From an optimization exercise on the open Yosys and OpenROAD flow, aimed at small area, a short achievable clock period and few clock cycles per item; shortcuts taken in it are not production practice.
At most, simulation tests tie the RTL to the original design; equivalence was not proved.
Not every run is shown, and edits may drop behaviour that the tests do not exercise.
Only the layout flow was run in runs 2 to 6 and 10; the RTL was not checked for function there.

==> run_1/layer_met4.png <==
The bar under the picture is 50 µm long.
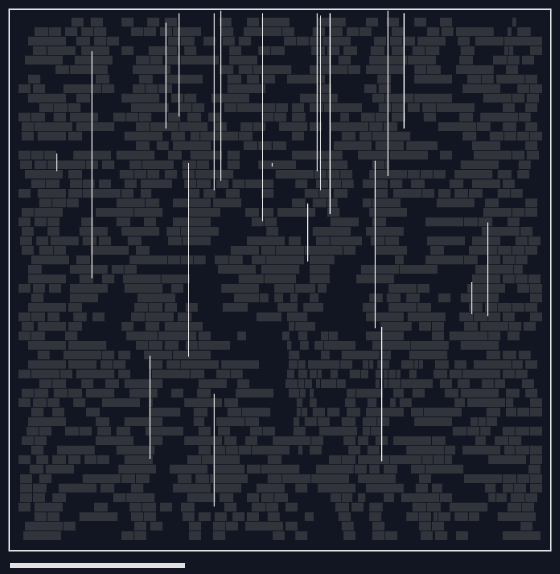
==> run_1/chip.png <==
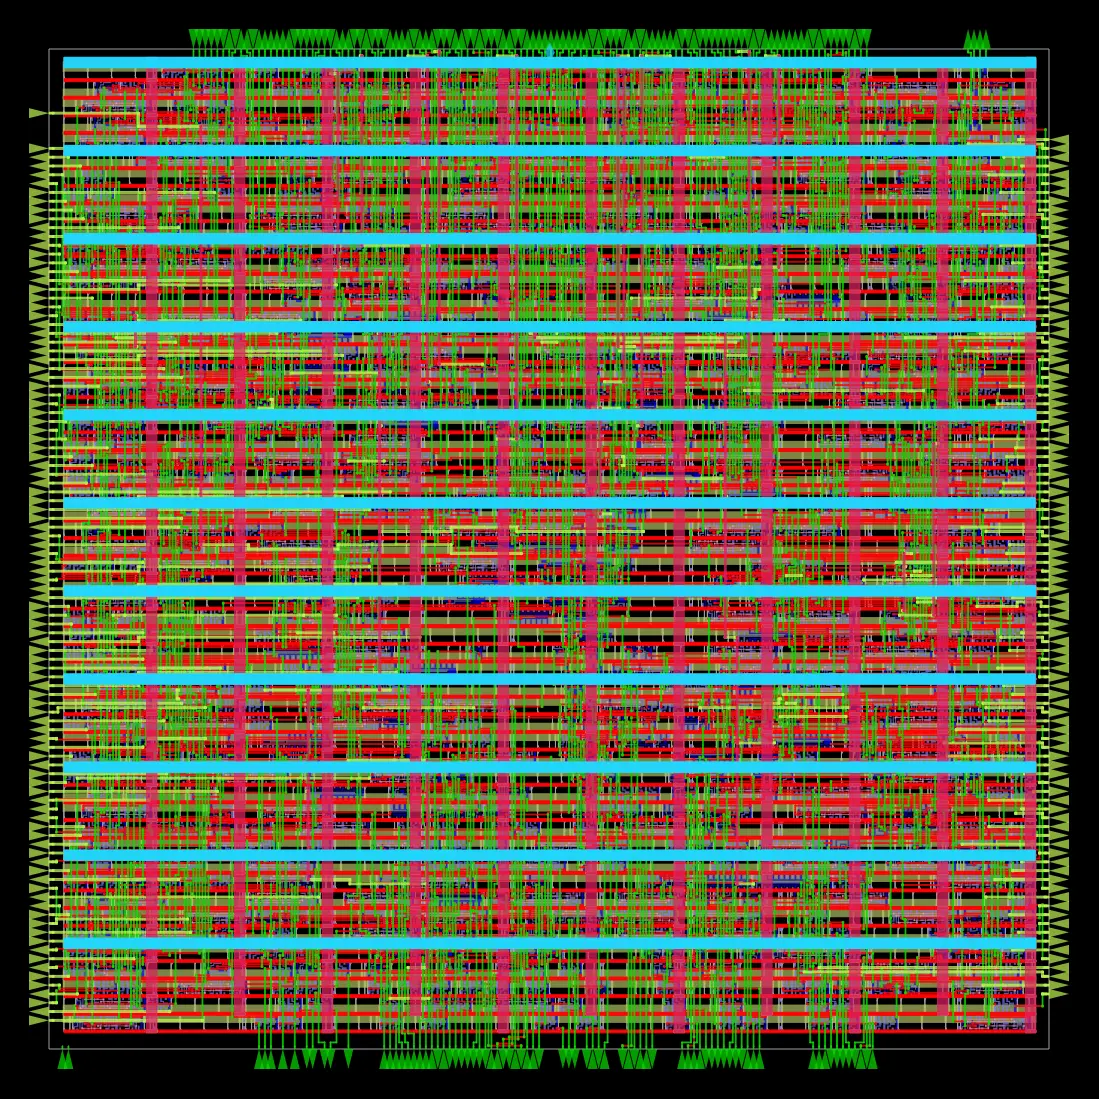
==> run_1/layer_met3.png <==
The bar under the picture is 50 µm long.
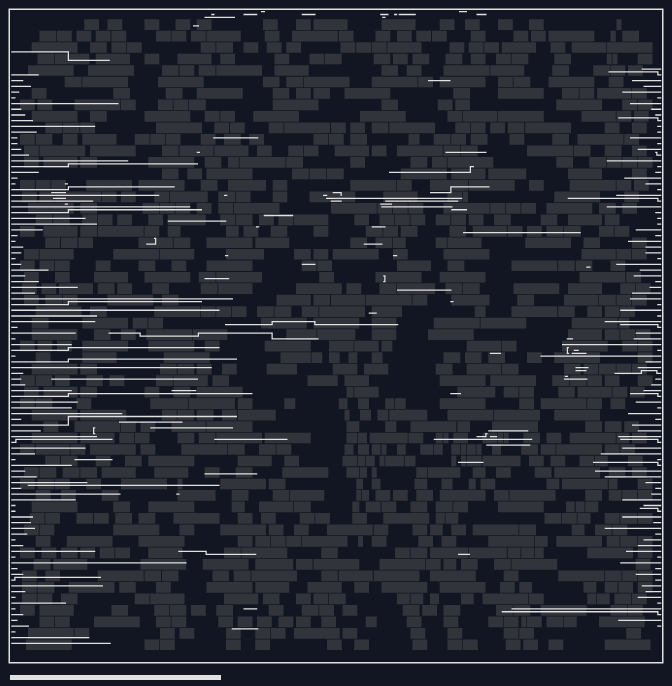
==> design/flow/design.v <==
module cache_controller(
    input  logic         clk,
    input  logic         rst_n,
    input  logic         read_req,      
    input  logic         write_req,     
    input  logic         cache_flush,   
    input  logic [31:0]  p_addr,        
    output logic [31:0]  m_addr,        
    input  logic [31:0]  p_w_data,      
    output logic [31:0]  p_r_data,      
    input  logic [127:0] m_r_data,      
    output logic [127:0] m_w_data,      
    input  logic         main_mem_ack,  
    output logic         mem_write,     
    output logic         mem_read,      
    output logic         stall,         
    output logic         p_ready        
);
    logic [127:0] line;     
    logic [27:0]  tag;      
    logic         valid;
    logic         dirty;
    logic [1:0]   off;
    logic         rw, hit, wb, fill, fill_done;
    logic [3:0]   wsel;
    assign off  = p_addr[3:2];
    assign rw   = read_req | write_req;
    assign hit  = valid && (tag == p_addr[31:4]);
    assign wb   = dirty && ((rw && !hit) || cache_flush);
    assign fill = rw && !hit && !dirty;
    assign mem_write = wb;
    assign mem_read  = fill;
    assign m_addr    = {(wb ? tag : p_addr[31:4]), 4'b0000};
    assign m_w_data  = line;
    assign fill_done = fill && main_mem_ack;
    assign p_ready   = (rw && hit) || fill_done || (cache_flush && (!dirty || main_mem_ack));
    assign stall     = (read_req | write_req | cache_flush) & ~p_ready;
    always_comb begin
        case (off)
        2'd0: p_r_data = hit ? line[31:0]   : m_r_data[31:0];
        2'd1: p_r_data = hit ? line[63:32]  : m_r_data[63:32];
        2'd2: p_r_data = hit ? line[95:64]  : m_r_data[95:64];
        default: p_r_data = hit ? line[127:96] : m_r_data[127:96];
        endcase
    end
    always_comb begin
        for (int k = 0; k < 4; k++)
            wsel[k] = write_req && (hit || fill_done) && (off == 2'(k));
    end
    always_ff @(posedge clk) begin
        for (int k = 0; k < 4; k++) begin
            if (wsel[k])
                line[32*k +: 32] <= p_w_data;
            else if (fill_done)
                line[32*k +: 32] <= m_r_data[32*k +: 32];
        end
        if (fill_done)
            tag <= p_addr[31:4];
    end
    always_ff @(posedge clk or negedge rst_n) begin
        if (!rst_n) begin
            valid <= 1'b0;
            dirty <= 1'b0;
        end else begin
            if (fill_done)
                valid <= 1'b1;
            if (wb && main_mem_ack)
                dirty <= 1'b0;
            else if (write_req && (hit || fill_done))
                dirty <= 1'b1;
        end
    end
endmodule
==> design/flow/run.sh <==
#!/bin/bash
# synth_recipe.tcl (not shown) runs the flow's synth.tcl, then flattens the netlist and writes it again
# the make line also repeats each setting of config.mk as NAME=value (left out here)
make -C /OpenROAD-flow-scripts/flow DESIGN_CONFIG=/design/flow/config.mk WORK_HOME=/design/flow/orfs CLKGATE_MAP_FILE= SYNTH_SCRIPT=/design/flow/synth_recipe.tcl finish
==> design/flow/config.mk <==
export PLATFORM = sky130hd
export DESIGN_NAME = cache_controller
export DESIGN_NICKNAME = cache_controller
export VERILOG_FILES = /design/flow/design.v
export SDC_FILE = /design/flow/constraint.sdc
export NUM_CORES = 4
export LEC_CHECK = 0
export CAP_MARGIN = 20
export CORE_MARGIN = 2
export CORE_UTILIZATION = 40
export SLEW_MARGIN = 20
==> design/flow/constraint.sdc <==
create_clock -name core_clock -period 6.0 [get_ports {clk}]
set_input_delay 1.2000 -clock core_clock [delete_from_list [all_inputs] [get_ports {clk}]]
set_output_delay 1.2000 -clock core_clock [all_outputs]
set_load 0.01 [all_outputs]
==> impl_metrics.env, run 1 <==
export IMPL_ff2ff_path_depth=9
export IMPL_worstPathCellList="clkdlybuf4s50_1 > xnor2_1 > nand4_1 > nor4_1 > buf_4 > nand4_4 > a31oi_2 > buf_4 > mux2_2 > clkdlybuf4s50_1"
export IMPL_synth_top_cell_by_area="edfxtp_1"
export IMPL_first_pass_grt_wire_length_um=46200
export IMPL_synth_edf_count=156
export IMPL_clock_tree_skew_after_final_layout_ns=0.00980
export IMPL_timing_critical_path_depth=10
export IMPL_worstPathBufferInverterCount=4
export IMPL_globalRouteMet3Util_pct=8.13
export IMPL_worstPathArrival_ns=4.15
export IMPL_grt_antenna_before_repair=4
export IMPL_comb_multi_input_count=330
export IMPL_gr_total_overflow=0
export IMPL_synth_xor_area_share_pct=2.23
export IMPL_nClkBuffers=18
export IMPL_reg_largest_list="line x128, tag x28"
export IMPL_yosysSeqAreaShare_pct=52.3
export IMPL_multi_input_area_share_pct=30.1
export IMPL_fmax_mhz=187
export IMPL_syn_to_final_growth_pct=54.0
export IMPL_most_numerous_cell_types_in_the_synthesized_netlist="174 x mux2_2, 156 x edfxtp_1, 64 x mux4_2"
export IMPL_critical_path_startpoint="p_addr[5]"
export IMPL_whs_ns=0.485
export IMPL_placement_cell_area_mm2=0.0134
export IMPL_timing_final_max_slew_violations=0
export IMPL_synth_top_area_share_pct=51.8
export IMPL_synth_lib_cells_used_distinct=39
export IMPL_setup_reg_to_reg_worst_slack_ns=2.53
export IMPL_run_status="timing/DRC/antenna clean"
export IMPL_ctsResizeCount=0
export IMPL_postSynthRegisterBits=158
export IMPL_min_from="valid$_DFFE_PN0P_"
Testbench counts for the RTL of run 1, summed over its fixed seeds: cycles 62,113, items 12,008.
-- layer_met4.png (at the start) --
wire length on this layer: 772 µm
share of all routed wire: 2.5%
Routed WL: 31000 µm
via total after detailed routing: 6685

-- chip.png (at the start) --
die extent in y: 154 µm
die area: 0.0238 mm²

-- layer_met3.png (at the start) --
main direction: horizontal
longest straight run: 52.2 µm

==> run_1/layer_met1.png <==
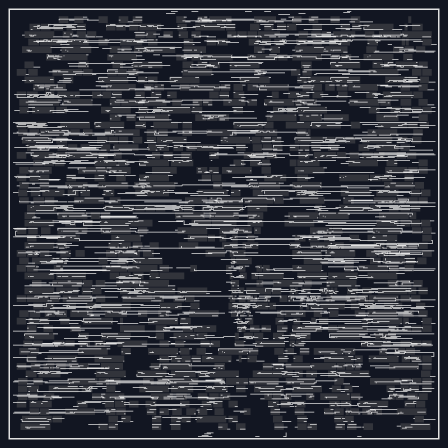

==> run 2, diff against run 1 <==
==> design/flow/design.v (replaced) <==
module cache_controller(
    input  logic         clk,
    input  logic         rst_n,
    input  logic         read_req,      
    input  logic         write_req,     
    input  logic         cache_flush,   
    input  logic [31:0]  p_addr,        
    output logic [31:0]  m_addr,        
    input  logic [31:0]  p_w_data,      
    output logic [31:0]  p_r_data,      
    input  logic [127:0] m_r_data,      
    output logic [127:0] m_w_data,      
    input  logic         main_mem_ack,  
    output logic         mem_write,     
    output logic         mem_read,      
    output logic         stall,         
    output logic         p_ready        
);
    logic [127:0] line;     
    logic [27:0]  tag;      
    logic         valid;
    logic         dirty;
    logic         hit_r;    
    logic         rd_r;     
    logic         wr_r;     
    logic [1:0]   off;
    logic         rw, idle, hit, fill_done;
    logic [3:0]   wsel;
    assign off  = p_addr[3:2];
    assign rw   = read_req | write_req;
    assign idle = !hit_r && !rd_r && !wr_r;
    assign hit  = valid && (tag == p_addr[31:4]);
    assign mem_write = wr_r;
    assign mem_read  = rd_r;
    assign m_addr    = {(wr_r ? tag : p_addr[31:4]), 4'b0000};
    assign m_w_data  = line;
    assign fill_done = rd_r && main_mem_ack;
    assign p_ready   = hit_r || fill_done || (cache_flush && ((idle && !dirty) || (wr_r && main_mem_ack)));
    assign stall     = (read_req | write_req | cache_flush) & ~p_ready;
    always_comb begin
        case (off)
        2'd0: p_r_data = main_mem_ack ? m_r_data[31:0]   : line[31:0];
        2'd1: p_r_data = main_mem_ack ? m_r_data[63:32]  : line[63:32];
        2'd2: p_r_data = main_mem_ack ? m_r_data[95:64]  : line[95:64];
        default: p_r_data = main_mem_ack ? m_r_data[127:96] : line[127:96];
        endcase
    end
    always_comb begin
        for (int k = 0; k < 4; k++)
            wsel[k] = write_req && ((idle && hit) || fill_done) && (off == 2'(k));
    end
    always_ff @(posedge clk) begin
        for (int k = 0; k < 4; k++) begin
            if (wsel[k])
                line[32*k +: 32] <= p_w_data;
            else if (fill_done)
                line[32*k +: 32] <= m_r_data[32*k +: 32];
        end
        if (fill_done)
            tag <= p_addr[31:4];
    end
    always_ff @(posedge clk or negedge rst_n) begin
        if (!rst_n) begin
            valid <= 1'b0;
            dirty <= 1'b0;
            hit_r <= 1'b0;
            rd_r  <= 1'b0;
            wr_r  <= 1'b0;
        end else begin
            hit_r <= 1'b0;
            if (idle) begin
                if (rw) begin
                    if (hit) begin
                        hit_r <= 1'b1;
                        if (write_req)
                            dirty <= 1'b1;
                    end else if (dirty) begin
                        wr_r <= 1'b1;
                    end else begin
                        rd_r <= 1'b1;
                    end
                end else if (cache_flush && dirty) begin
                    wr_r <= 1'b1;
                end
            end
            if (wr_r && main_mem_ack) begin
                wr_r  <= 1'b0;
                dirty <= 1'b0;
                rd_r  <= rw;
            end
            if (fill_done) begin
                rd_r  <= 1'b0;
                valid <= 1'b1;
                dirty <= write_req;
            end
        end
    end
endmodule
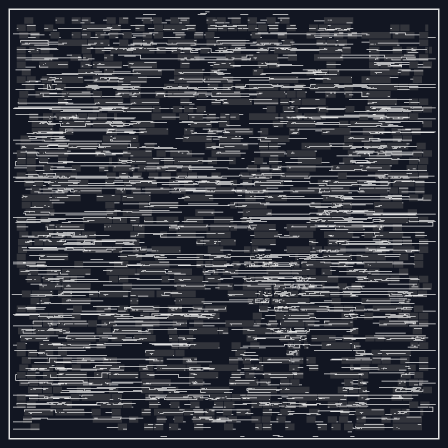
(run_2/layer_met1.png)
share of all routed wire: 38%
main direction: horizontal
nets with wire on the layer: 976
global routing met1 resource utilization: 29.9%
via total after detailed routing: 6807
Routed WL: 31800 µm

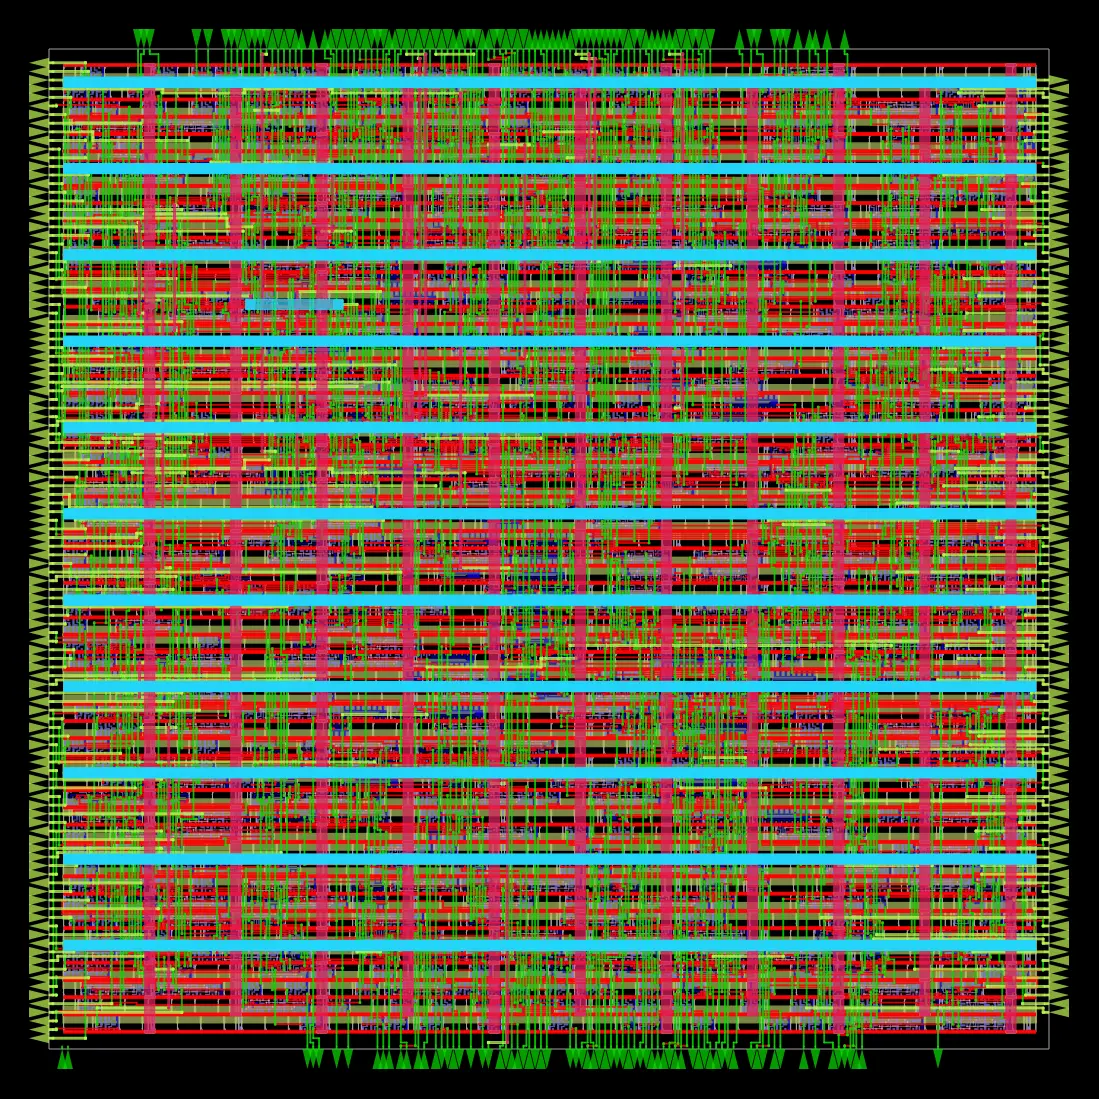
(run_2/chip.png)
Layout Cells excl Fill: 1271
die outline width: 158 µm
die area: 0.0248 mm²
die extent in y: 158 µm
standard-cell rows: 56

==> run 2 against run 1 <==
Net effect:
- still clean on timing, DRC and antenna
- sequential share of layout area decreased by 0.42 points
- clock skew increased by 0.0059 ns
==> impl_metrics.env, run 2 <==
export IMPL_first_pass_grt_wire_length_um=45900
export IMPL_fmax_mhz=205
export IMPL_whs_ns=0.518
export IMPL_ff2ff_path_depth=7
export IMPL_grt_antenna_before_repair=4
export IMPL_worstPathCellList="buf_4 > buf_4 > mux4_2 > mux2_2 > clkdlybuf4s50_1"
export IMPL_synth_xor_area_share_pct=1.95
export IMPL_clock_tree_skew_after_final_layout_ns=0.0157
export IMPL_run_status="timing/DRC/antenna clean"
export IMPL_ctsResizeCount=0
export IMPL_timing_final_max_slew_violations=0
export IMPL_worstPathBufferInverterCount=3
export IMPL_placement_cell_area_mm2=0.0137
export IMPL_multi_input_area_share_pct=30.6
export IMPL_worstPathArrival_ns=3.69
export IMPL_fin_nets=1134
export IMPL_gr_total_overflow=0
export IMPL_reg_largest_list="line x128, tag x28"
export IMPL_min_from="valid$_DFFE_PN0P_"
export IMPL_critical_path_startpoint="p_addr[2]"
export IMPL_synth_lib_cells_used_distinct=40
export IMPL_yosysSeqAreaShare_pct=51.0
export IMPL_synth_top_area_share_pct=49.7
export IMPL_timing_critical_path_depth=5
export IMPL_setup_reg_to_reg_worst_slack_ns=2.24
export IMPL_postSynthRegisterBits=161
export IMPL_syn_to_final_growth_pct=52.0
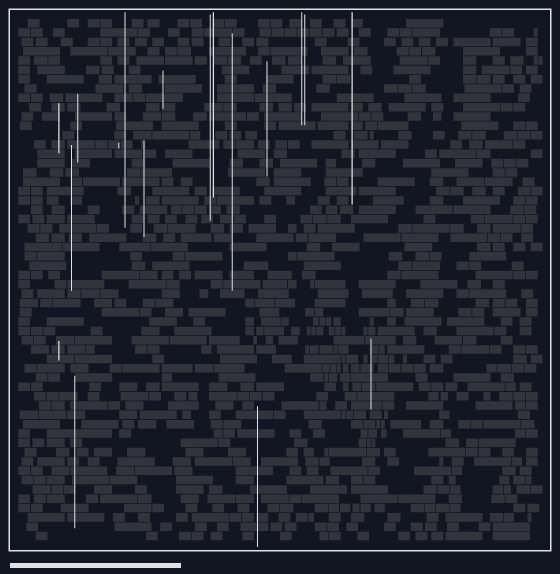
(run_2/layer_met4.png)
The bar under the picture is 50 µm long.
longest straight run: 74.8 µm
main direction: vertical
nets with wire on the layer: 17
wire length on this layer: 632 µm

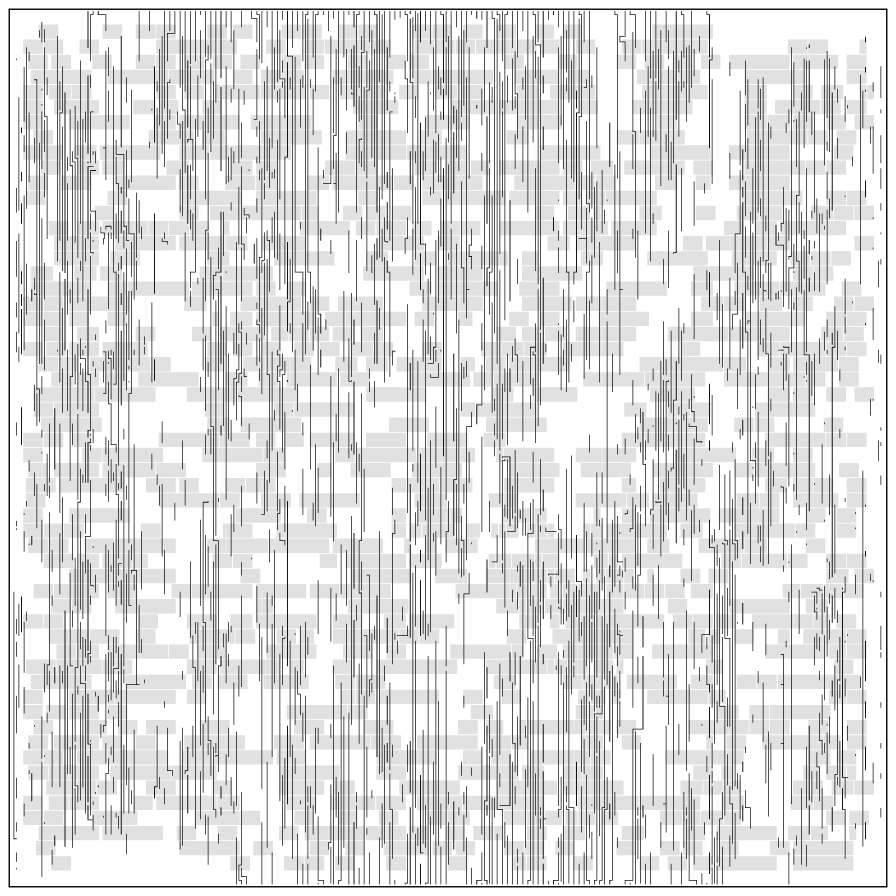
(run_2/layer_met2.png)
share of all routed wire: 51%
main direction: vertical
longest straight run: 67.5 µm
wire length on this layer: 16200 µm
nets with wire on the layer: 1082

==> run 3, diff against run 2 <==
==> design/flow/design.v (replaced) <==
module cache_controller(
    input  logic         clk,
    input  logic         rst_n,
    input  logic         read_req,      
    input  logic         write_req,     
    input  logic         cache_flush,   
    input  logic [31:0]  p_addr,        
    output logic [31:0]  m_addr,        
    input  logic [31:0]  p_w_data,      
    output logic [31:0]  p_r_data,      
    input  logic [127:0] m_r_data,      
    output logic [127:0] m_w_data,      
    input  logic         main_mem_ack,  
    output logic         mem_write,     
    output logic         mem_read,      
    output logic         stall,         
    output logic         p_ready        
);
    localparam PB = 3;      
    logic [127:0] line;     
    logic [27:0]  tag;      
    logic         valid;
    logic         dirty;
    logic         hit_r;    
    logic         miss_r;   
    logic         wreq_r;   
    logic [3:0]   ws_r;     
    logic         rd_r;     
    logic         wr_r;     
    logic         ack_r;    
    logic         rw, match, miss, fill_done, wb_done;
    logic [3:0]   word;     
    logic [3:0]   wsel;     
    logic [127:0] line_d;
    assign rw    = read_req | write_req;
    assign match = valid && (tag == p_addr[31:4]);
    assign miss  = !(valid && (tag[PB-1:0] == p_addr[PB+3:4])) || miss_r;
    assign fill_done = rd_r && main_mem_ack;
    assign wb_done   = wr_r && main_mem_ack;
    assign mem_write = dirty && ((rw && miss) || cache_flush);
    assign mem_read  = rw && !dirty && miss;
    assign m_addr    = {(dirty ? tag : p_addr[31:4]), 4'b0000};
    assign m_w_data  = line;
    assign p_ready = (rw && hit_r) || (main_mem_ack && ack_r) || (cache_flush && !dirty);
    assign stall   = (read_req | write_req | cache_flush) & ~p_ready;
    always_comb begin
        for (int k = 0; k < 4; k++) begin
            word[k] = (p_addr[3:2] == 2'(k));
            wsel[k] = ws_r[k] && wreq_r && (hit_r || rd_r);
            line_d[32*k +: 32] = wsel[k] ? p_w_data :
                                 rd_r    ? m_r_data[32*k +: 32] : line[32*k +: 32];
        end
    end
    always_comb begin
        p_r_data = 32'd0;
        for (int k = 0; k < 4; k++)
            p_r_data = p_r_data | ({32{ws_r[k]}} & line_d[32*k +: 32]);
    end
    always_ff @(posedge clk) begin
        line   <= line_d;
        ws_r   <= word;
        wreq_r <= write_req;
        if (fill_done)
            tag <= p_addr[31:4];
    end
    always_ff @(posedge clk or negedge rst_n) begin
        if (!rst_n) begin
            valid  <= 1'b0;
            dirty  <= 1'b0;
            hit_r  <= 1'b0;
            miss_r <= 1'b0;
            rd_r   <= 1'b0;
            wr_r   <= 1'b0;
            ack_r  <= 1'b0;
        end else begin
            hit_r  <= stall && match;
            miss_r <= stall && !match;
            rd_r   <= mem_read && !main_mem_ack;
            wr_r   <= mem_write && !main_mem_ack;
            ack_r  <= (mem_read || (mem_write && cache_flush)) && !main_mem_ack;
            if (fill_done)
                valid <= 1'b1;
            if (wb_done)
                dirty <= 1'b0;
            else if (wreq_r && (hit_r || fill_done))
                dirty <= 1'b1;
        end
    end
endmodule
==> design/flow/flow/run.sh (new file) <==
#!/bin/bash
# Standard layout with two changes:
#  - synthesis maps the logic with an area-oriented ABC script
#    (flow/abc_area.script) instead of ORFS's speed script; everything else
#    in the standard flow's synthesis script (synth_recipe.tcl) is kept;
#  - the ports get plain buf_1 buffers (buffer_ports -buffer_cell).
set -euo pipefail
W=$PWD
# synth_recipe.tcl with a wrapper that swaps the ABC script
{
  head -n 1 synth_recipe.tcl
  cat <<EOT
proc abc {args} {
  set i [lsearch -exact \$args -script]
  if {\$i >= 0} { set args [lreplace \$args [expr {\$i+1}] [expr {\$i+1}] $W/flow/abc_area.script] }
  yosys abc {*}\$args
}
EOT
  tail -n +2 synth_recipe.tcl
} > synth_area.tcl
sed "s#SYNTH_SCRIPT=[^ ]*synth_recipe.tcl#SYNTH_SCRIPT=$W/synth_area.tcl#" standard.sh > standard_area.sh
grep -q "SYNTH_SCRIPT=$W/synth_area.tcl" standard_area.sh
export BUFFER_PORTS_ARGS="-buffer_cell sky130_fd_sc_hd__buf_1"
bash standard_area.sh > standard.log 2>&1
==> design/flow/flow/abc_area.script (new file) <==
strash
&get -n
&fraig -x
&put
dc2
strash
&get -n
&dch -f
&nf
&put
==> design/flow/standard.sh (new file) <==
#!/bin/bash
# synth_recipe.tcl (not shown) runs the flow's synth.tcl, then flattens the netlist and writes it again
# the make line also repeats each setting of config.mk as NAME=value (left out here)
make -C /OpenROAD-flow-scripts/flow DESIGN_CONFIG=/design/flow/config.mk WORK_HOME=/design/flow/orfs CLKGATE_MAP_FILE= SYNTH_SCRIPT=/design/flow/synth_recipe.tcl "${@:-finish}"
--- a/design/flow/config.mk
+++ b/design/flow/config.mk
@@ -7,5 +7,7 @@
 export LEC_CHECK = 0
 export CAP_MARGIN = 20
 export CORE_MARGIN = 2
-export CORE_UTILIZATION = 40
+export CORE_UTILIZATION = 60
+export CTS_BUF_LIST = sky130_fd_sc_hd__clkbuf_8
+export SETUP_SLACK_MARGIN = 2.8
 export SLEW_MARGIN = 20
removed: design/flow/run.sh
==> run 3 against run 2 <==
Net effect:
- the flow now stops in global routing (5_1_grt)
- area after synthesis decreased by 20%
- synthesized cell count increased by 43%
==> impl_metrics.env, run 3 <==
export IMPL_grt_antenna_before_repair=10
export IMPL_post_synth_inst_count=782
export IMPL_synthAdderAreaFrac_pct=0
export IMPL_stop_stage="global routing (5_1_grt)"
export IMPL_portbufs=387
export IMPL_post_synthesis_share_of_cell_area_spent_on_and_or_nand_and_nor_gates_pct=13.9
export IMPL_die_width_um=116
export IMPL_yosysSeqAreaShare_pct=48.6
export IMPL_global_routing_met1_resource_utilization_pct=79.8
export IMPL_synth_xor_area_share_pct=0.579
export IMPL_postSynthRegisterBits=168
export IMPL_ctsResizeCount=108
export IMPL_grt_start_max_net_pins=41
export IMPL_synth_top_family_by_area="multiplexers"
export IMPL_most_numerous_cell_types_in_the_synthesized_netlist="135 x nor2_1, 133 x a21oi_1, 133 x dfxtp_1"
export IMPL_synth_top_area_share_pct=35.2
export IMPL_grt_busiest_layer="met2"
export IMPL_ios=394
export IMPL_placement_cell_area_mm2=0.00937
export IMPL_die_h_um=116
export IMPL_cts_inserted_buffers=17
export IMPL_tool_error="[ERROR GRT-0232] Routing congestion too high. Check the congestion heatmap in the GUI."
export IMPL_gr_total_overflow=29
export IMPL_run_status="stopped before the end"
export IMPL_fp_row_count=41
export IMPL_finalWeightedCongestion=0.858
export IMPL_synth_lib_cells_used_distinct=33
export IMPL_synth_most_common_cell="nor2_1"
export IMPL_synth_edf_count=28
==> run 4, diff against run 3 <==
--- a/design/flow/config.mk
+++ b/design/flow/config.mk
@@ -7,7 +7,7 @@
 export LEC_CHECK = 0
 export CAP_MARGIN = 20
 export CORE_MARGIN = 2
-export CORE_UTILIZATION = 60
+export CORE_UTILIZATION = 45
 export CTS_BUF_LIST = sky130_fd_sc_hd__clkbuf_8
 export SETUP_SLACK_MARGIN = 2.8
 export SLEW_MARGIN = 20
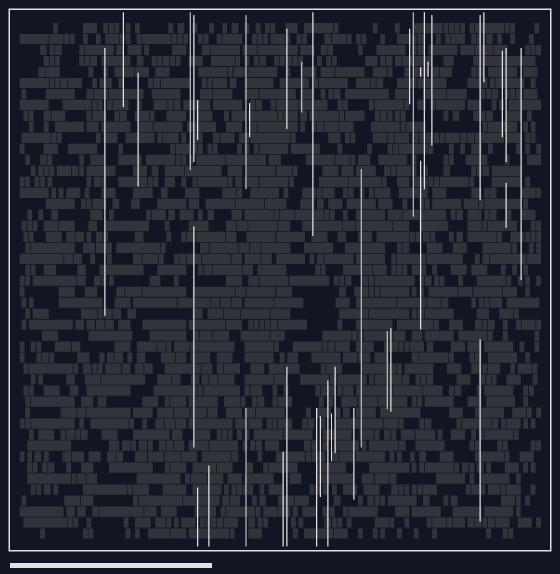
(run_4/layer_met4.png)
The bar under the picture is 50 µm long.
wire length on this layer: 1210 µm
main direction: vertical
share of all routed wire: 3.7%
nets with wire on the layer: 36
longest straight run: 68.7 µm

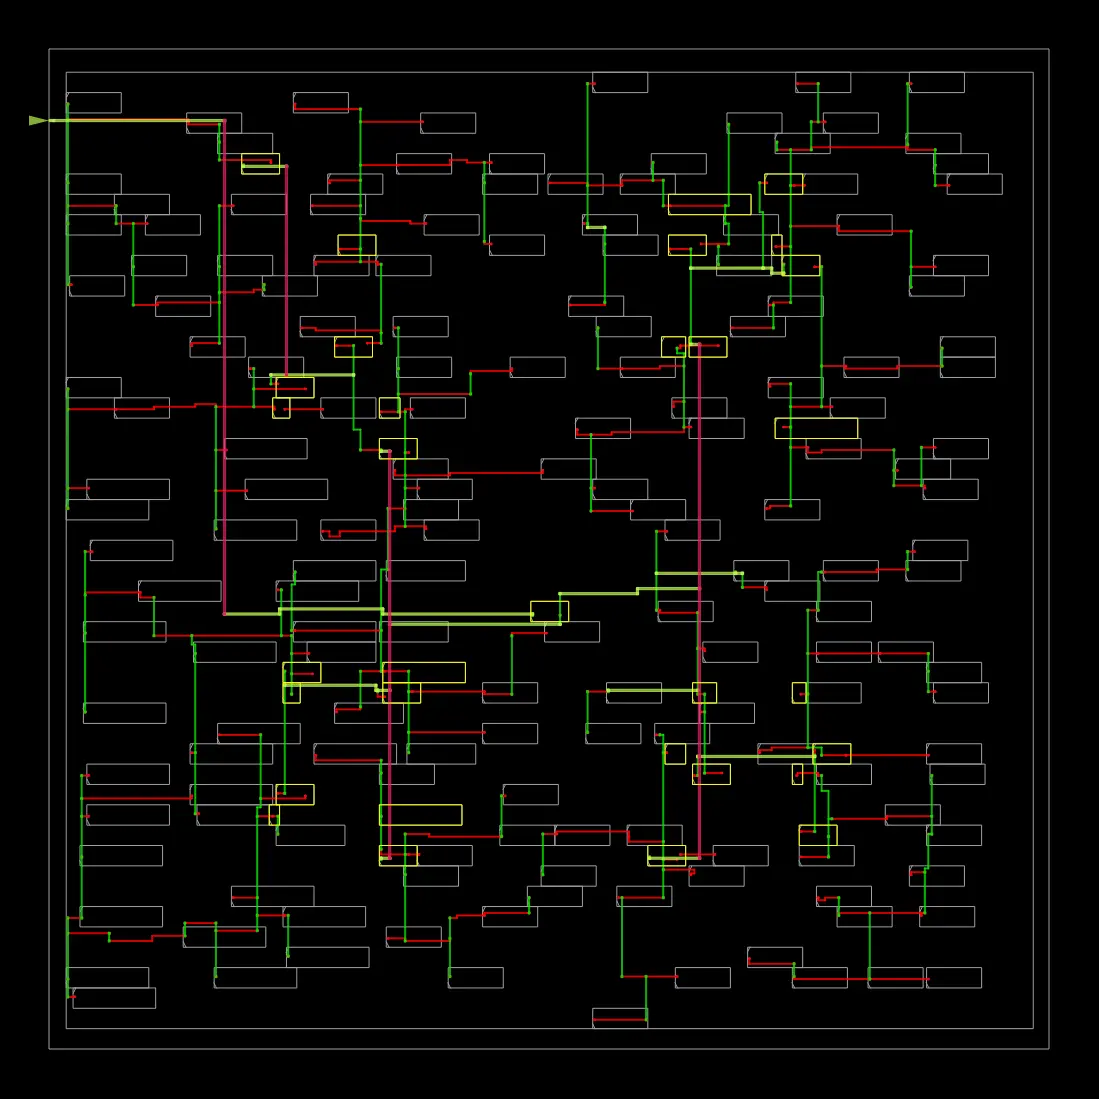
(run_4/clocks.png)
Num Clock Sinks: 168
clock tree skew after final layout: 0.0111 ns
insertion delay to the later sink of the worst-skew pair: 0.47 ns
number of buffers created by CTS: 17

==> run 4 against run 3 <==
Net effect:
- area after synthesis unchanged
- synthesized cell count unchanged
- the run now finishes clean
==> impl_metrics.env, run 4 <==
export IMPL_timing_hold_violations_final=0
export IMPL_synth_edf_count=28
export IMPL_synth_most_common_cell="nor2_1"
export IMPL_run_status="timing/DRC/antenna clean"
export IMPL_critPathRequiredTime_ns=4.80
export IMPL_synth_top_area_share_pct=35.2
export IMPL_fp_row_count=47
export IMPL_gr_total_overflow=0
export IMPL_finalWeightedCongestion=0.883
export IMPL_grt_antenna_before_repair=1
export IMPL_postSynthRegisterBits=168
export IMPL_global_routing_met1_resource_utilization_pct=41.3
export IMPL_timing_setup_critical_path_class="reg2out"
export IMPL_ios=394
export IMPL_die_h_um=134
export IMPL_post_route_cell_area_mm2=0.0118
export IMPL_post_synthesis_share_of_cell_area_spent_on_and_or_nand_and_nor_gates_pct=13.9
export IMPL_placement_cell_area_mm2=0.00941
export IMPL_synthAdderAreaFrac_pct=0
export IMPL_most_numerous_cell_types_in_the_synthesized_netlist="135 x nor2_1, 133 x a21oi_1, 133 x dfxtp_1"
export IMPL_grt_busiest_layer="met2"
export IMPL_post_synth_inst_count=782
export IMPL_synth_xor_area_share_pct=0.579
export IMPL_die_width_um=134
export IMPL_final_cell_count_no_fill=1520
export IMPL_synth_lib_cells_used_distinct=33
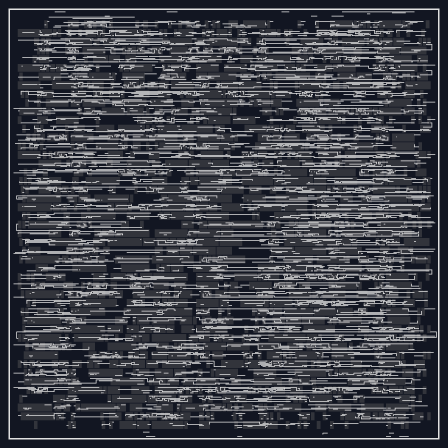
(run_4/layer_met1.png)
nets with wire on the layer: 1289
longest straight run: 37.7 µm
wire length on this layer: 12400 µm

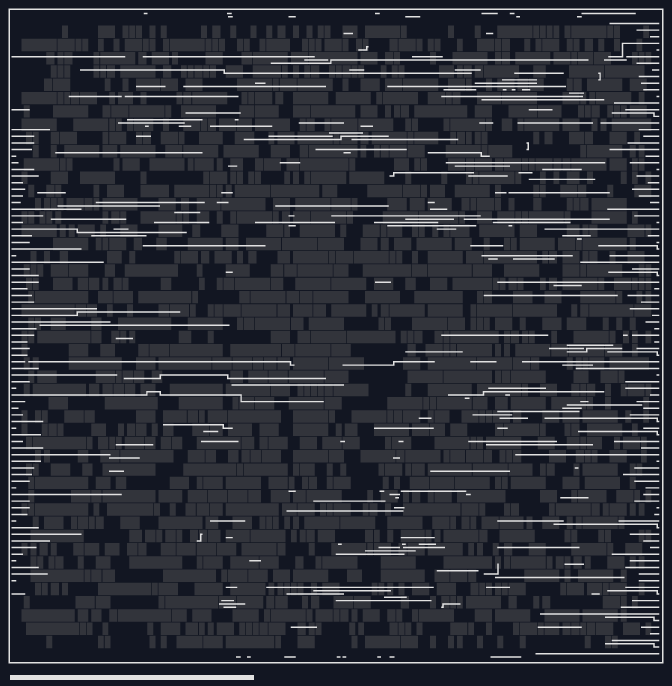
(run_4/layer_met3.png)
The bar under the picture is 50 µm long.
wire length on this layer: 3150 µm
main direction: horizontal
nets with wire on the layer: 273

==> run_4/layer_met2.png <==
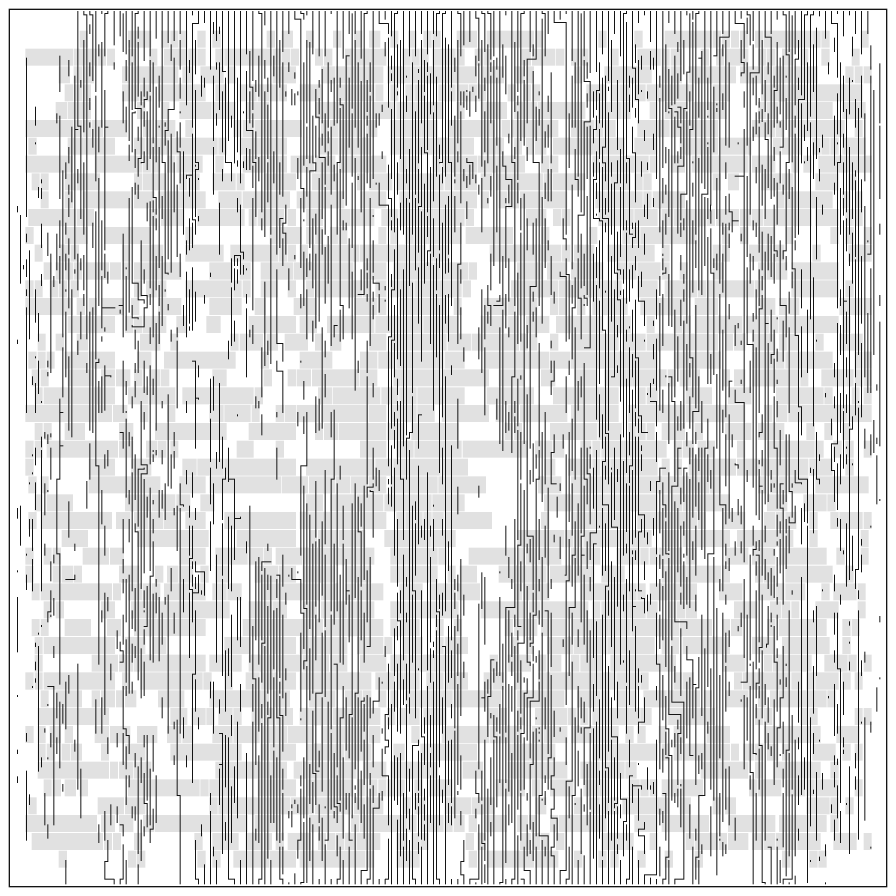

==> run 5, diff against run 4 <==
--- a/design/flow/config.mk
+++ b/design/flow/config.mk
@@ -9,5 +9,5 @@
 export CORE_MARGIN = 2
 export CORE_UTILIZATION = 45
 export CTS_BUF_LIST = sky130_fd_sc_hd__clkbuf_8
-export SETUP_SLACK_MARGIN = 2.8
+export SETUP_SLACK_MARGIN = 2.2
 export SLEW_MARGIN = 20
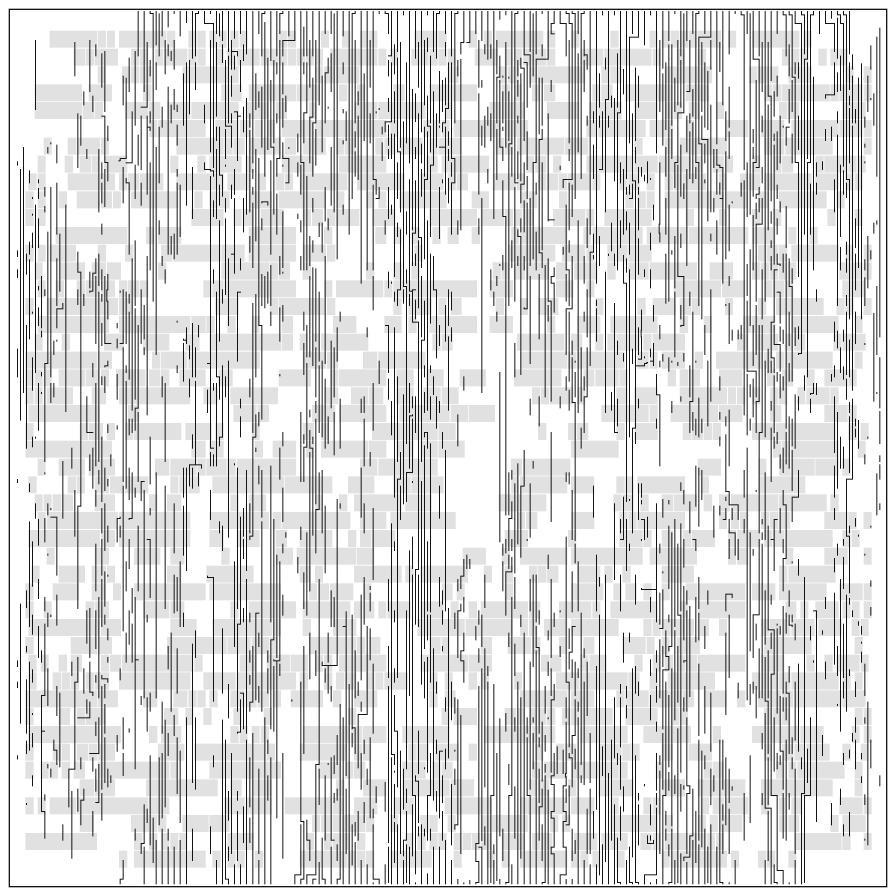
(run_5/layer_met2.png)
longest straight run: 50.3 µm
nets with wire on the layer: 1142
GRT met2 Usage: 50.9%
via total after detailed routing: 7629
Routed WL: 27700 µm

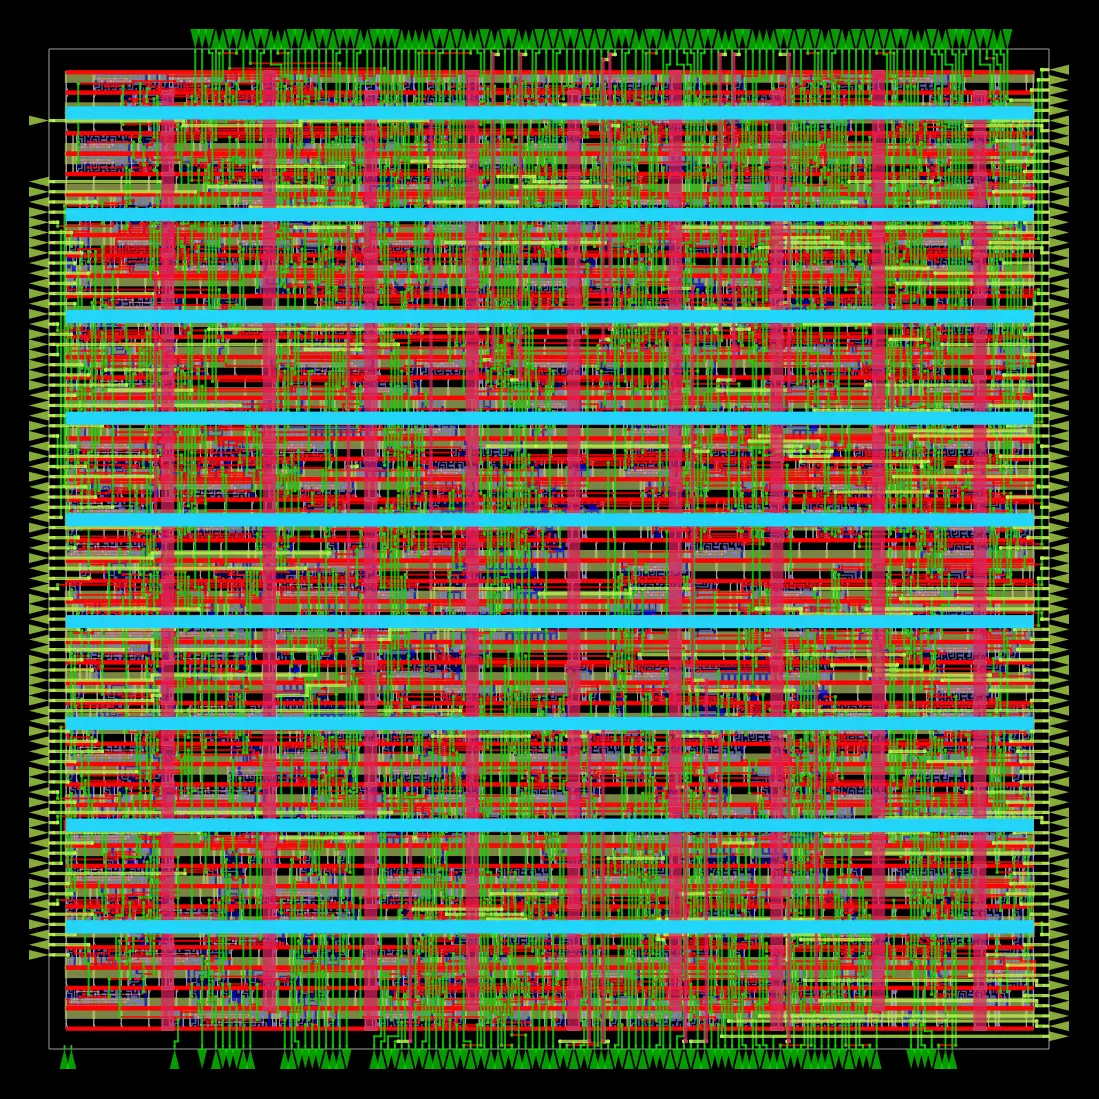
(run_5/chip.png)
design area: 0.0100 mm²
die outline width: 134 µm
count of pins on the block boundary: 394
Layout Cells excl Fill: 1448
die area: 0.0179 mm²

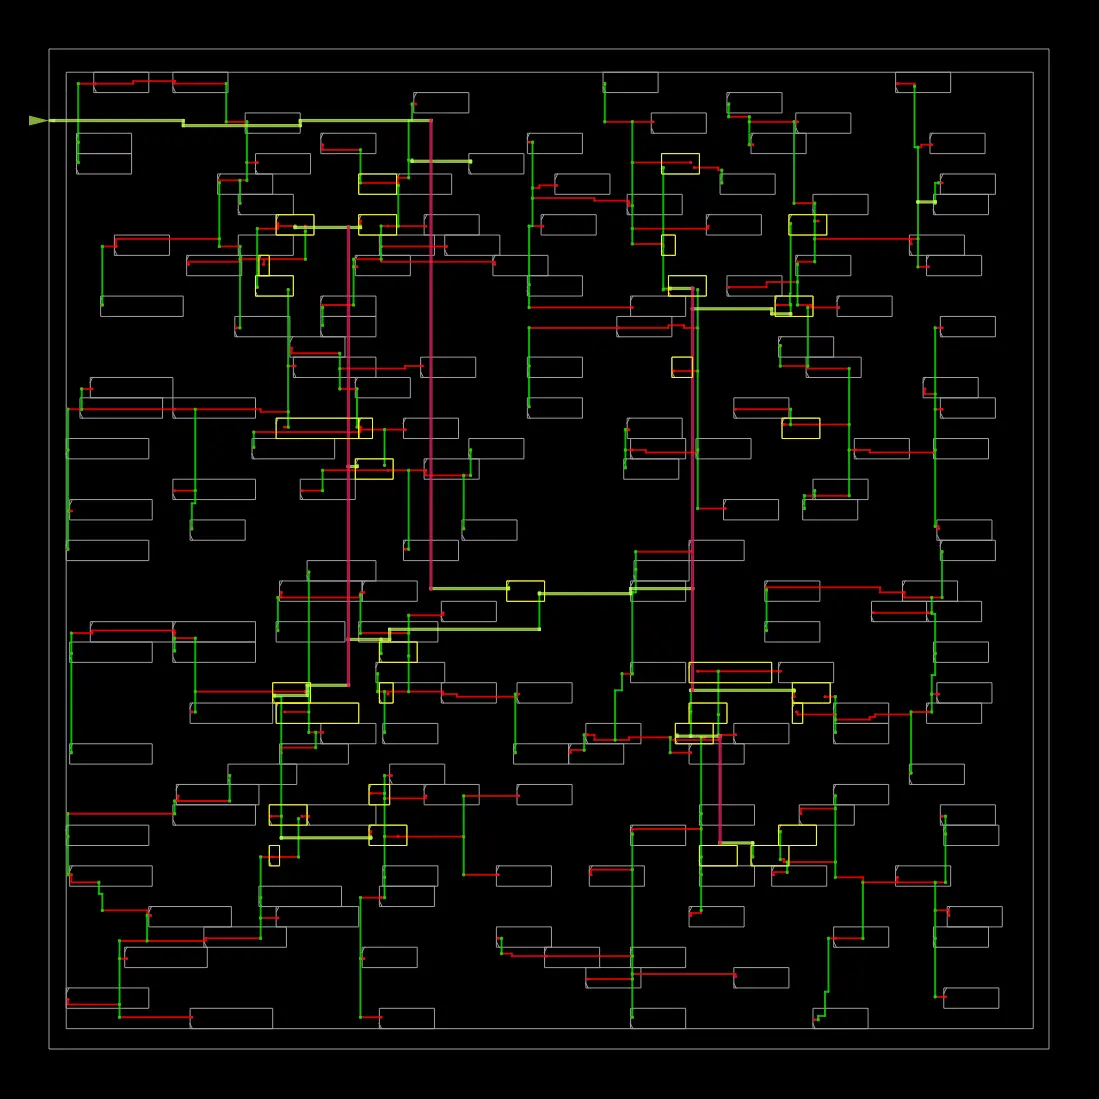
(run_5/clocks.png)
clock tree skew after final layout: 0.0142 ns
insertion delay to the later sink of the worst-skew pair: 0.45 ns

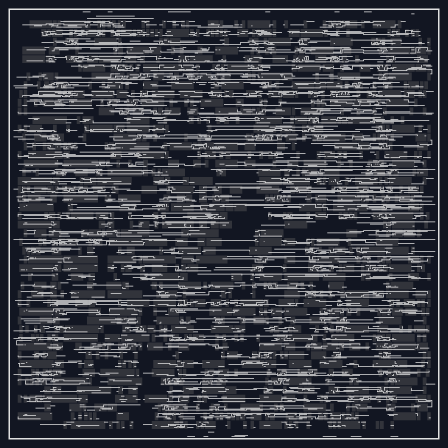
(run_5/layer_met1.png)
longest straight run: 52.9 µm
nets with wire on the layer: 1204
wire length on this layer: 11000 µm
global routing met1 resource utilization: 34.4%

==> run 5 against run 4 <==
Net effect:
- sequential cell count stayed put
- clock skew is 0.0031 ns higher
- fmax is 2.1% lower
- synthesized cell count stayed put
- utilization is 11 points lower
- still clean on timing, DRC and antenna
- critical path type unchanged
- largest cell class unchanged
- worst hold slack better by 0.022 ns
- area after synthesis stayed put
- highest routed layer unchanged
- sequential share of layout area is 5.6 points higher
==> impl_metrics.env, run 5 <==
export IMPL_comb_multi_input_count=600
export IMPL_synth_top_area_share_pct=35.2
export IMPL_endpoint_of_the_lowest_slack_register_to_register_path="miss_r$_DFF_PN0_"
export IMPL_critPathRequiredTime_ns=4.80
export IMPL_run_status="timing/DRC/antenna clean"
export IMPL_whs_ns=0.474
export IMPL_placement_cell_area_mm2=0.00942
export IMPL_postSynthRegisterBits=168
export IMPL_routed_wl_met2_um=13500
export IMPL_layout_filler_cells=1547
export IMPL_synthAdderAreaFrac_pct=0
export IMPL_gr_total_overflow=0
export IMPL_synth_most_common_cell="nor2_1"
export IMPL_fp_row_count=47
export IMPL_finalWeightedCongestion=0.873
export IMPL_cts_inserted_buffers=17
export IMPL_synth_xor_area_share_pct=0.579
export IMPL_timing_hold_violations_final=0
export IMPL_post_synthesis_share_of_cell_area_spent_on_and_or_nand_and_nor_gates_pct=13.9
export IMPL_timing_setup_critical_path_class="reg2out"
export IMPL_grt_antenna_before_repair=0
export IMPL_cts_sinks=168
export IMPL_ff2ff_path_depth=6
export IMPL_fin_setup_tns_ns=0
export IMPL_synth_lib_cells_used_distinct=33
export IMPL_post_place_cells=1405
export IMPL_top_cells_by_area_synth="dfxtp_1 35%, mux2i_1 17%, edfxtp_1 11%, a21oi_1 8.8%, nor2_1 6.7%"
export IMPL_portbufs=387
export IMPL_postSynthAreaPerCell_um2=9.68
export IMPL_hp_class="reg2reg"
export IMPL_grt_busiest_layer="met2"
export IMPL_most_numerous_cell_types_in_the_synthesized_netlist="135 x nor2_1, 133 x a21oi_1, 133 x dfxtp_1"
export IMPL_post_synth_inst_count=782
==> run_5/layer_met4.png <==
The bar under the picture is 50 µm long.
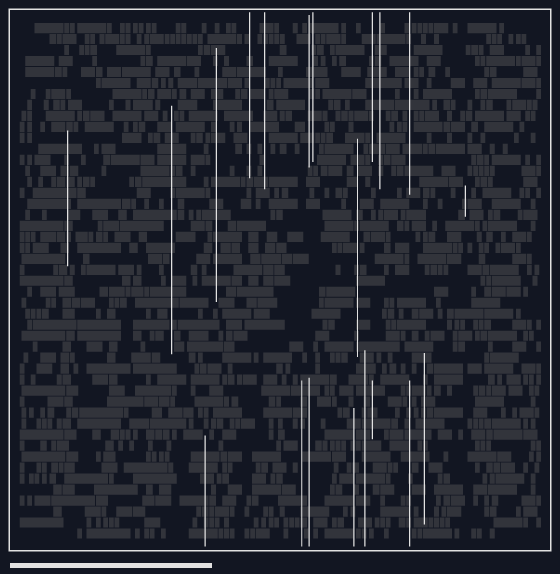

==> run 6, diff against run 5 <==
--- a/design/flow/config.mk
+++ b/design/flow/config.mk
@@ -9,5 +9,5 @@
 export CORE_MARGIN = 2
 export CORE_UTILIZATION = 45
 export CTS_BUF_LIST = sky130_fd_sc_hd__clkbuf_8
-export SETUP_SLACK_MARGIN = 2.2
+export SETUP_SLACK_MARGIN = 2.5
 export SLEW_MARGIN = 20
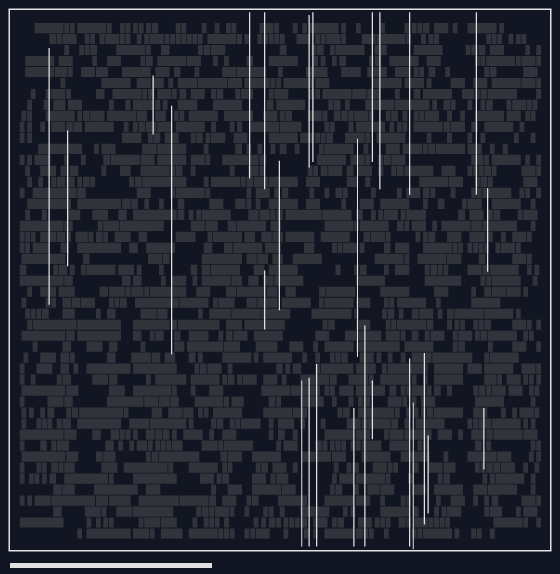
(run_6/layer_met4.png)
The bar under the picture is 50 µm long.
share of all routed wire: 3.4%
wire length on this layer: 1010 µm
longest straight run: 63.2 µm
main direction: vertical
via total after detailed routing: 7879
Routed WL: 29700 µm

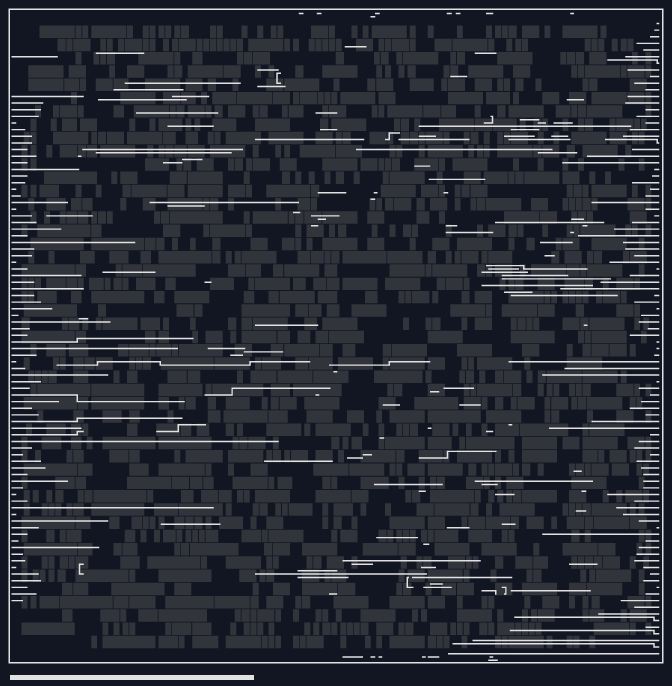
(run_6/layer_met3.png)
The bar under the picture is 50 µm long.
share of all routed wire: 8.3%
wire length on this layer: 2470 µm
longest straight run: 54.5 µm
main direction: horizontal

==> run 6 against run 5 <==
Net effect:
- fmax is 2.8% higher
- die area stayed put
- sequential cell count stayed put
- clock-buffer cell count stayed put
- worst hold slack worse by 0.0029 ns
- sequential share of layout area is 2.4 points lower
- via count is 3.3% higher
- non-clock buffer count is 26 higher
- clock skew is 0.00077 ns lower
- area after synthesis stayed put
- highest routed layer unchanged
==> impl_metrics.env, run 6 <==
export IMPL_grt_busiest_layer="met2"
export IMPL_whs_ns=0.471
export IMPL_seq_total_area_pct=34.4
export IMPL_timing_hold_violations_final=0
export IMPL_timing_setup_critical_path_class="reg2out"
export IMPL_grt_start_max_net_pins=41
export IMPL_layout_filler_cells=1465
export IMPL_grt_antenna_before_repair=0
export IMPL_most_numerous_cell_types_in_the_synthesized_netlist="135 x nor2_1, 133 x a21oi_1, 133 x dfxtp_1"
export IMPL_portbufs=387
export IMPL_comb_multi_input_count=600
export IMPL_ios=394
export IMPL_synth_top_area_share_pct=35.2
export IMPL_placement_cell_area_mm2=0.00942
export IMPL_finalWeightedCongestion=0.873
export IMPL_top_cells_by_area_synth="dfxtp_1 35%, mux2i_1 17%, edfxtp_1 11%, a21oi_1 8.8%, nor2_1 6.7%"
export IMPL_synth_lib_cells_used_distinct=33
export IMPL_fin_setup_tns_ns=0
export IMPL_gr_total_overflow=0
export IMPL_endpoint_of_the_lowest_slack_register_to_register_path="wr_r$_DFF_PN0_"
export IMPL_global_routing_met1_resource_utilization_pct=35.9
export IMPL_nNonClkBuffers=441
export IMPL_ff2ff_path_depth=6
export IMPL_critPathRequiredTime_ns=4.80
export IMPL_post_synth_inst_count=782
export IMPL_hp_class="reg2reg"
export IMPL_synth_xor_area_share_pct=0.579
export IMPL_post_place_cells=1405
export IMPL_cts_inserted_buffers=17
export IMPL_routed_wl_met2_um=14500
export IMPL_synthAdderAreaFrac_pct=0
export IMPL_die_width_um=134
export IMPL_run_status="timing/DRC/antenna clean"
export IMPL_postSynthAreaPerCell_um2=9.68
export IMPL_postSynthRegisterBits=168
export IMPL_clock_tree_skew_after_final_layout_ns=0.0134
export IMPL_fp_row_count=47
export IMPL_clkLatencyLatePin_ns=0.46
export IMPL_post_synthesis_share_of_cell_area_spent_on_and_or_nand_and_nor_gates_pct=13.9
export IMPL_cts_sinks=168
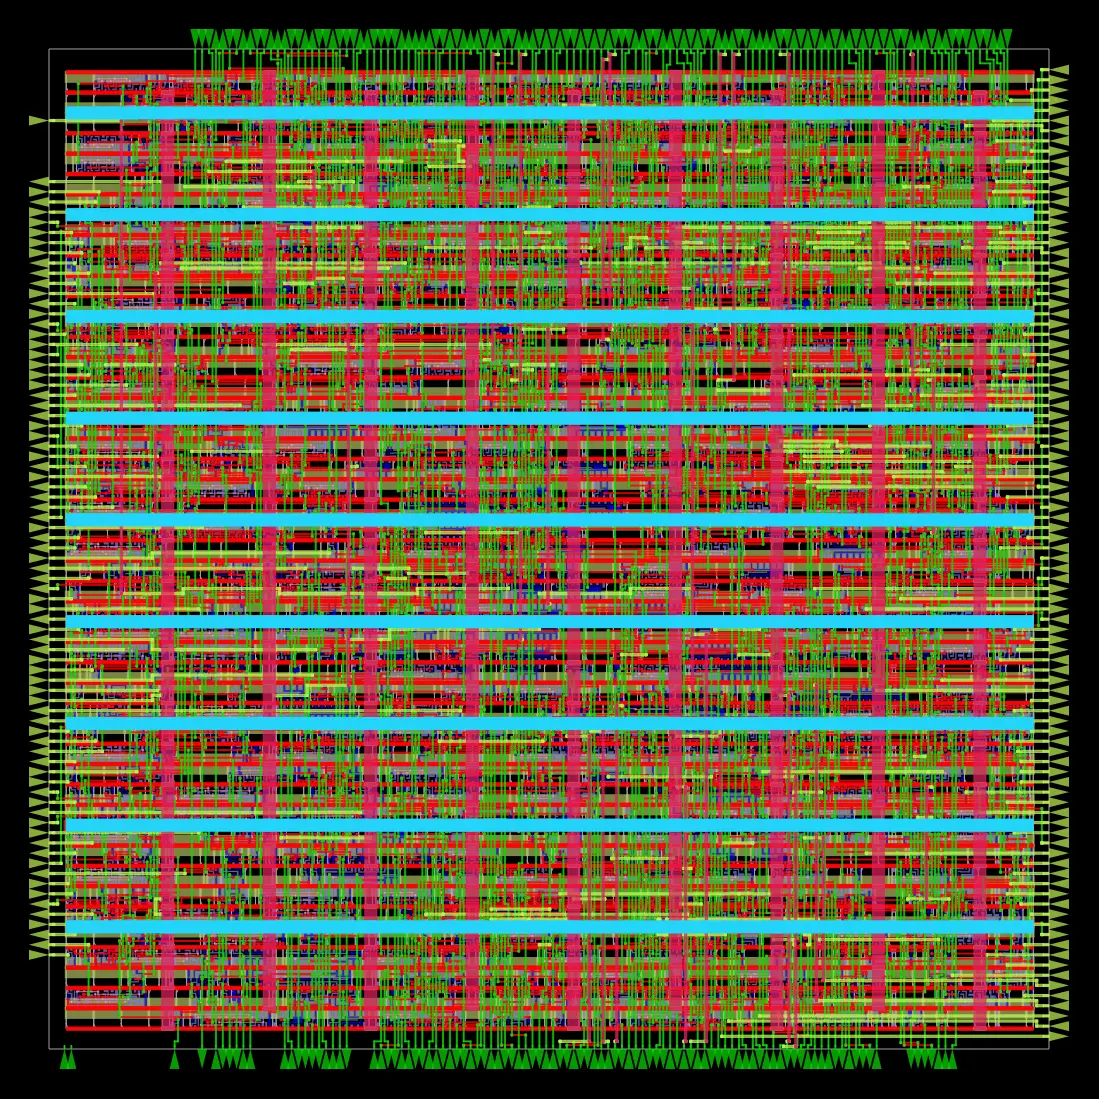
(run_6/chip.png)
Layout Cells excl Fill: 1475
final core utilization: 64.8%
design area: 0.0107 mm²
die extent in y: 134 µm

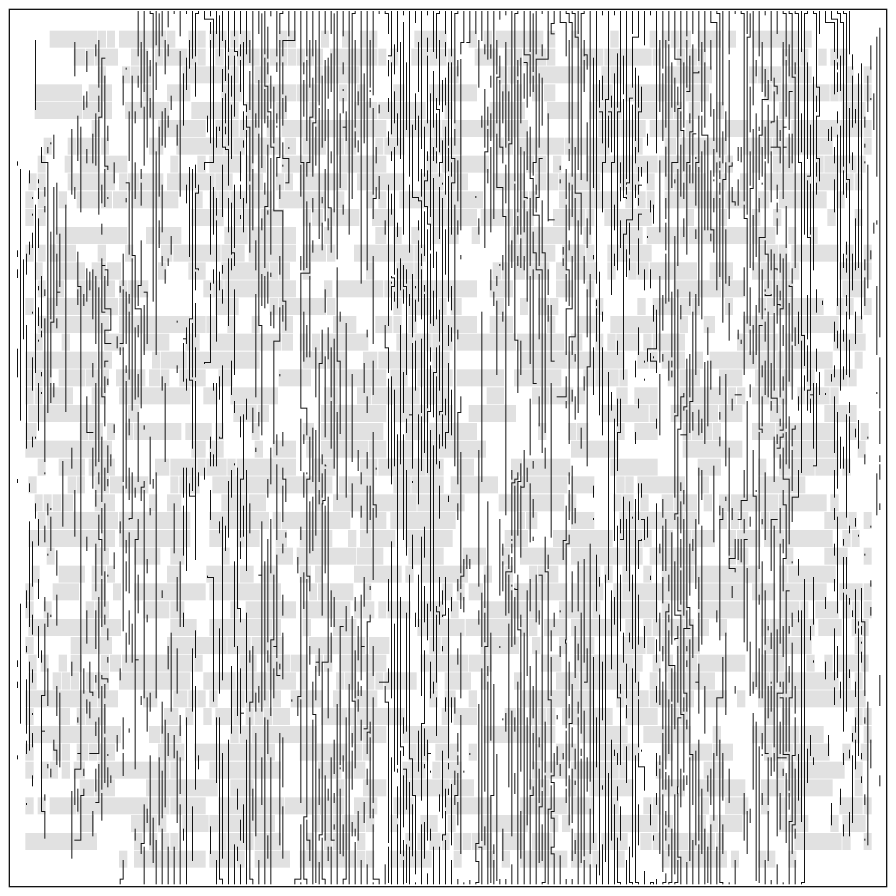
(run_6/layer_met2.png)
main direction: vertical
share of all routed wire: 49%
nets with wire on the layer: 1174
longest straight run: 73.6 µm
wire length on this layer: 14500 µm
GRT met2 Usage: 53.7%

==> run_6/clocks.png <==
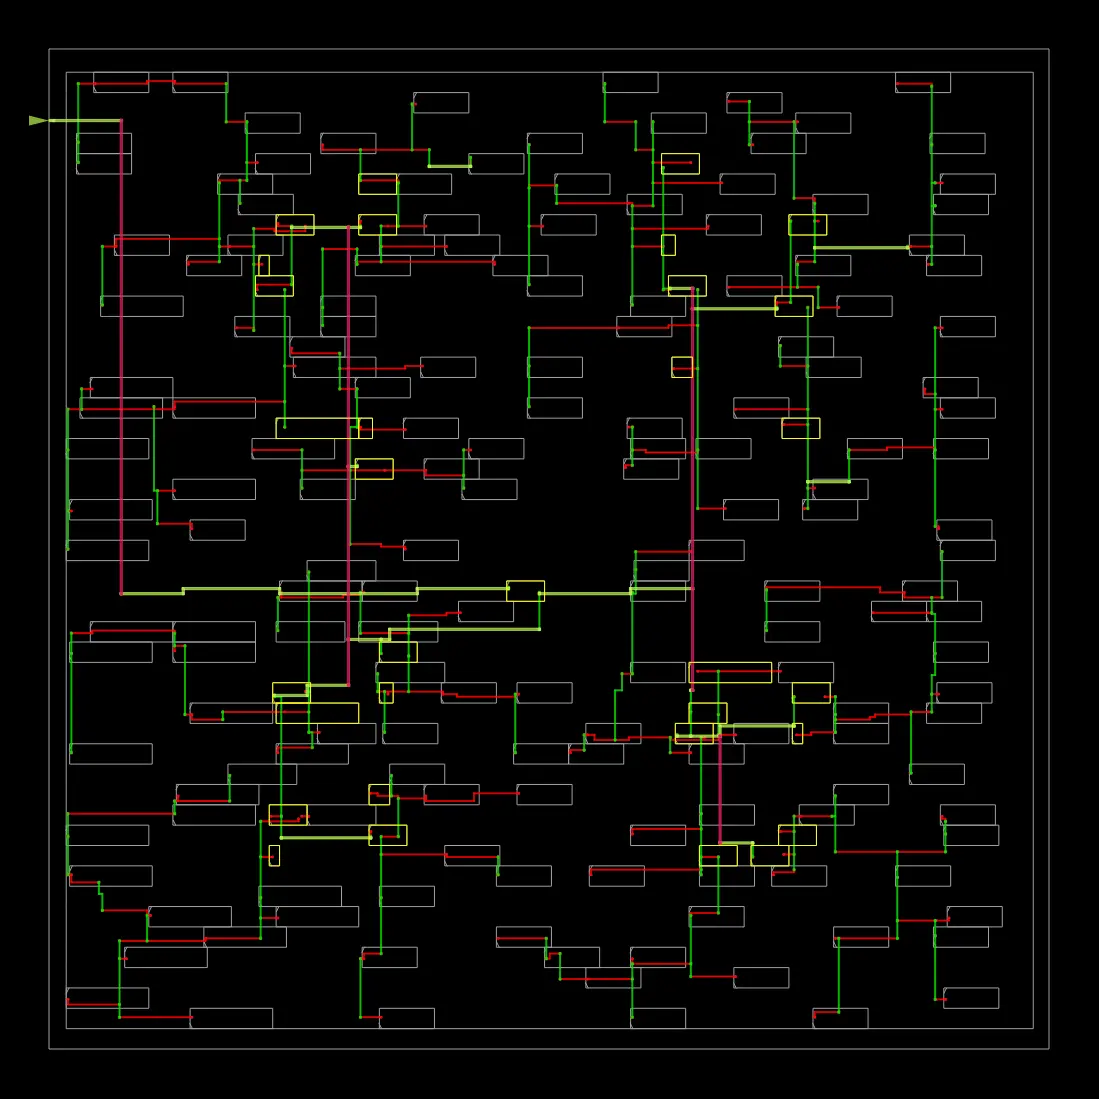

==> run 7, diff against run 6 <==
--- a/design/flow/design.v
+++ b/design/flow/design.v
@@ -23,14 +23,16 @@
     logic         dirty;
     logic         hit_r;    
     logic         miss_r;   
-    logic         wreq_r;   
-    logic [3:0]   ws_r;     
     logic         rd_r;     
     logic         wr_r;     
     logic         ack_r;    
+    logic [3:0]   selm_r;   
+    logic [3:0]   sell_r;   
     logic         rw, match, miss, fill_done, wb_done;
     logic [3:0]   word;     
     logic [3:0]   wsel;     
+    logic [3:0]   fsel;     
+    logic [3:0]   hold;     
     logic [127:0] line_d;
     assign rw    = read_req | write_req;
     assign match = valid && (tag == p_addr[31:4]);
@@ -44,22 +46,27 @@
     assign p_ready = (rw && hit_r) || (main_mem_ack && ack_r) || (cache_flush && !dirty);
     assign stall   = (read_req | write_req | cache_flush) & ~p_ready;
     always_comb begin
+        p_r_data = 32'd0;
+        for (int k = 0; k < 4; k++)
+            p_r_data = p_r_data
+                     | ({32{selm_r[k]}} & m_r_data[32*k +: 32])
+                     | ({32{sell_r[k]}} & line[32*k +: 32]);
+    end
+    always_comb begin
         for (int k = 0; k < 4; k++) begin
             word[k] = (p_addr[3:2] == 2'(k));
-            wsel[k] = ws_r[k] && wreq_r && (hit_r || rd_r);
-            line_d[32*k +: 32] = wsel[k] ? p_w_data :
-                                 rd_r    ? m_r_data[32*k +: 32] : line[32*k +: 32];
+            wsel[k] = write_req && word[k] && (hit_r || fill_done);
+            fsel[k] = fill_done && !wsel[k];
+            hold[k] = !wsel[k] && !fill_done;
+            line_d[32*k +: 32] = ({32{hold[k]}} & line[32*k +: 32])
+                               | ({32{wsel[k]}} & p_w_data)
+                               | ({32{fsel[k]}} & m_r_data[32*k +: 32]);
         end
-    end
-    always_comb begin
-        p_r_data = 32'd0;
-        for (int k = 0; k < 4; k++)
-            p_r_data = p_r_data | ({32{ws_r[k]}} & line_d[32*k +: 32]);
     end
     always_ff @(posedge clk) begin
         line   <= line_d;
-        ws_r   <= word;
-        wreq_r <= write_req;
+        selm_r <= word & {4{mem_read && !main_mem_ack}};
+        sell_r <= word & {4{!(mem_read && !main_mem_ack)}};
         if (fill_done)
             tag <= p_addr[31:4];
     end
@@ -82,7 +89,7 @@
                 valid <= 1'b1;
             if (wb_done)
                 dirty <= 1'b0;
-            else if (wreq_r && (hit_r || fill_done))
+            else if (write_req && (hit_r || fill_done))
                 dirty <= 1'b1;
         end
     end
--- a/design/flow/config.mk
+++ b/design/flow/config.mk
@@ -9,5 +9,5 @@
 export CORE_MARGIN = 2
 export CORE_UTILIZATION = 45
 export CTS_BUF_LIST = sky130_fd_sc_hd__clkbuf_8
-export SETUP_SLACK_MARGIN = 2.5
+export SETUP_SLACK_MARGIN = 2.8
 export SLEW_MARGIN = 20
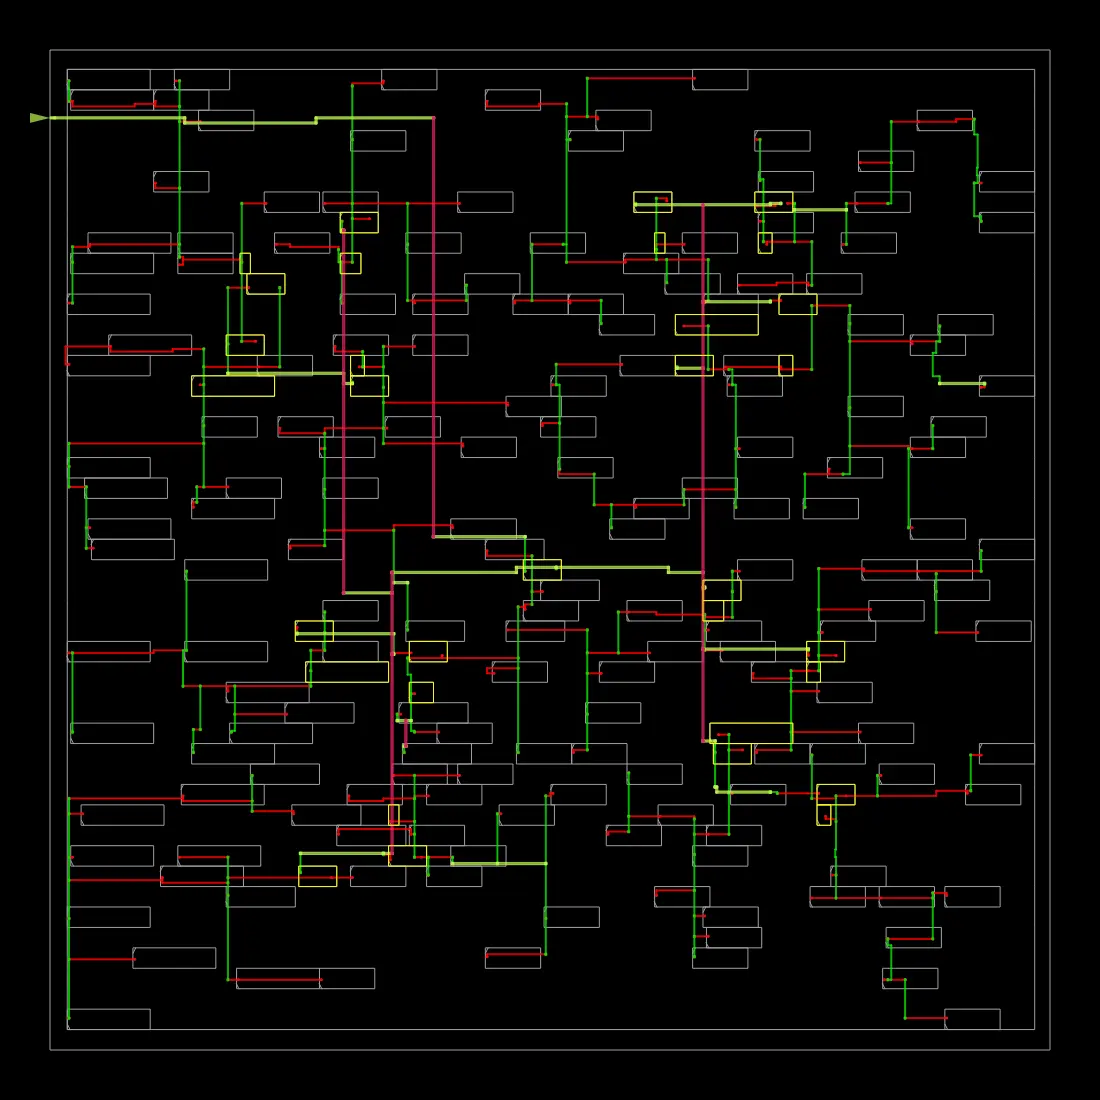
(run_7/clocks.png)
Seq cells: 171
clock tree skew after final layout: 0.0143 ns
final-layout clock buffer total: 17

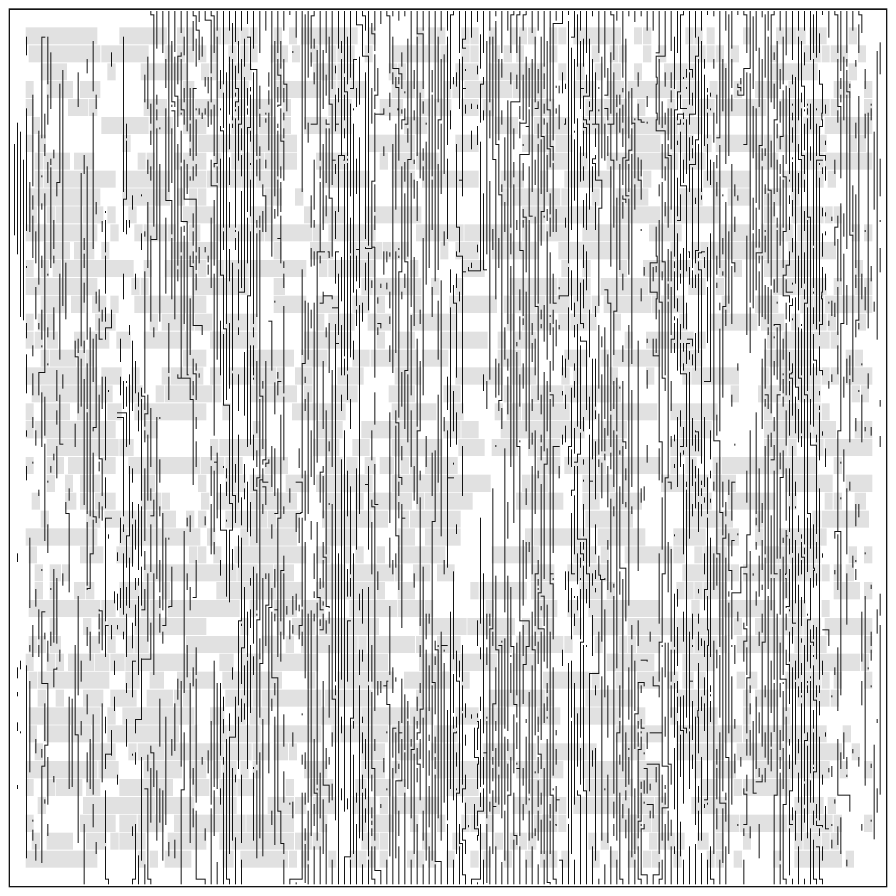
(run_7/layer_met2.png)
main direction: vertical
nets with wire on the layer: 1187
longest straight run: 57.8 µm
wire length on this layer: 16400 µm
share of all routed wire: 47%

==> run 7 against run 6 <==
Net effect:
- still clean
- sequential cell count up 3
- utilization is 2.9 points lower
- worst setup slack gained 0.15 ns
- clock skew rose by 0.00090 ns
- cell count decreased by 6.5%
- routed wire length grew 17%
- critical path depth down 3
- area after synthesis shrank 0.81%
- die area fell by 0.78%
- critical path type is now in2reg
- critical endpoint is now line[116]$_DFF_P_
==> impl_metrics.env, run 7 <==
export IMPL_run_status="timing/DRC/antenna clean"
export IMPL_die_h_um=133
export IMPL_grt_antenna_before_repair=0
export IMPL_whs_ns=0.467
export IMPL_synthAdderAreaFrac_pct=0
export IMPL_comb_multi_input_count=397
export IMPL_ios=394
export IMPL_final_cell_count_no_fill=1379
export IMPL_seq_total_area_pct=36.8
export IMPL_synth_xor_area_share_pct=1.40
export IMPL_post_synth_inst_count=707
export IMPL_postSynthAreaPerCell_um2=10.6
export IMPL_post_route_cell_area_mm2=0.0102
export IMPL_fp_row_count=47
export IMPL_timing_hold_violations_final=0
export IMPL_postSynthRegisterBits=171
export IMPL_post_place_cells=1328
export IMPL_clkLatencyLatePin_ns=0.47
export IMPL_post_synthesis_share_of_cell_area_spent_on_and_or_nand_and_nor_gates_pct=7.37
export IMPL_finalWeightedCongestion=0.871
export IMPL_synth_lib_cells_used_distinct=36
export IMPL_fin_setup_tns_ns=0
export IMPL_met2_usage_pct=60.4
export IMPL_top_cells_by_area_synth="dfxtp_1 36%, a222oi_1 25%, edfxtp_1 11%, clkinv_1 7.1%, a22oi_1 3.4%"
export IMPL_synth_top_area_share_pct=36.3
export IMPL_cts_inserted_buffers=17
export IMPL_cts_sinks=171
export IMPL_routed_wl_met2_um=16400
export IMPL_portbufs=387
export IMPL_grt_start_max_net_pins=44
export IMPL_layout_filler_cells=1557
Testbench counts for the RTL of run 7, summed over its fixed seeds: cycles 67,648, items 12,008.
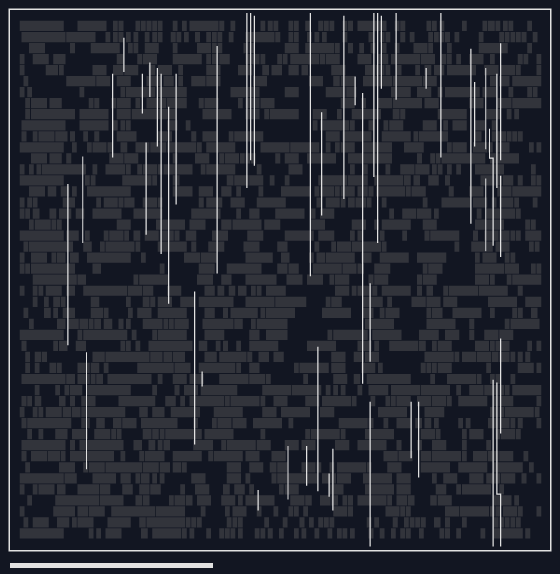
(run_7/layer_met4.png)
The bar under the picture is 50 µm long.
nets with wire on the layer: 42
longest straight run: 71.4 µm
wire length on this layer: 1380 µm
main direction: vertical
share of all routed wire: 4.0%
via total after detailed routing: 9011
Routed WL: 34700 µm

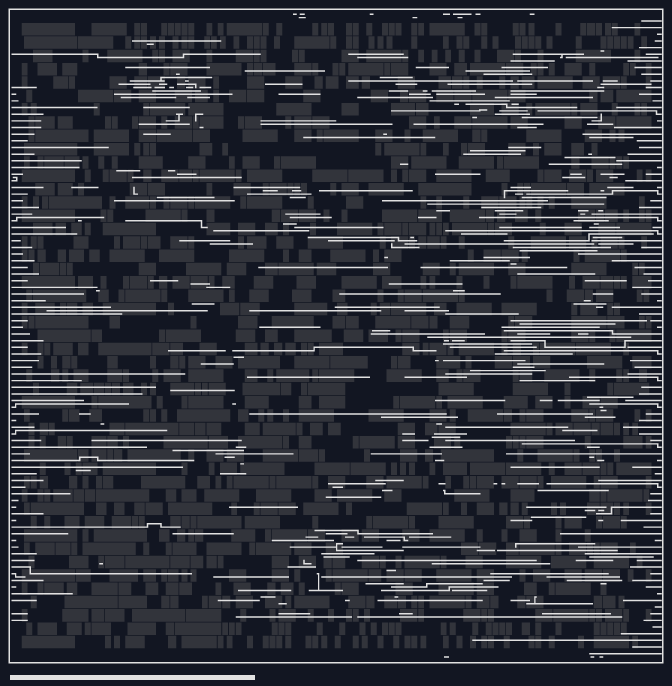
(run_7/layer_met3.png)
The bar under the picture is 50 µm long.
nets with wire on the layer: 309
wire length on this layer: 4720 µm
share of all routed wire: 14%
longest straight run: 53.8 µm
main direction: horizontal

==> run_7/chip.png <==
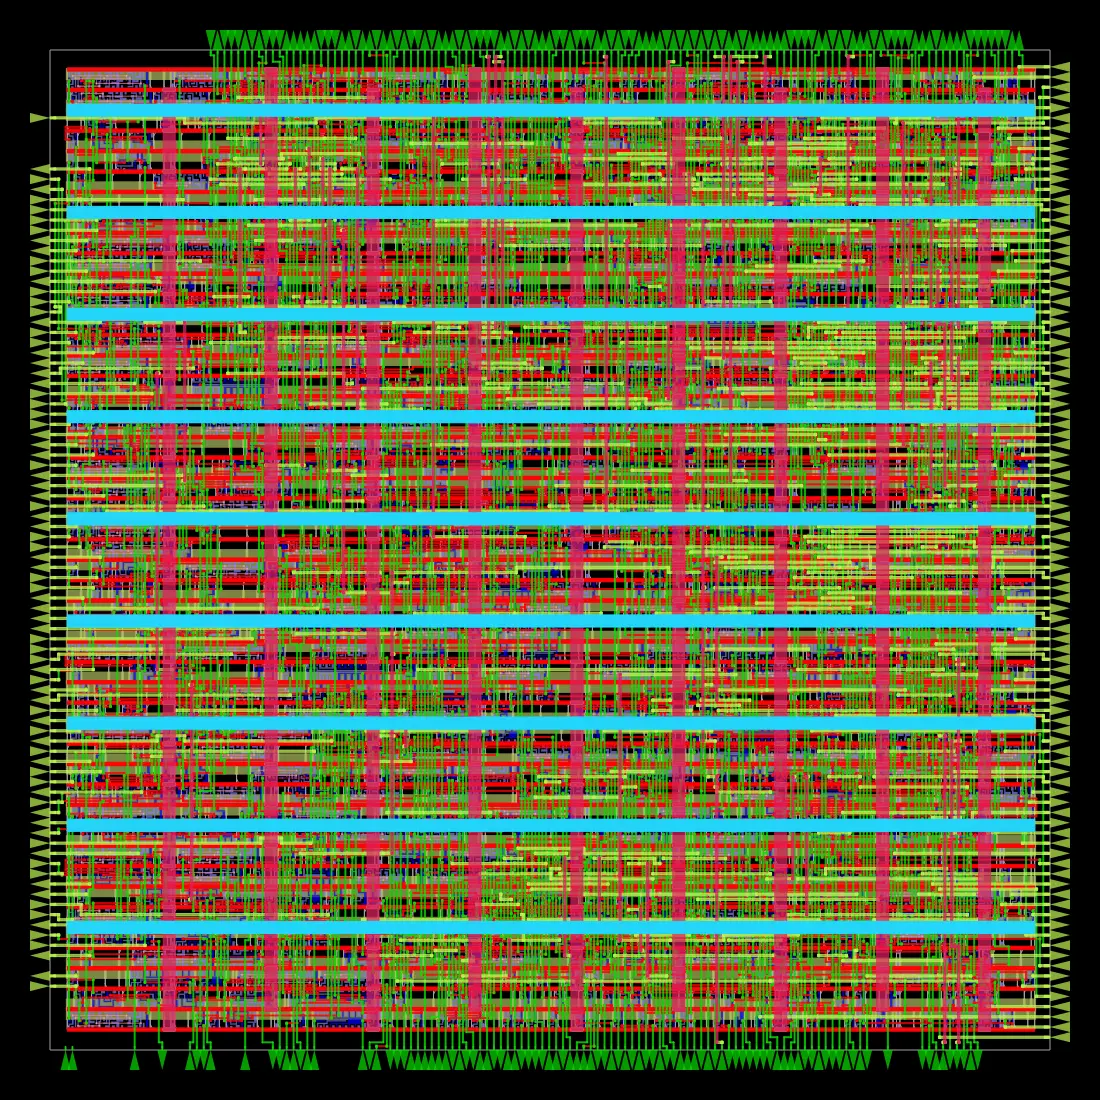

==> run 8, diff against run 7 <==
--- a/design/flow/config.mk
+++ b/design/flow/config.mk
@@ -7,7 +7,7 @@
 export LEC_CHECK = 0
 export CAP_MARGIN = 20
 export CORE_MARGIN = 2
-export CORE_UTILIZATION = 45
+export CORE_UTILIZATION = 60
 export CTS_BUF_LIST = sky130_fd_sc_hd__clkbuf_8
 export SETUP_SLACK_MARGIN = 2.8
 export SLEW_MARGIN = 20
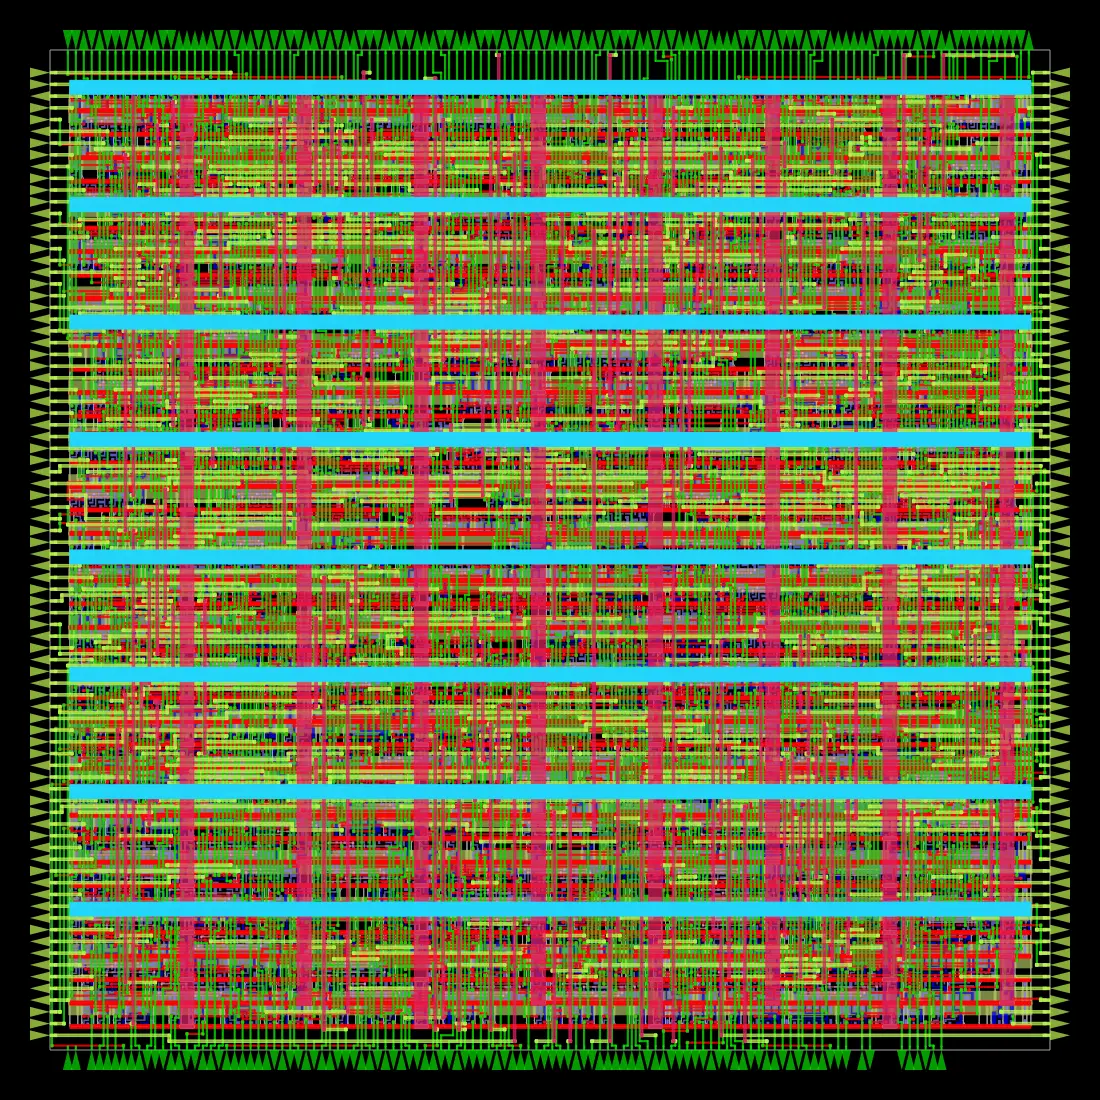
(run_8/chip.png)
Layout Cells excl Fill: 1327
die outline width: 116 µm

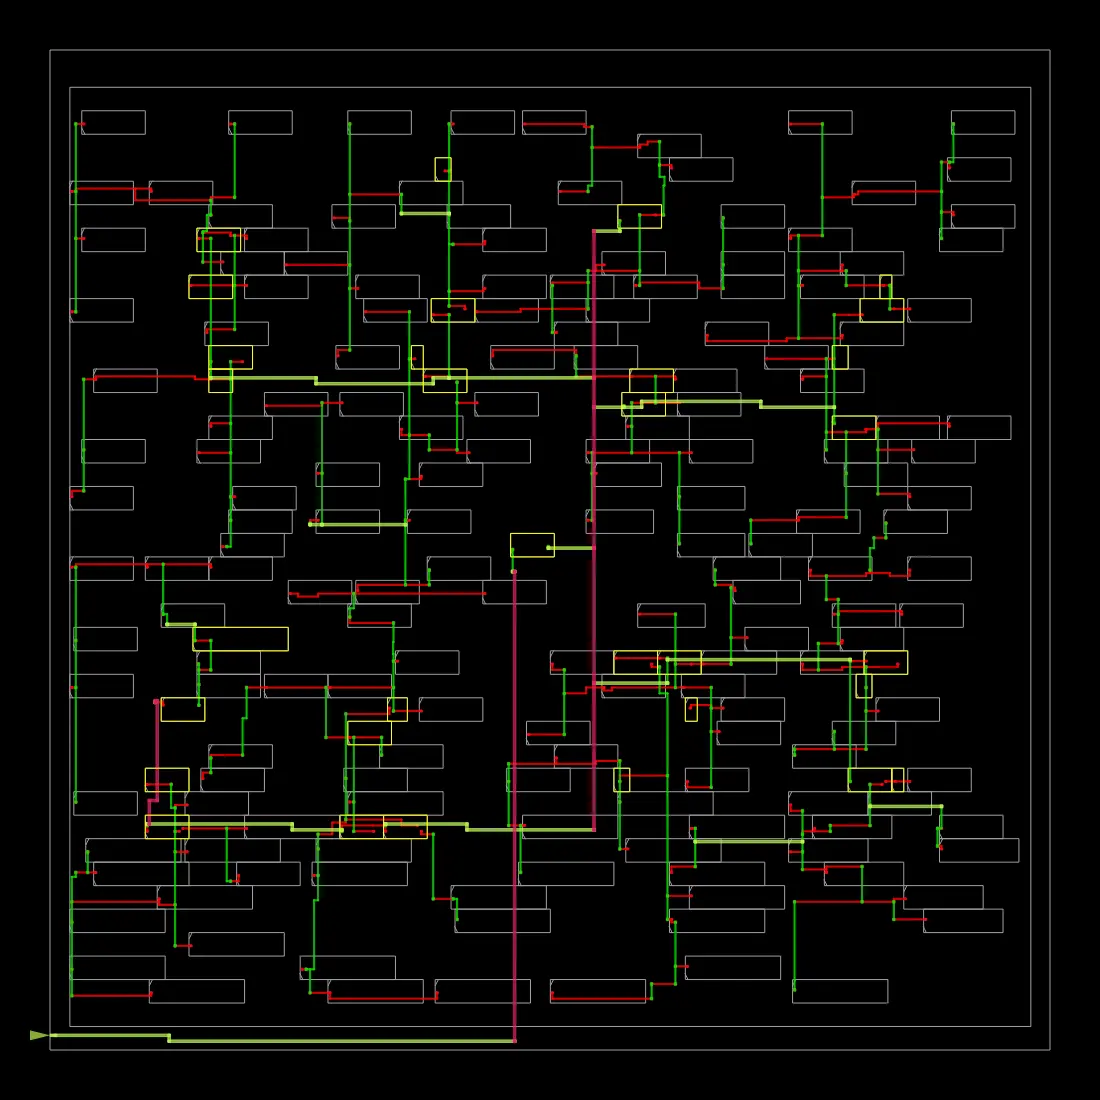
(run_8/clocks.png)
final-layout clock buffer total: 21

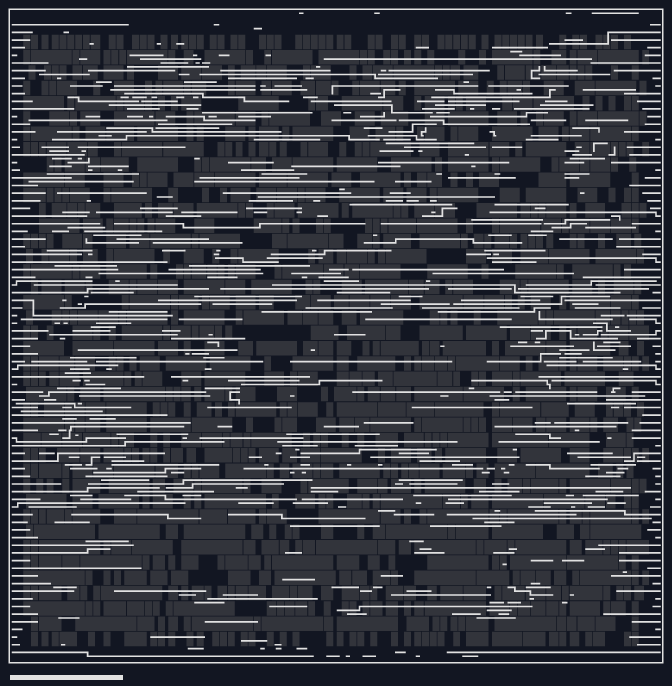
(run_8/layer_met3.png)
The bar under the picture is 20 µm long.
main direction: horizontal
share of all routed wire: 16%

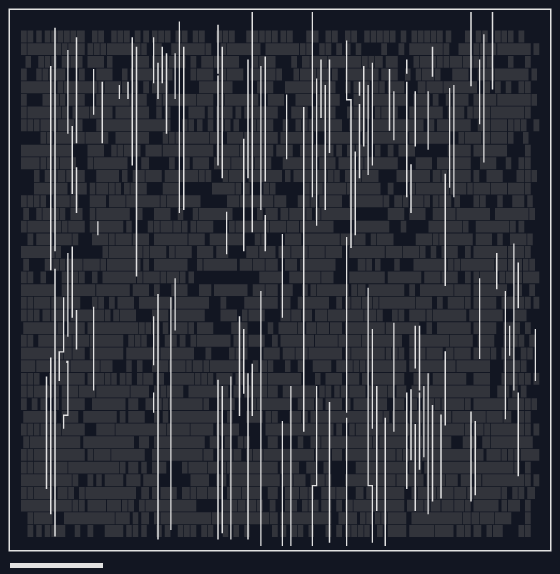
(run_8/layer_met4.png)
The bar under the picture is 20 µm long.
longest straight run: 69.4 µm
nets with wire on the layer: 89
main direction: vertical

==> run 8 against run 7 <==
Net effect:
- clock skew is essentially flat
- sequential share of layout area rose by 0.69 points
- non-clock buffer count grew 2
- clock-buffer cell count is 4 higher
- critical endpoint is now mem_read
- routed wire length shrank 0.97%
- utilization up 21 points
- critical path depth unchanged
- worst setup slack worse by 0.033 ns
- worst hold slack worse by 0.040 ns
- via count is 5.0% higher
==> impl_metrics.env, run 8 <==
export IMPL_worstSetupStartpointType="input pin"
export IMPL_layout_filler_cells=809
export IMPL_top_cells_by_area_synth="dfxtp_1 36%, a222oi_1 25%, edfxtp_1 11%, clkinv_1 7.1%, a22oi_1 3.4%"
export IMPL_run_status="timing/DRC/antenna clean"
export IMPL_grt_start_max_net_pins=44
export IMPL_post_route_cell_area_mm2=0.0100
export IMPL_non_clk_buf_share_pct=17.5
export IMPL_cts_sinks=171
export IMPL_finalWeightedCongestion=0.969
export IMPL_whs_ns=0.427
export IMPL_synth_lib_cells_used_distinct=36
export IMPL_clkLatencyLatePin_ns=0.46
export IMPL_nNonClkBuffers=418
export IMPL_synth_top_area_share_pct=36.3
export IMPL_setup_reg_to_reg_worst_slack_ns=3.45
export IMPL_postSynthAreaPerCell_um2=10.6
export IMPL_met2_usage_pct=75.4
export IMPL_grt_antenna_before_repair=3
export IMPL_portbufs=387
export IMPL_comb_multi_input_count=393
export IMPL_endpoint_of_the_lowest_slack_register_to_register_path="line[86]$_DFF_P_"
export IMPL_flops_and_latches=171
export IMPL_dp_slack_ns=2.22
export IMPL_antenna_violating_nets_post_route=0
export IMPL_drive_above_1_share_pct=8.82
export IMPL_routed_wl_met2_um=15400
export IMPL_num_vias=9465
export IMPL_synthAdderAreaFrac_pct=0
export IMPL_cts_inserted_buffers=17
export IMPL_post_synth_inst_count=707
export IMPL_post_place_cells=1281
export IMPL_timing_hold_violations_final=0
export IMPL_post_synthesis_share_of_cell_area_spent_on_and_or_nand_and_nor_gates_pct=7.37
export IMPL_fin_setup_tns_ns=0
export IMPL_worst_path_dominant_cell_family="buffers and inverters"
export IMPL_multi_input_area_share_pct=33.8
export IMPL_ios=394
export IMPL_synth_xor_area_share_pct=1.40
export IMPL_drt_wl_total_um=34400
export IMPL_fp_row_count=40
export IMPL_clock_tree_skew_after_final_layout_ns=0.0148
export IMPL_met1_length_um=10800
export IMPL_postSynthRegisterBits=171
==> run_8/layer_met1.png <==
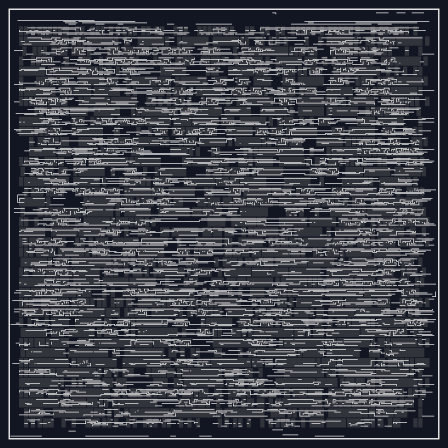

==> run 9, diff against run 8 <==
--- a/design/flow/config.mk
+++ b/design/flow/config.mk
@@ -7,7 +7,7 @@
 export LEC_CHECK = 0
 export CAP_MARGIN = 20
 export CORE_MARGIN = 2
-export CORE_UTILIZATION = 60
+export CORE_UTILIZATION = 50
 export CTS_BUF_LIST = sky130_fd_sc_hd__clkbuf_8
-export SETUP_SLACK_MARGIN = 2.8
+export SETUP_SLACK_MARGIN = 2.5
 export SLEW_MARGIN = 20
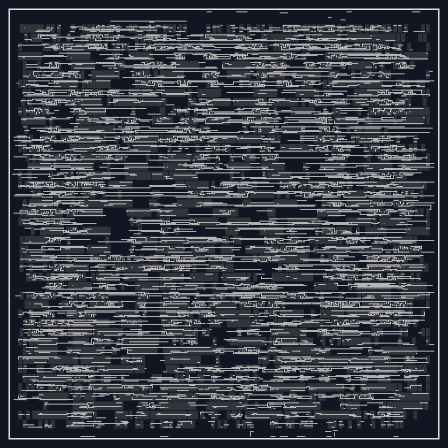
(run_9/layer_met1.png)
wire length on this layer: 11600 µm
share of all routed wire: 35%
global routing met1 resource utilization: 50.5%
Routed WL: 33000 µm
via total after detailed routing: 8894

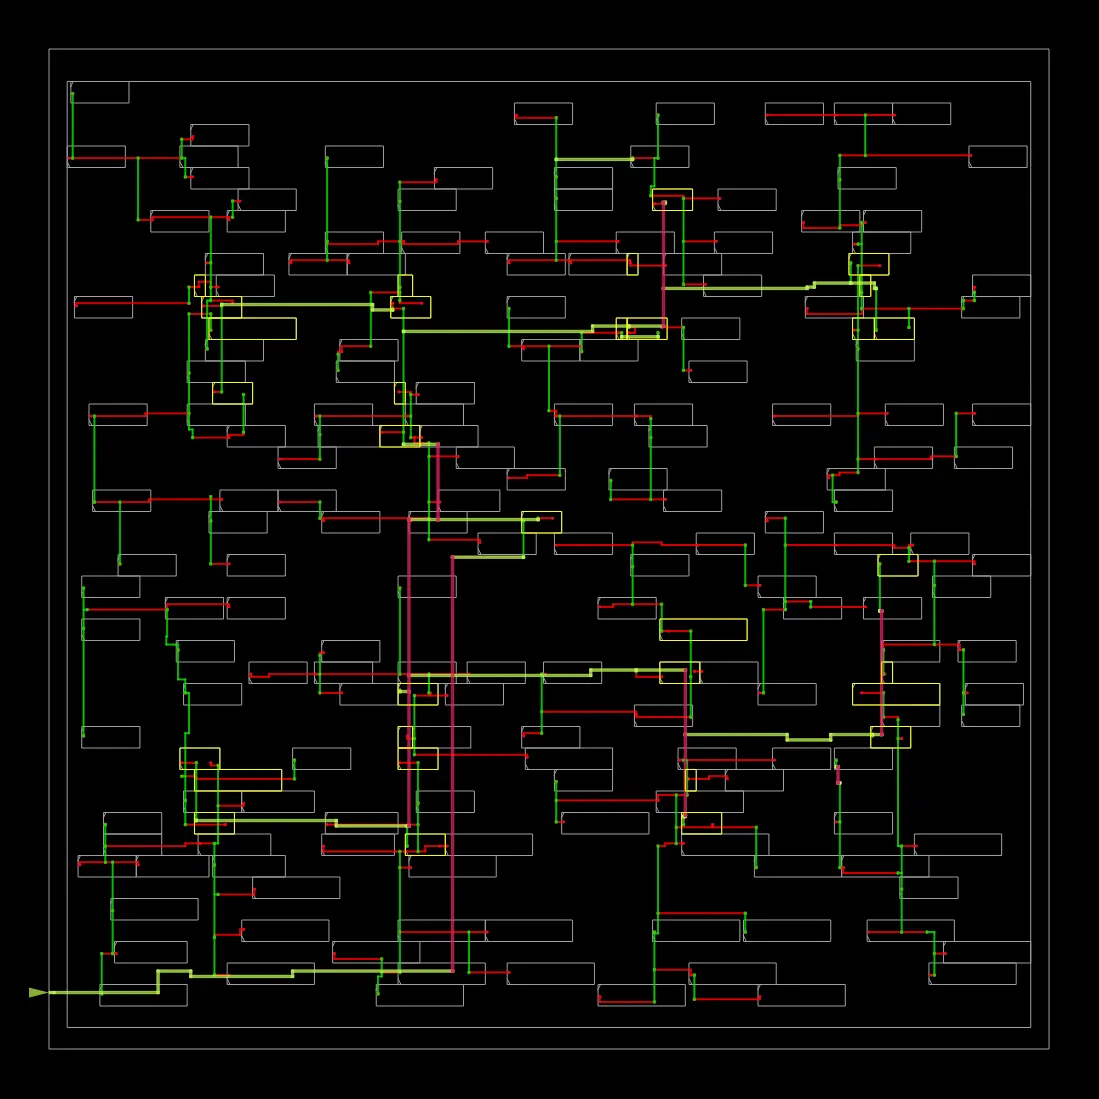
(run_9/clocks.png)
Num Clock Sinks: 171
clock tree skew after final layout: 0.0127 ns
final-layout clock buffer total: 18

==> run 9 against run 8 <==
Net effect:
- still clean
- clock-buffer cell count down 3
- first-iteration DRC count decreased by 21%
- design area shrank 2.0%
- cell count about the same
- highest routed layer unchanged
==> impl_metrics.env, run 9 <==
export IMPL_post_place_cells=1293
export IMPL_layout_filler_cells=1245
export IMPL_drive_above_1_share_pct=4.91
export IMPL_dp_slack_ns=2.25
export IMPL_fin_setup_tns_ns=0
export IMPL_cts_inserted_buffers=17
export IMPL_synth_xor_area_share_pct=1.40
export IMPL_finalWeightedCongestion=0.896
export IMPL_met1_length_um=11600
export IMPL_met2_usage_pct=60.8
export IMPL_flops_and_latches=171
export IMPL_worstSetupStartpointType="input pin"
export IMPL_synthAdderAreaFrac_pct=0
export IMPL_nNonClkBuffers=403
export IMPL_antenna_violating_nets_post_route=0
export IMPL_ios=394
export IMPL_post_synth_inst_count=707
export IMPL_endpoint_of_the_lowest_slack_register_to_register_path="line[57]$_DFF_P_"
export IMPL_top_cells_by_area_synth="dfxtp_1 36%, a222oi_1 25%, edfxtp_1 11%, clkinv_1 7.1%, a22oi_1 3.4%"
export IMPL_timing_hold_violations_final=0
export IMPL_grt_start_max_net_pins=39
export IMPL_synth_lib_cells_used_distinct=36
export IMPL_run_status="timing/DRC/antenna clean"
export IMPL_routed_wl_met2_um=15200
export IMPL_post_route_cell_area_mm2=0.00981
export IMPL_postSynthAreaPerCell_um2=10.6
export IMPL_setup_reg_to_reg_worst_slack_ns=3.14
export IMPL_comb_multi_input_count=393
export IMPL_multi_input_area_share_pct=33.9
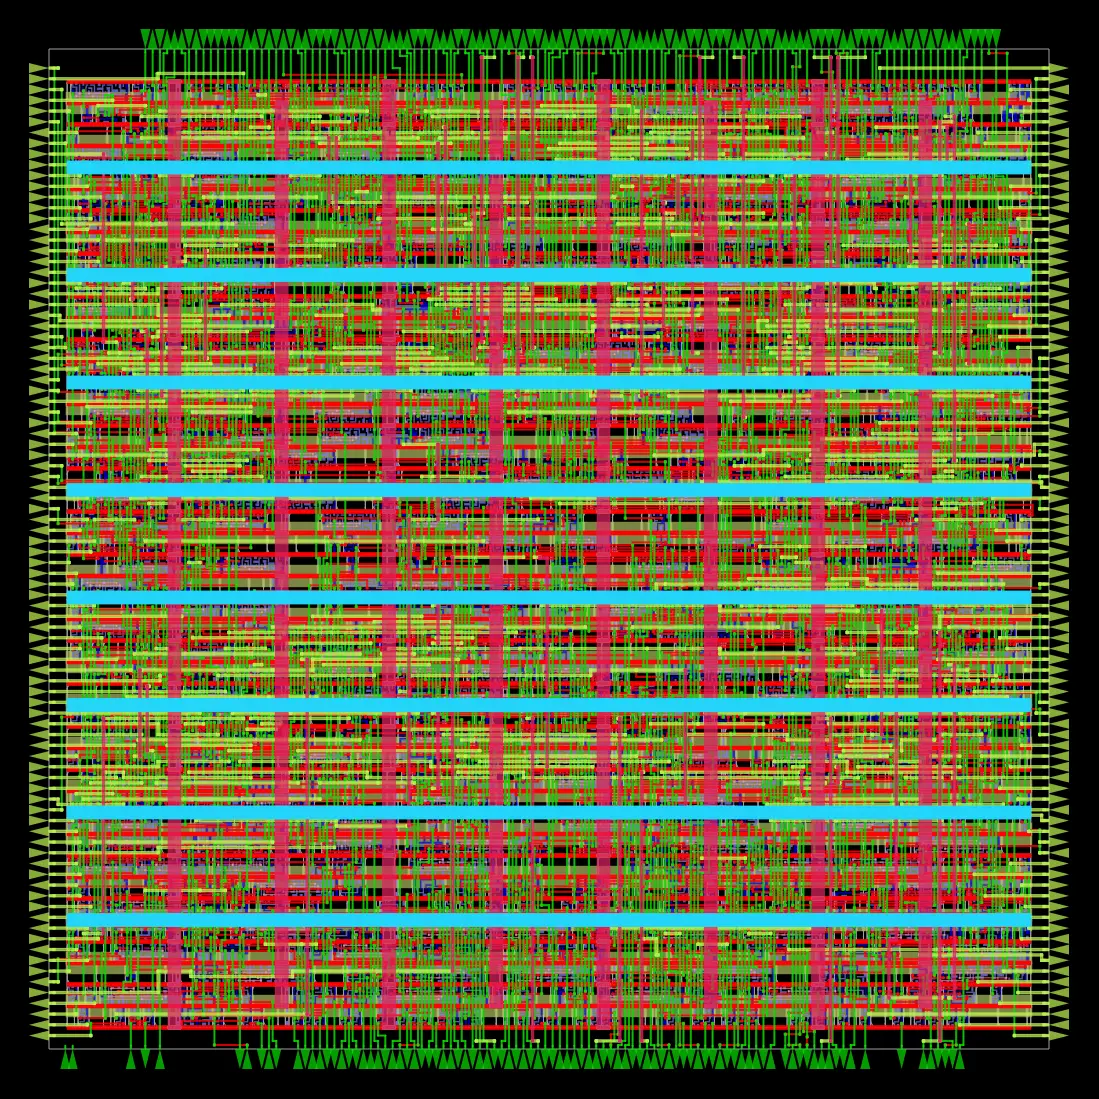
(run_9/chip.png)
standard-cell rows: 44
Layout Cells excl Fill: 1326
die area: 0.0160 mm²
die outline width: 127 µm

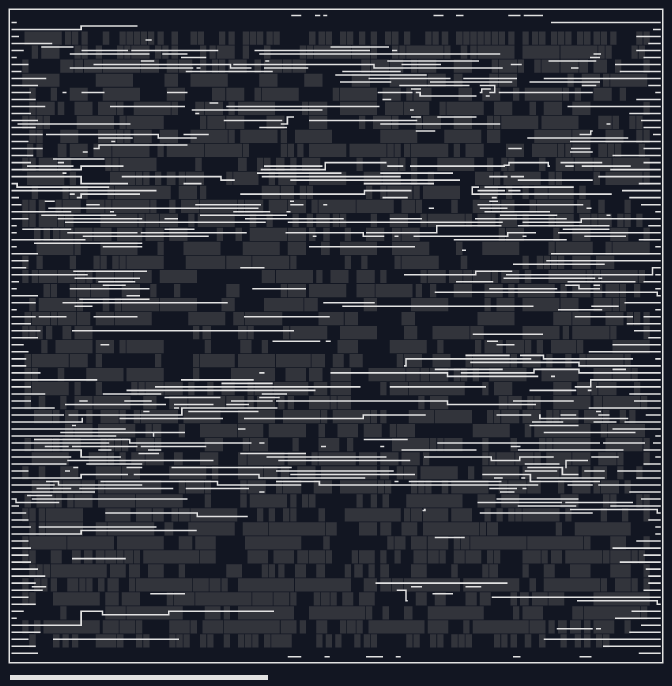
(run_9/layer_met3.png)
The bar under the picture is 50 µm long.
main direction: horizontal
longest straight run: 46.5 µm
wire length on this layer: 5010 µm
nets with wire on the layer: 317

==> run_9/layer_met4.png <==
The bar under the picture is 50 µm long.
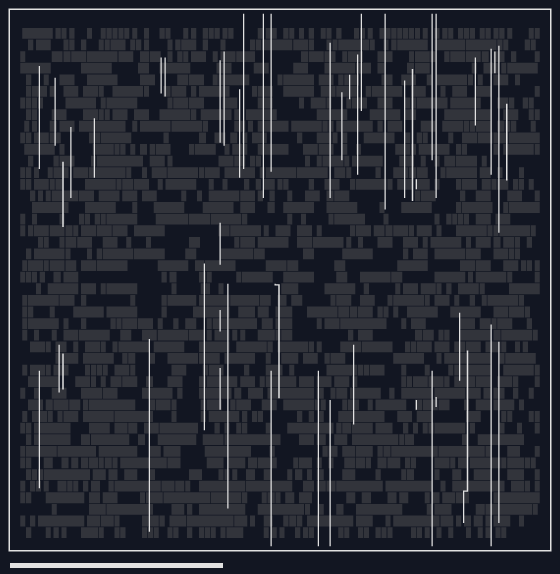

==> run 10, diff against run 9 <==
--- a/design/flow/design.v
+++ b/design/flow/design.v
@@ -16,7 +16,7 @@
     output logic         stall,         
     output logic         p_ready        
 );
-    localparam PB = 3;      
+    localparam PB = 4;      
     logic [127:0] line;     
     logic [27:0]  tag;      
     logic         valid;
@@ -26,31 +26,35 @@
     logic         rd_r;     
     logic         wr_r;     
     logic         ack_r;    
-    logic [3:0]   selm_r;   
-    logic [3:0]   sell_r;   
-    logic         rw, match, miss, fill_done, wb_done;
+    logic [3:0]   selm_r [2];  
+    logic [3:0]   sell_r [2];  
+    logic         rw, any, done, match, miss, fill_done, wb_done, fill_next;
     logic [3:0]   word;     
     logic [3:0]   wsel;     
     logic [3:0]   fsel;     
     logic [3:0]   hold;     
     logic [127:0] line_d;
     assign rw    = read_req | write_req;
+    assign any   = read_req | write_req | cache_flush;
     assign match = valid && (tag == p_addr[31:4]);
-    assign miss  = !(valid && (tag[PB-1:0] == p_addr[PB+3:4])) || miss_r;
+    assign miss  = (tag[PB-1:0] != p_addr[PB+3:4]) || miss_r;
     assign fill_done = rd_r && main_mem_ack;
     assign wb_done   = wr_r && main_mem_ack;
     assign mem_write = dirty && ((rw && miss) || cache_flush);
     assign mem_read  = rw && !dirty && miss;
     assign m_addr    = {(dirty ? tag : p_addr[31:4]), 4'b0000};
     assign m_w_data  = line;
-    assign p_ready = (rw && hit_r) || (main_mem_ack && ack_r) || (cache_flush && !dirty);
-    assign stall   = (read_req | write_req | cache_flush) & ~p_ready;
+    assign done    = hit_r || (main_mem_ack && ack_r) || (cache_flush && !dirty);
+    assign p_ready = any && done;
+    assign stall   = any && !done;
     always_comb begin
-        p_r_data = 32'd0;
-        for (int k = 0; k < 4; k++)
-            p_r_data = p_r_data
-                     | ({32{selm_r[k]}} & m_r_data[32*k +: 32])
-                     | ({32{sell_r[k]}} & line[32*k +: 32]);
+        for (int h = 0; h < 2; h++) begin
+            p_r_data[16*h +: 16] = 16'd0;
+            for (int k = 0; k < 4; k++)
+                p_r_data[16*h +: 16] = p_r_data[16*h +: 16]
+                                     | ({16{selm_r[h][k]}} & m_r_data[32*k+16*h +: 16])
+                                     | ({16{sell_r[h][k]}} & line[32*k+16*h +: 16]);
+        end
     end
     always_comb begin
         for (int k = 0; k < 4; k++) begin
@@ -63,10 +67,13 @@
                                | ({32{fsel[k]}} & m_r_data[32*k +: 32]);
         end
     end
+    assign fill_next = mem_read && !main_mem_ack;
     always_ff @(posedge clk) begin
-        line   <= line_d;
-        selm_r <= word & {4{mem_read && !main_mem_ack}};
-        sell_r <= word & {4{!(mem_read && !main_mem_ack)}};
+        line <= line_d;
+        for (int h = 0; h < 2; h++) begin
+            selm_r[h] <= word & {4{fill_next}};
+            sell_r[h] <= word & {4{!fill_next}};
+        end
         if (fill_done)
             tag <= p_addr[31:4];
     end
@@ -75,14 +82,14 @@
             valid  <= 1'b0;
             dirty  <= 1'b0;
             hit_r  <= 1'b0;
-            miss_r <= 1'b0;
+            miss_r <= 1'b1;
             rd_r   <= 1'b0;
             wr_r   <= 1'b0;
             ack_r  <= 1'b0;
         end else begin
-            hit_r  <= stall && match;
-            miss_r <= stall && !match;
-            rd_r   <= mem_read && !main_mem_ack;
+            hit_r  <= stall && rw && match;
+            miss_r <= (stall && !match) || !(valid || fill_done);
+            rd_r   <= fill_next;
             wr_r   <= mem_write && !main_mem_ack;
             ack_r  <= (mem_read || (mem_write && cache_flush)) && !main_mem_ack;
             if (fill_done)
==> design/flow/flow/abc_area.script (replaced) <==
strash
&get -n
&fraig -x
&put
dc2
strash
&get -n
&dch -f
&nf -R 1000
&put
--- a/design/flow/config.mk
+++ b/design/flow/config.mk
@@ -9,5 +9,5 @@
 export CORE_MARGIN = 2
 export CORE_UTILIZATION = 50
 export CTS_BUF_LIST = sky130_fd_sc_hd__clkbuf_8
-export SETUP_SLACK_MARGIN = 2.5
+export SETUP_SLACK_MARGIN = 2.8
 export SLEW_MARGIN = 20
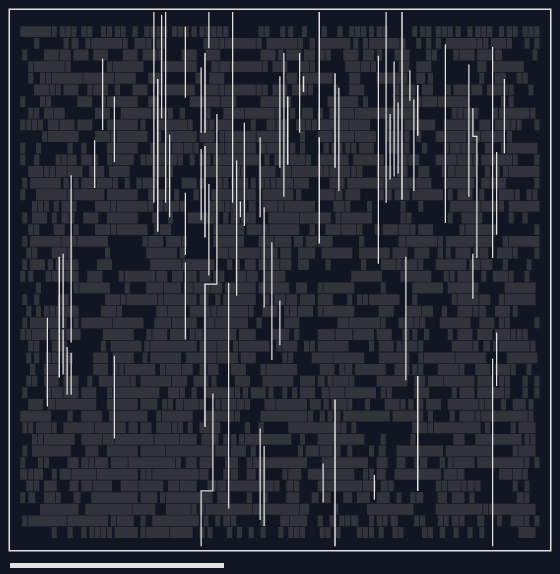
(run_10/layer_met4.png)
The bar under the picture is 50 µm long.
share of all routed wire: 4.6%
longest straight run: 52.4 µm
wire length on this layer: 1680 µm
Routed WL: 36300 µm
via total after detailed routing: 9350

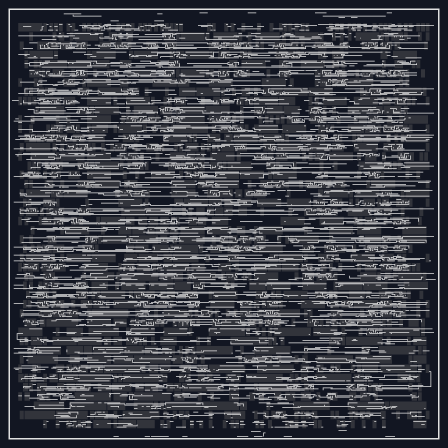
(run_10/layer_met1.png)
longest straight run: 49.2 µm
main direction: horizontal
wire length on this layer: 12200 µm
global routing met1 resource utilization: 54.2%

==> run 10 against run 9 <==
Net effect:
- utilization is 3.0 points higher
- first-iteration DRC count grew 0.85%
- register-to-register slack improved by 0.17 ns
- worst setup slack gained 0.14 ns
- critical endpoint unchanged
==> impl_metrics.env, run 10 <==
export IMPL_run_status="timing/DRC/antenna clean"
export IMPL_grt_start_max_net_pins=49
export IMPL_final_critical_path_setup_slack_ns=2.75
export IMPL_post_place_cells=1301
export IMPL_routed_wl_met2_um=16800
export IMPL_multi_input_area_share_pct=33.4
export IMPL_synth_xor_area_share_pct=1.06
export IMPL_synthFlopType="dfxtp_1"
export IMPL_root_buf_cell="clkbuf_8"
export IMPL_post_synth_inst_count=720
export IMPL_layout_filler_cells=1220
export IMPL_ff2ff_path_depth=7
export IMPL_flops_and_latches=171
export IMPL_critPathRequiredTime_ns=4.80
export IMPL_hp_class="reg2reg"
export IMPL_comb_multi_input_count=409
export IMPL_fp_row_count=44
export IMPL_worstSetupStartpointType="input pin"
export IMPL_nClkBuffers=24
export IMPL_final_common_cell="buf_1"
export IMPL_drive_above_1_share_pct=9.73
export IMPL_timing_hold_violations_final=0
export IMPL_synthAdderAreaFrac_pct=0
export IMPL_fin_setup_tns_ns=0
export IMPL_cts_sinks=171
export IMPL_min_from="wr_r$_DFF_PN0_"
export IMPL_die_area_mm2=0.0159
export IMPL_setup_reg_to_reg_worst_slack_ns=3.31
export IMPL_clock_tree_skew_after_final_layout_ns=0.0142
export IMPL_antenna_violating_nets_post_route=0
export IMPL_slowest_stage="nand4_1"
export IMPL_endpoint_of_the_lowest_slack_register_to_register_path="line[28]$_DFF_P_"
export IMPL_finalWeightedCongestion=0.937
export IMPL_cts_inserted_buffers=17
export IMPL_dp_slack_ns=1.92
export IMPL_nNonClkBuffers=420
export IMPL_postSynthAreaPerCell_um2=10.4
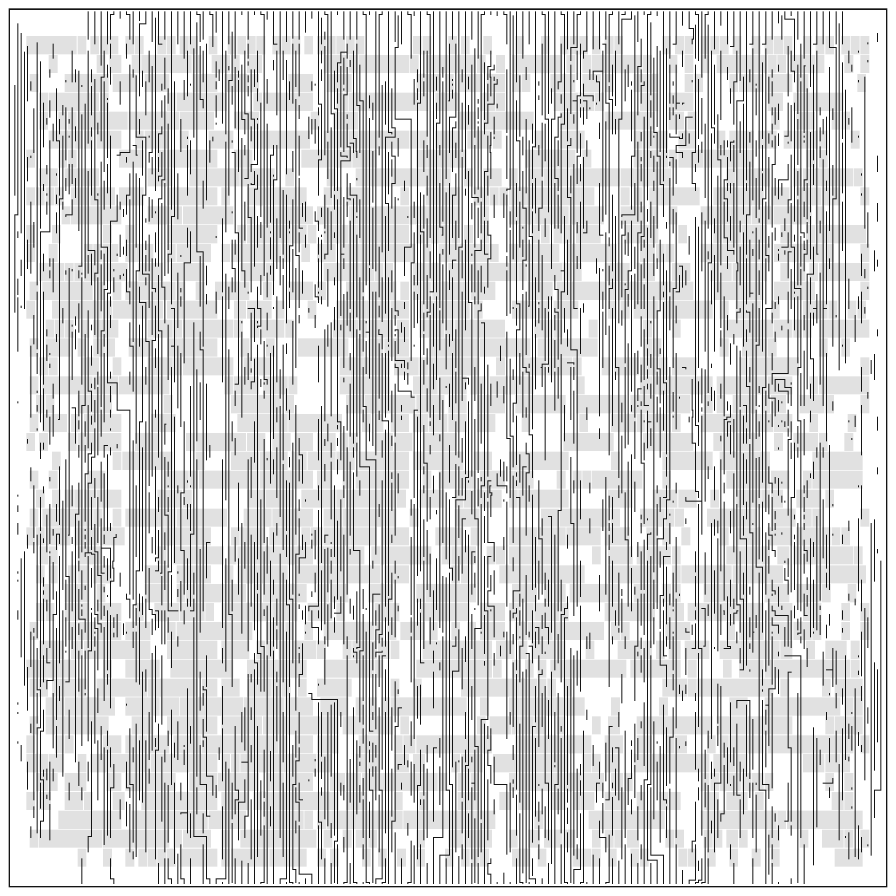
(run_10/layer_met2.png)
wire length on this layer: 16800 µm
main direction: vertical
share of all routed wire: 46%
longest straight run: 49.8 µm
GRT met2 Usage: 68.6%

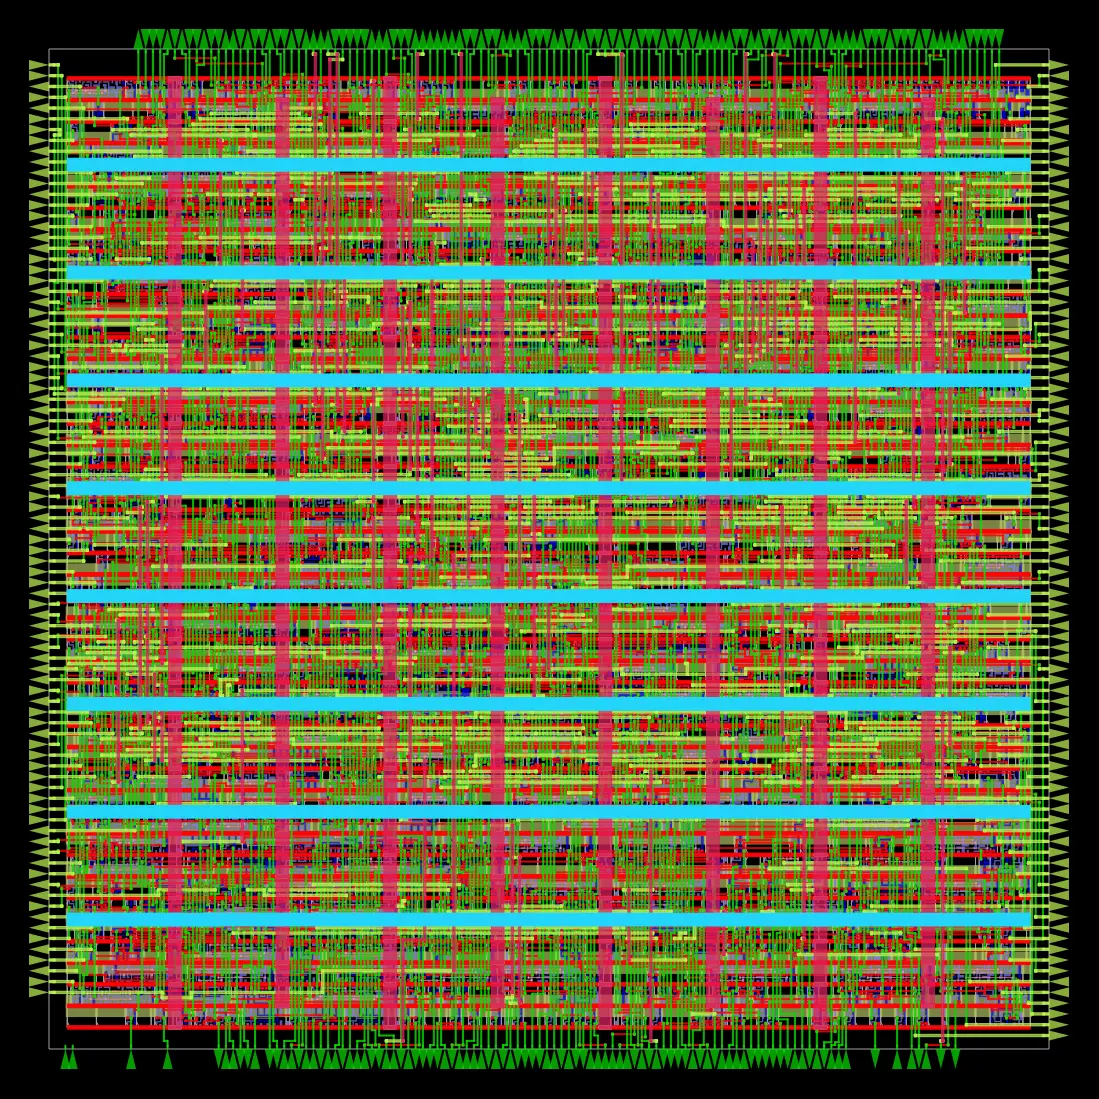
(run_10/chip.png)
design area: 0.0102 mm²
die outline width: 126 µm
final core utilization: 70.2%
Layout Cells excl Fill: 1366
die extent in y: 126 µm


==> notes/layouts.md <==
Pictures saved along the way, in no particular order.

Met3 routing.
The bar under the picture is 50 µm long.
shot_01.png
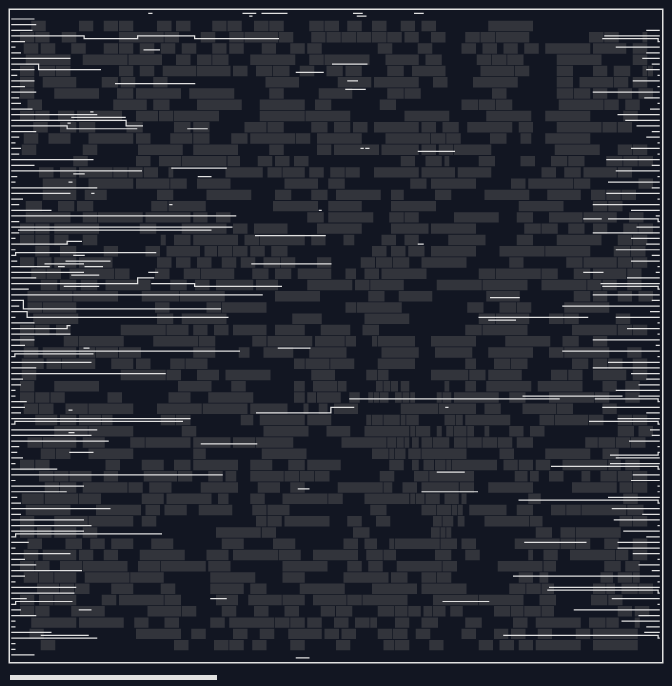
shot_02.png
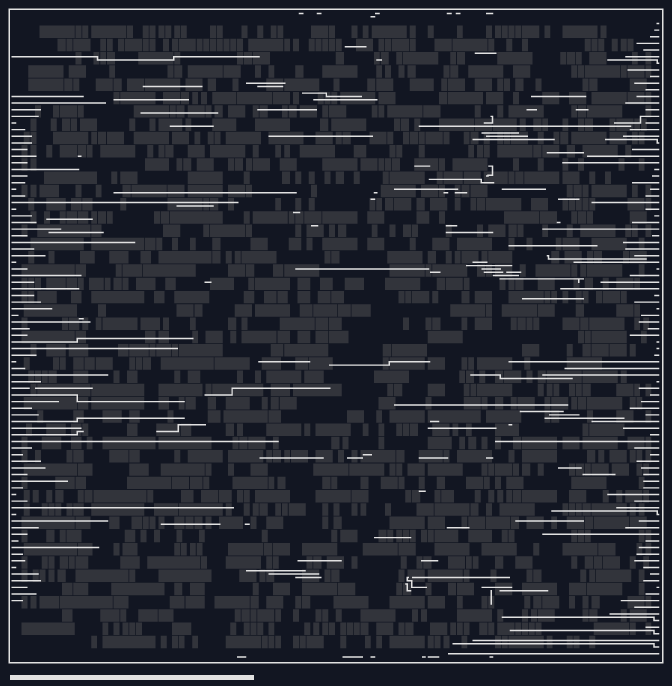
shot_03.png
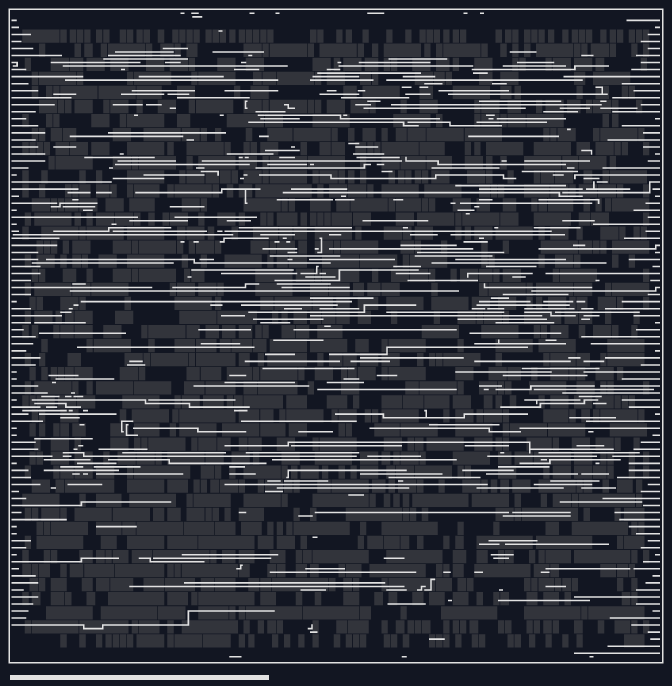
- largest die: shot_01.png
shot_01.png comes from run 2.
shot_02.png comes from run 5.
shot_03.png comes from run 10.

Key to shot_01.png:
main direction: horizontal
nets with wire on the layer: 258
wire length on this layer: 2870 µm
share of all routed wire: 9.0%
longest straight run: 60.5 µm


==> gallery <==
M2 wires.
(a)
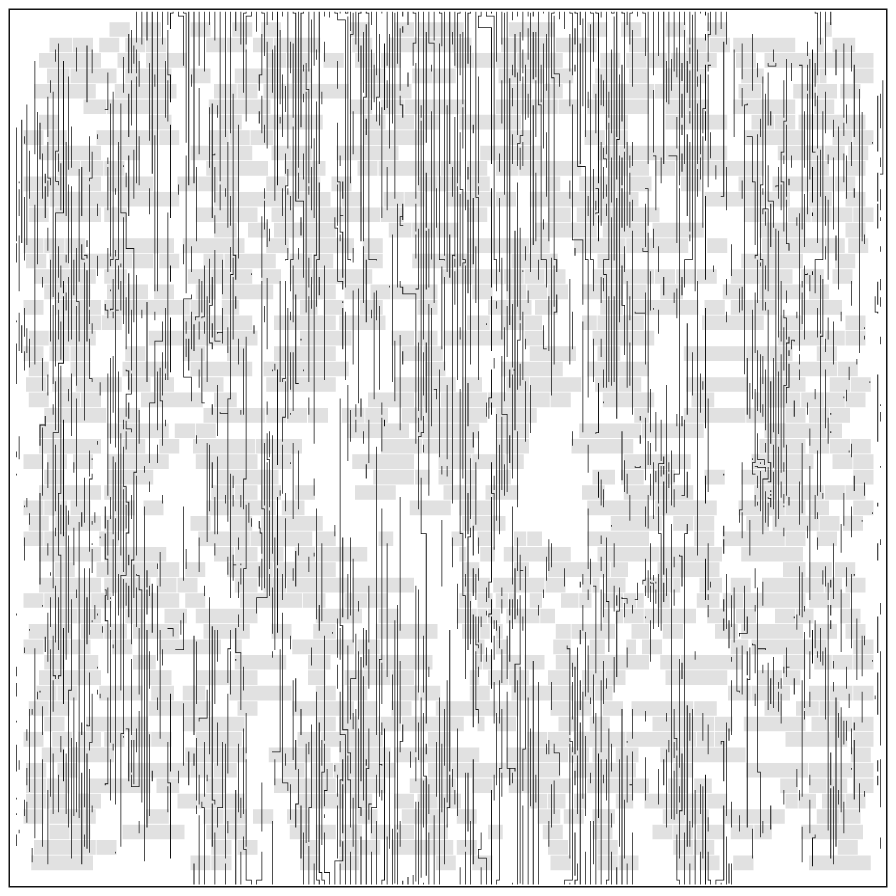
(b)
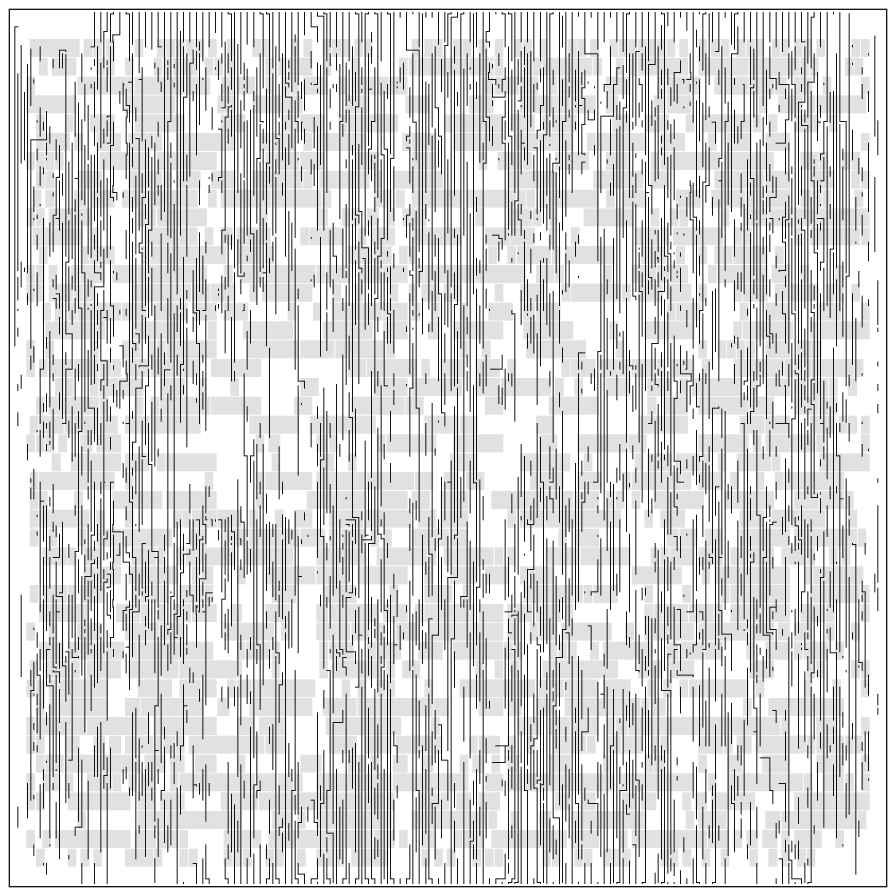
(a) comes from run 1.
(b) comes from run 9.

## what the ideal ports hide
The flow's constraints put no driver on any port. The routed layouts listed below were extracted and timed again, unchanged, in two steps. Step 1 sets driving cells, clkbuf_16 on the clock port and buf_2 on the other inputs (assumed; they add their load-dependent delay and slew). Step 2 moves the port delays by t, midway between the first and last clock arrival at a register: inputs arrive t later, outputs are due t later. That takes back most of the time a late clock gives input paths. a / b / c = ideal / step 1 / step 2; a / b = the first two.
| run | t (ns) | slack for setup (ns) | hold slack, ns | latest minus earliest clock arrival (ns) | slew at the worst register clock pin (ns) |
|---|---|---|---|---|---|
| run 1 | 0.473 | 0.647 / 0.622 / 0.622 | 0.485 / 0.485 / 0.485 | 0.011 / 0.011 | 0.07 / 0.07 |
| run 2 | 0.466 | 1.111 / 1.086 / 0.979 | 0.518 / 0.518 / 0.518 | 0.018 / 0.018 | 0.07 / 0.07 |
| run 4 | 0.509 | 2.431 / 2.387 / 2.124 | 0.451 / 0.451 / 0.451 | 0.016 / 0.016 | 0.10 / 0.10 |
| run 5 | 0.487 | 2.354 / 2.314 / 2.485 | 0.474 / 0.474 / 0.474 | 0.016 / 0.015 | 0.09 / 0.09 |
| run 6 | 0.488 | 2.455 / 2.415 / 2.499 | 0.471 / 0.471 / 0.471 | 0.015 / 0.015 | 0.09 / 0.09 |
| run 7 | 0.505 | 2.609 / 2.602 / 2.123 | 0.467 / 0.467 / 0.467 | 0.014 / 0.014 | 0.09 / 0.09 |
| run 8 | 0.491 | 2.576 / 2.531 / 2.398 | 0.427 / 0.427 / 0.427 | 0.015 / 0.016 | 0.09 / 0.09 |
| run 9 | 0.506 | 2.612 / 2.576 / 2.134 | 0.415 / 0.415 / 0.415 | 0.016 / 0.016 | 0.10 / 0.10 |
| run 10 | 0.504 | 2.748 / 2.707 / 2.303 | 0.453 / 0.453 / 0.453 | 0.014 / 0.014 | 0.09 / 0.09 |
After both steps setup and hold are still met in every run listed. For run 7, which loses most, drivers alone change the setup slack by -0.007 ns; drivers and shift together by -0.486 ns.
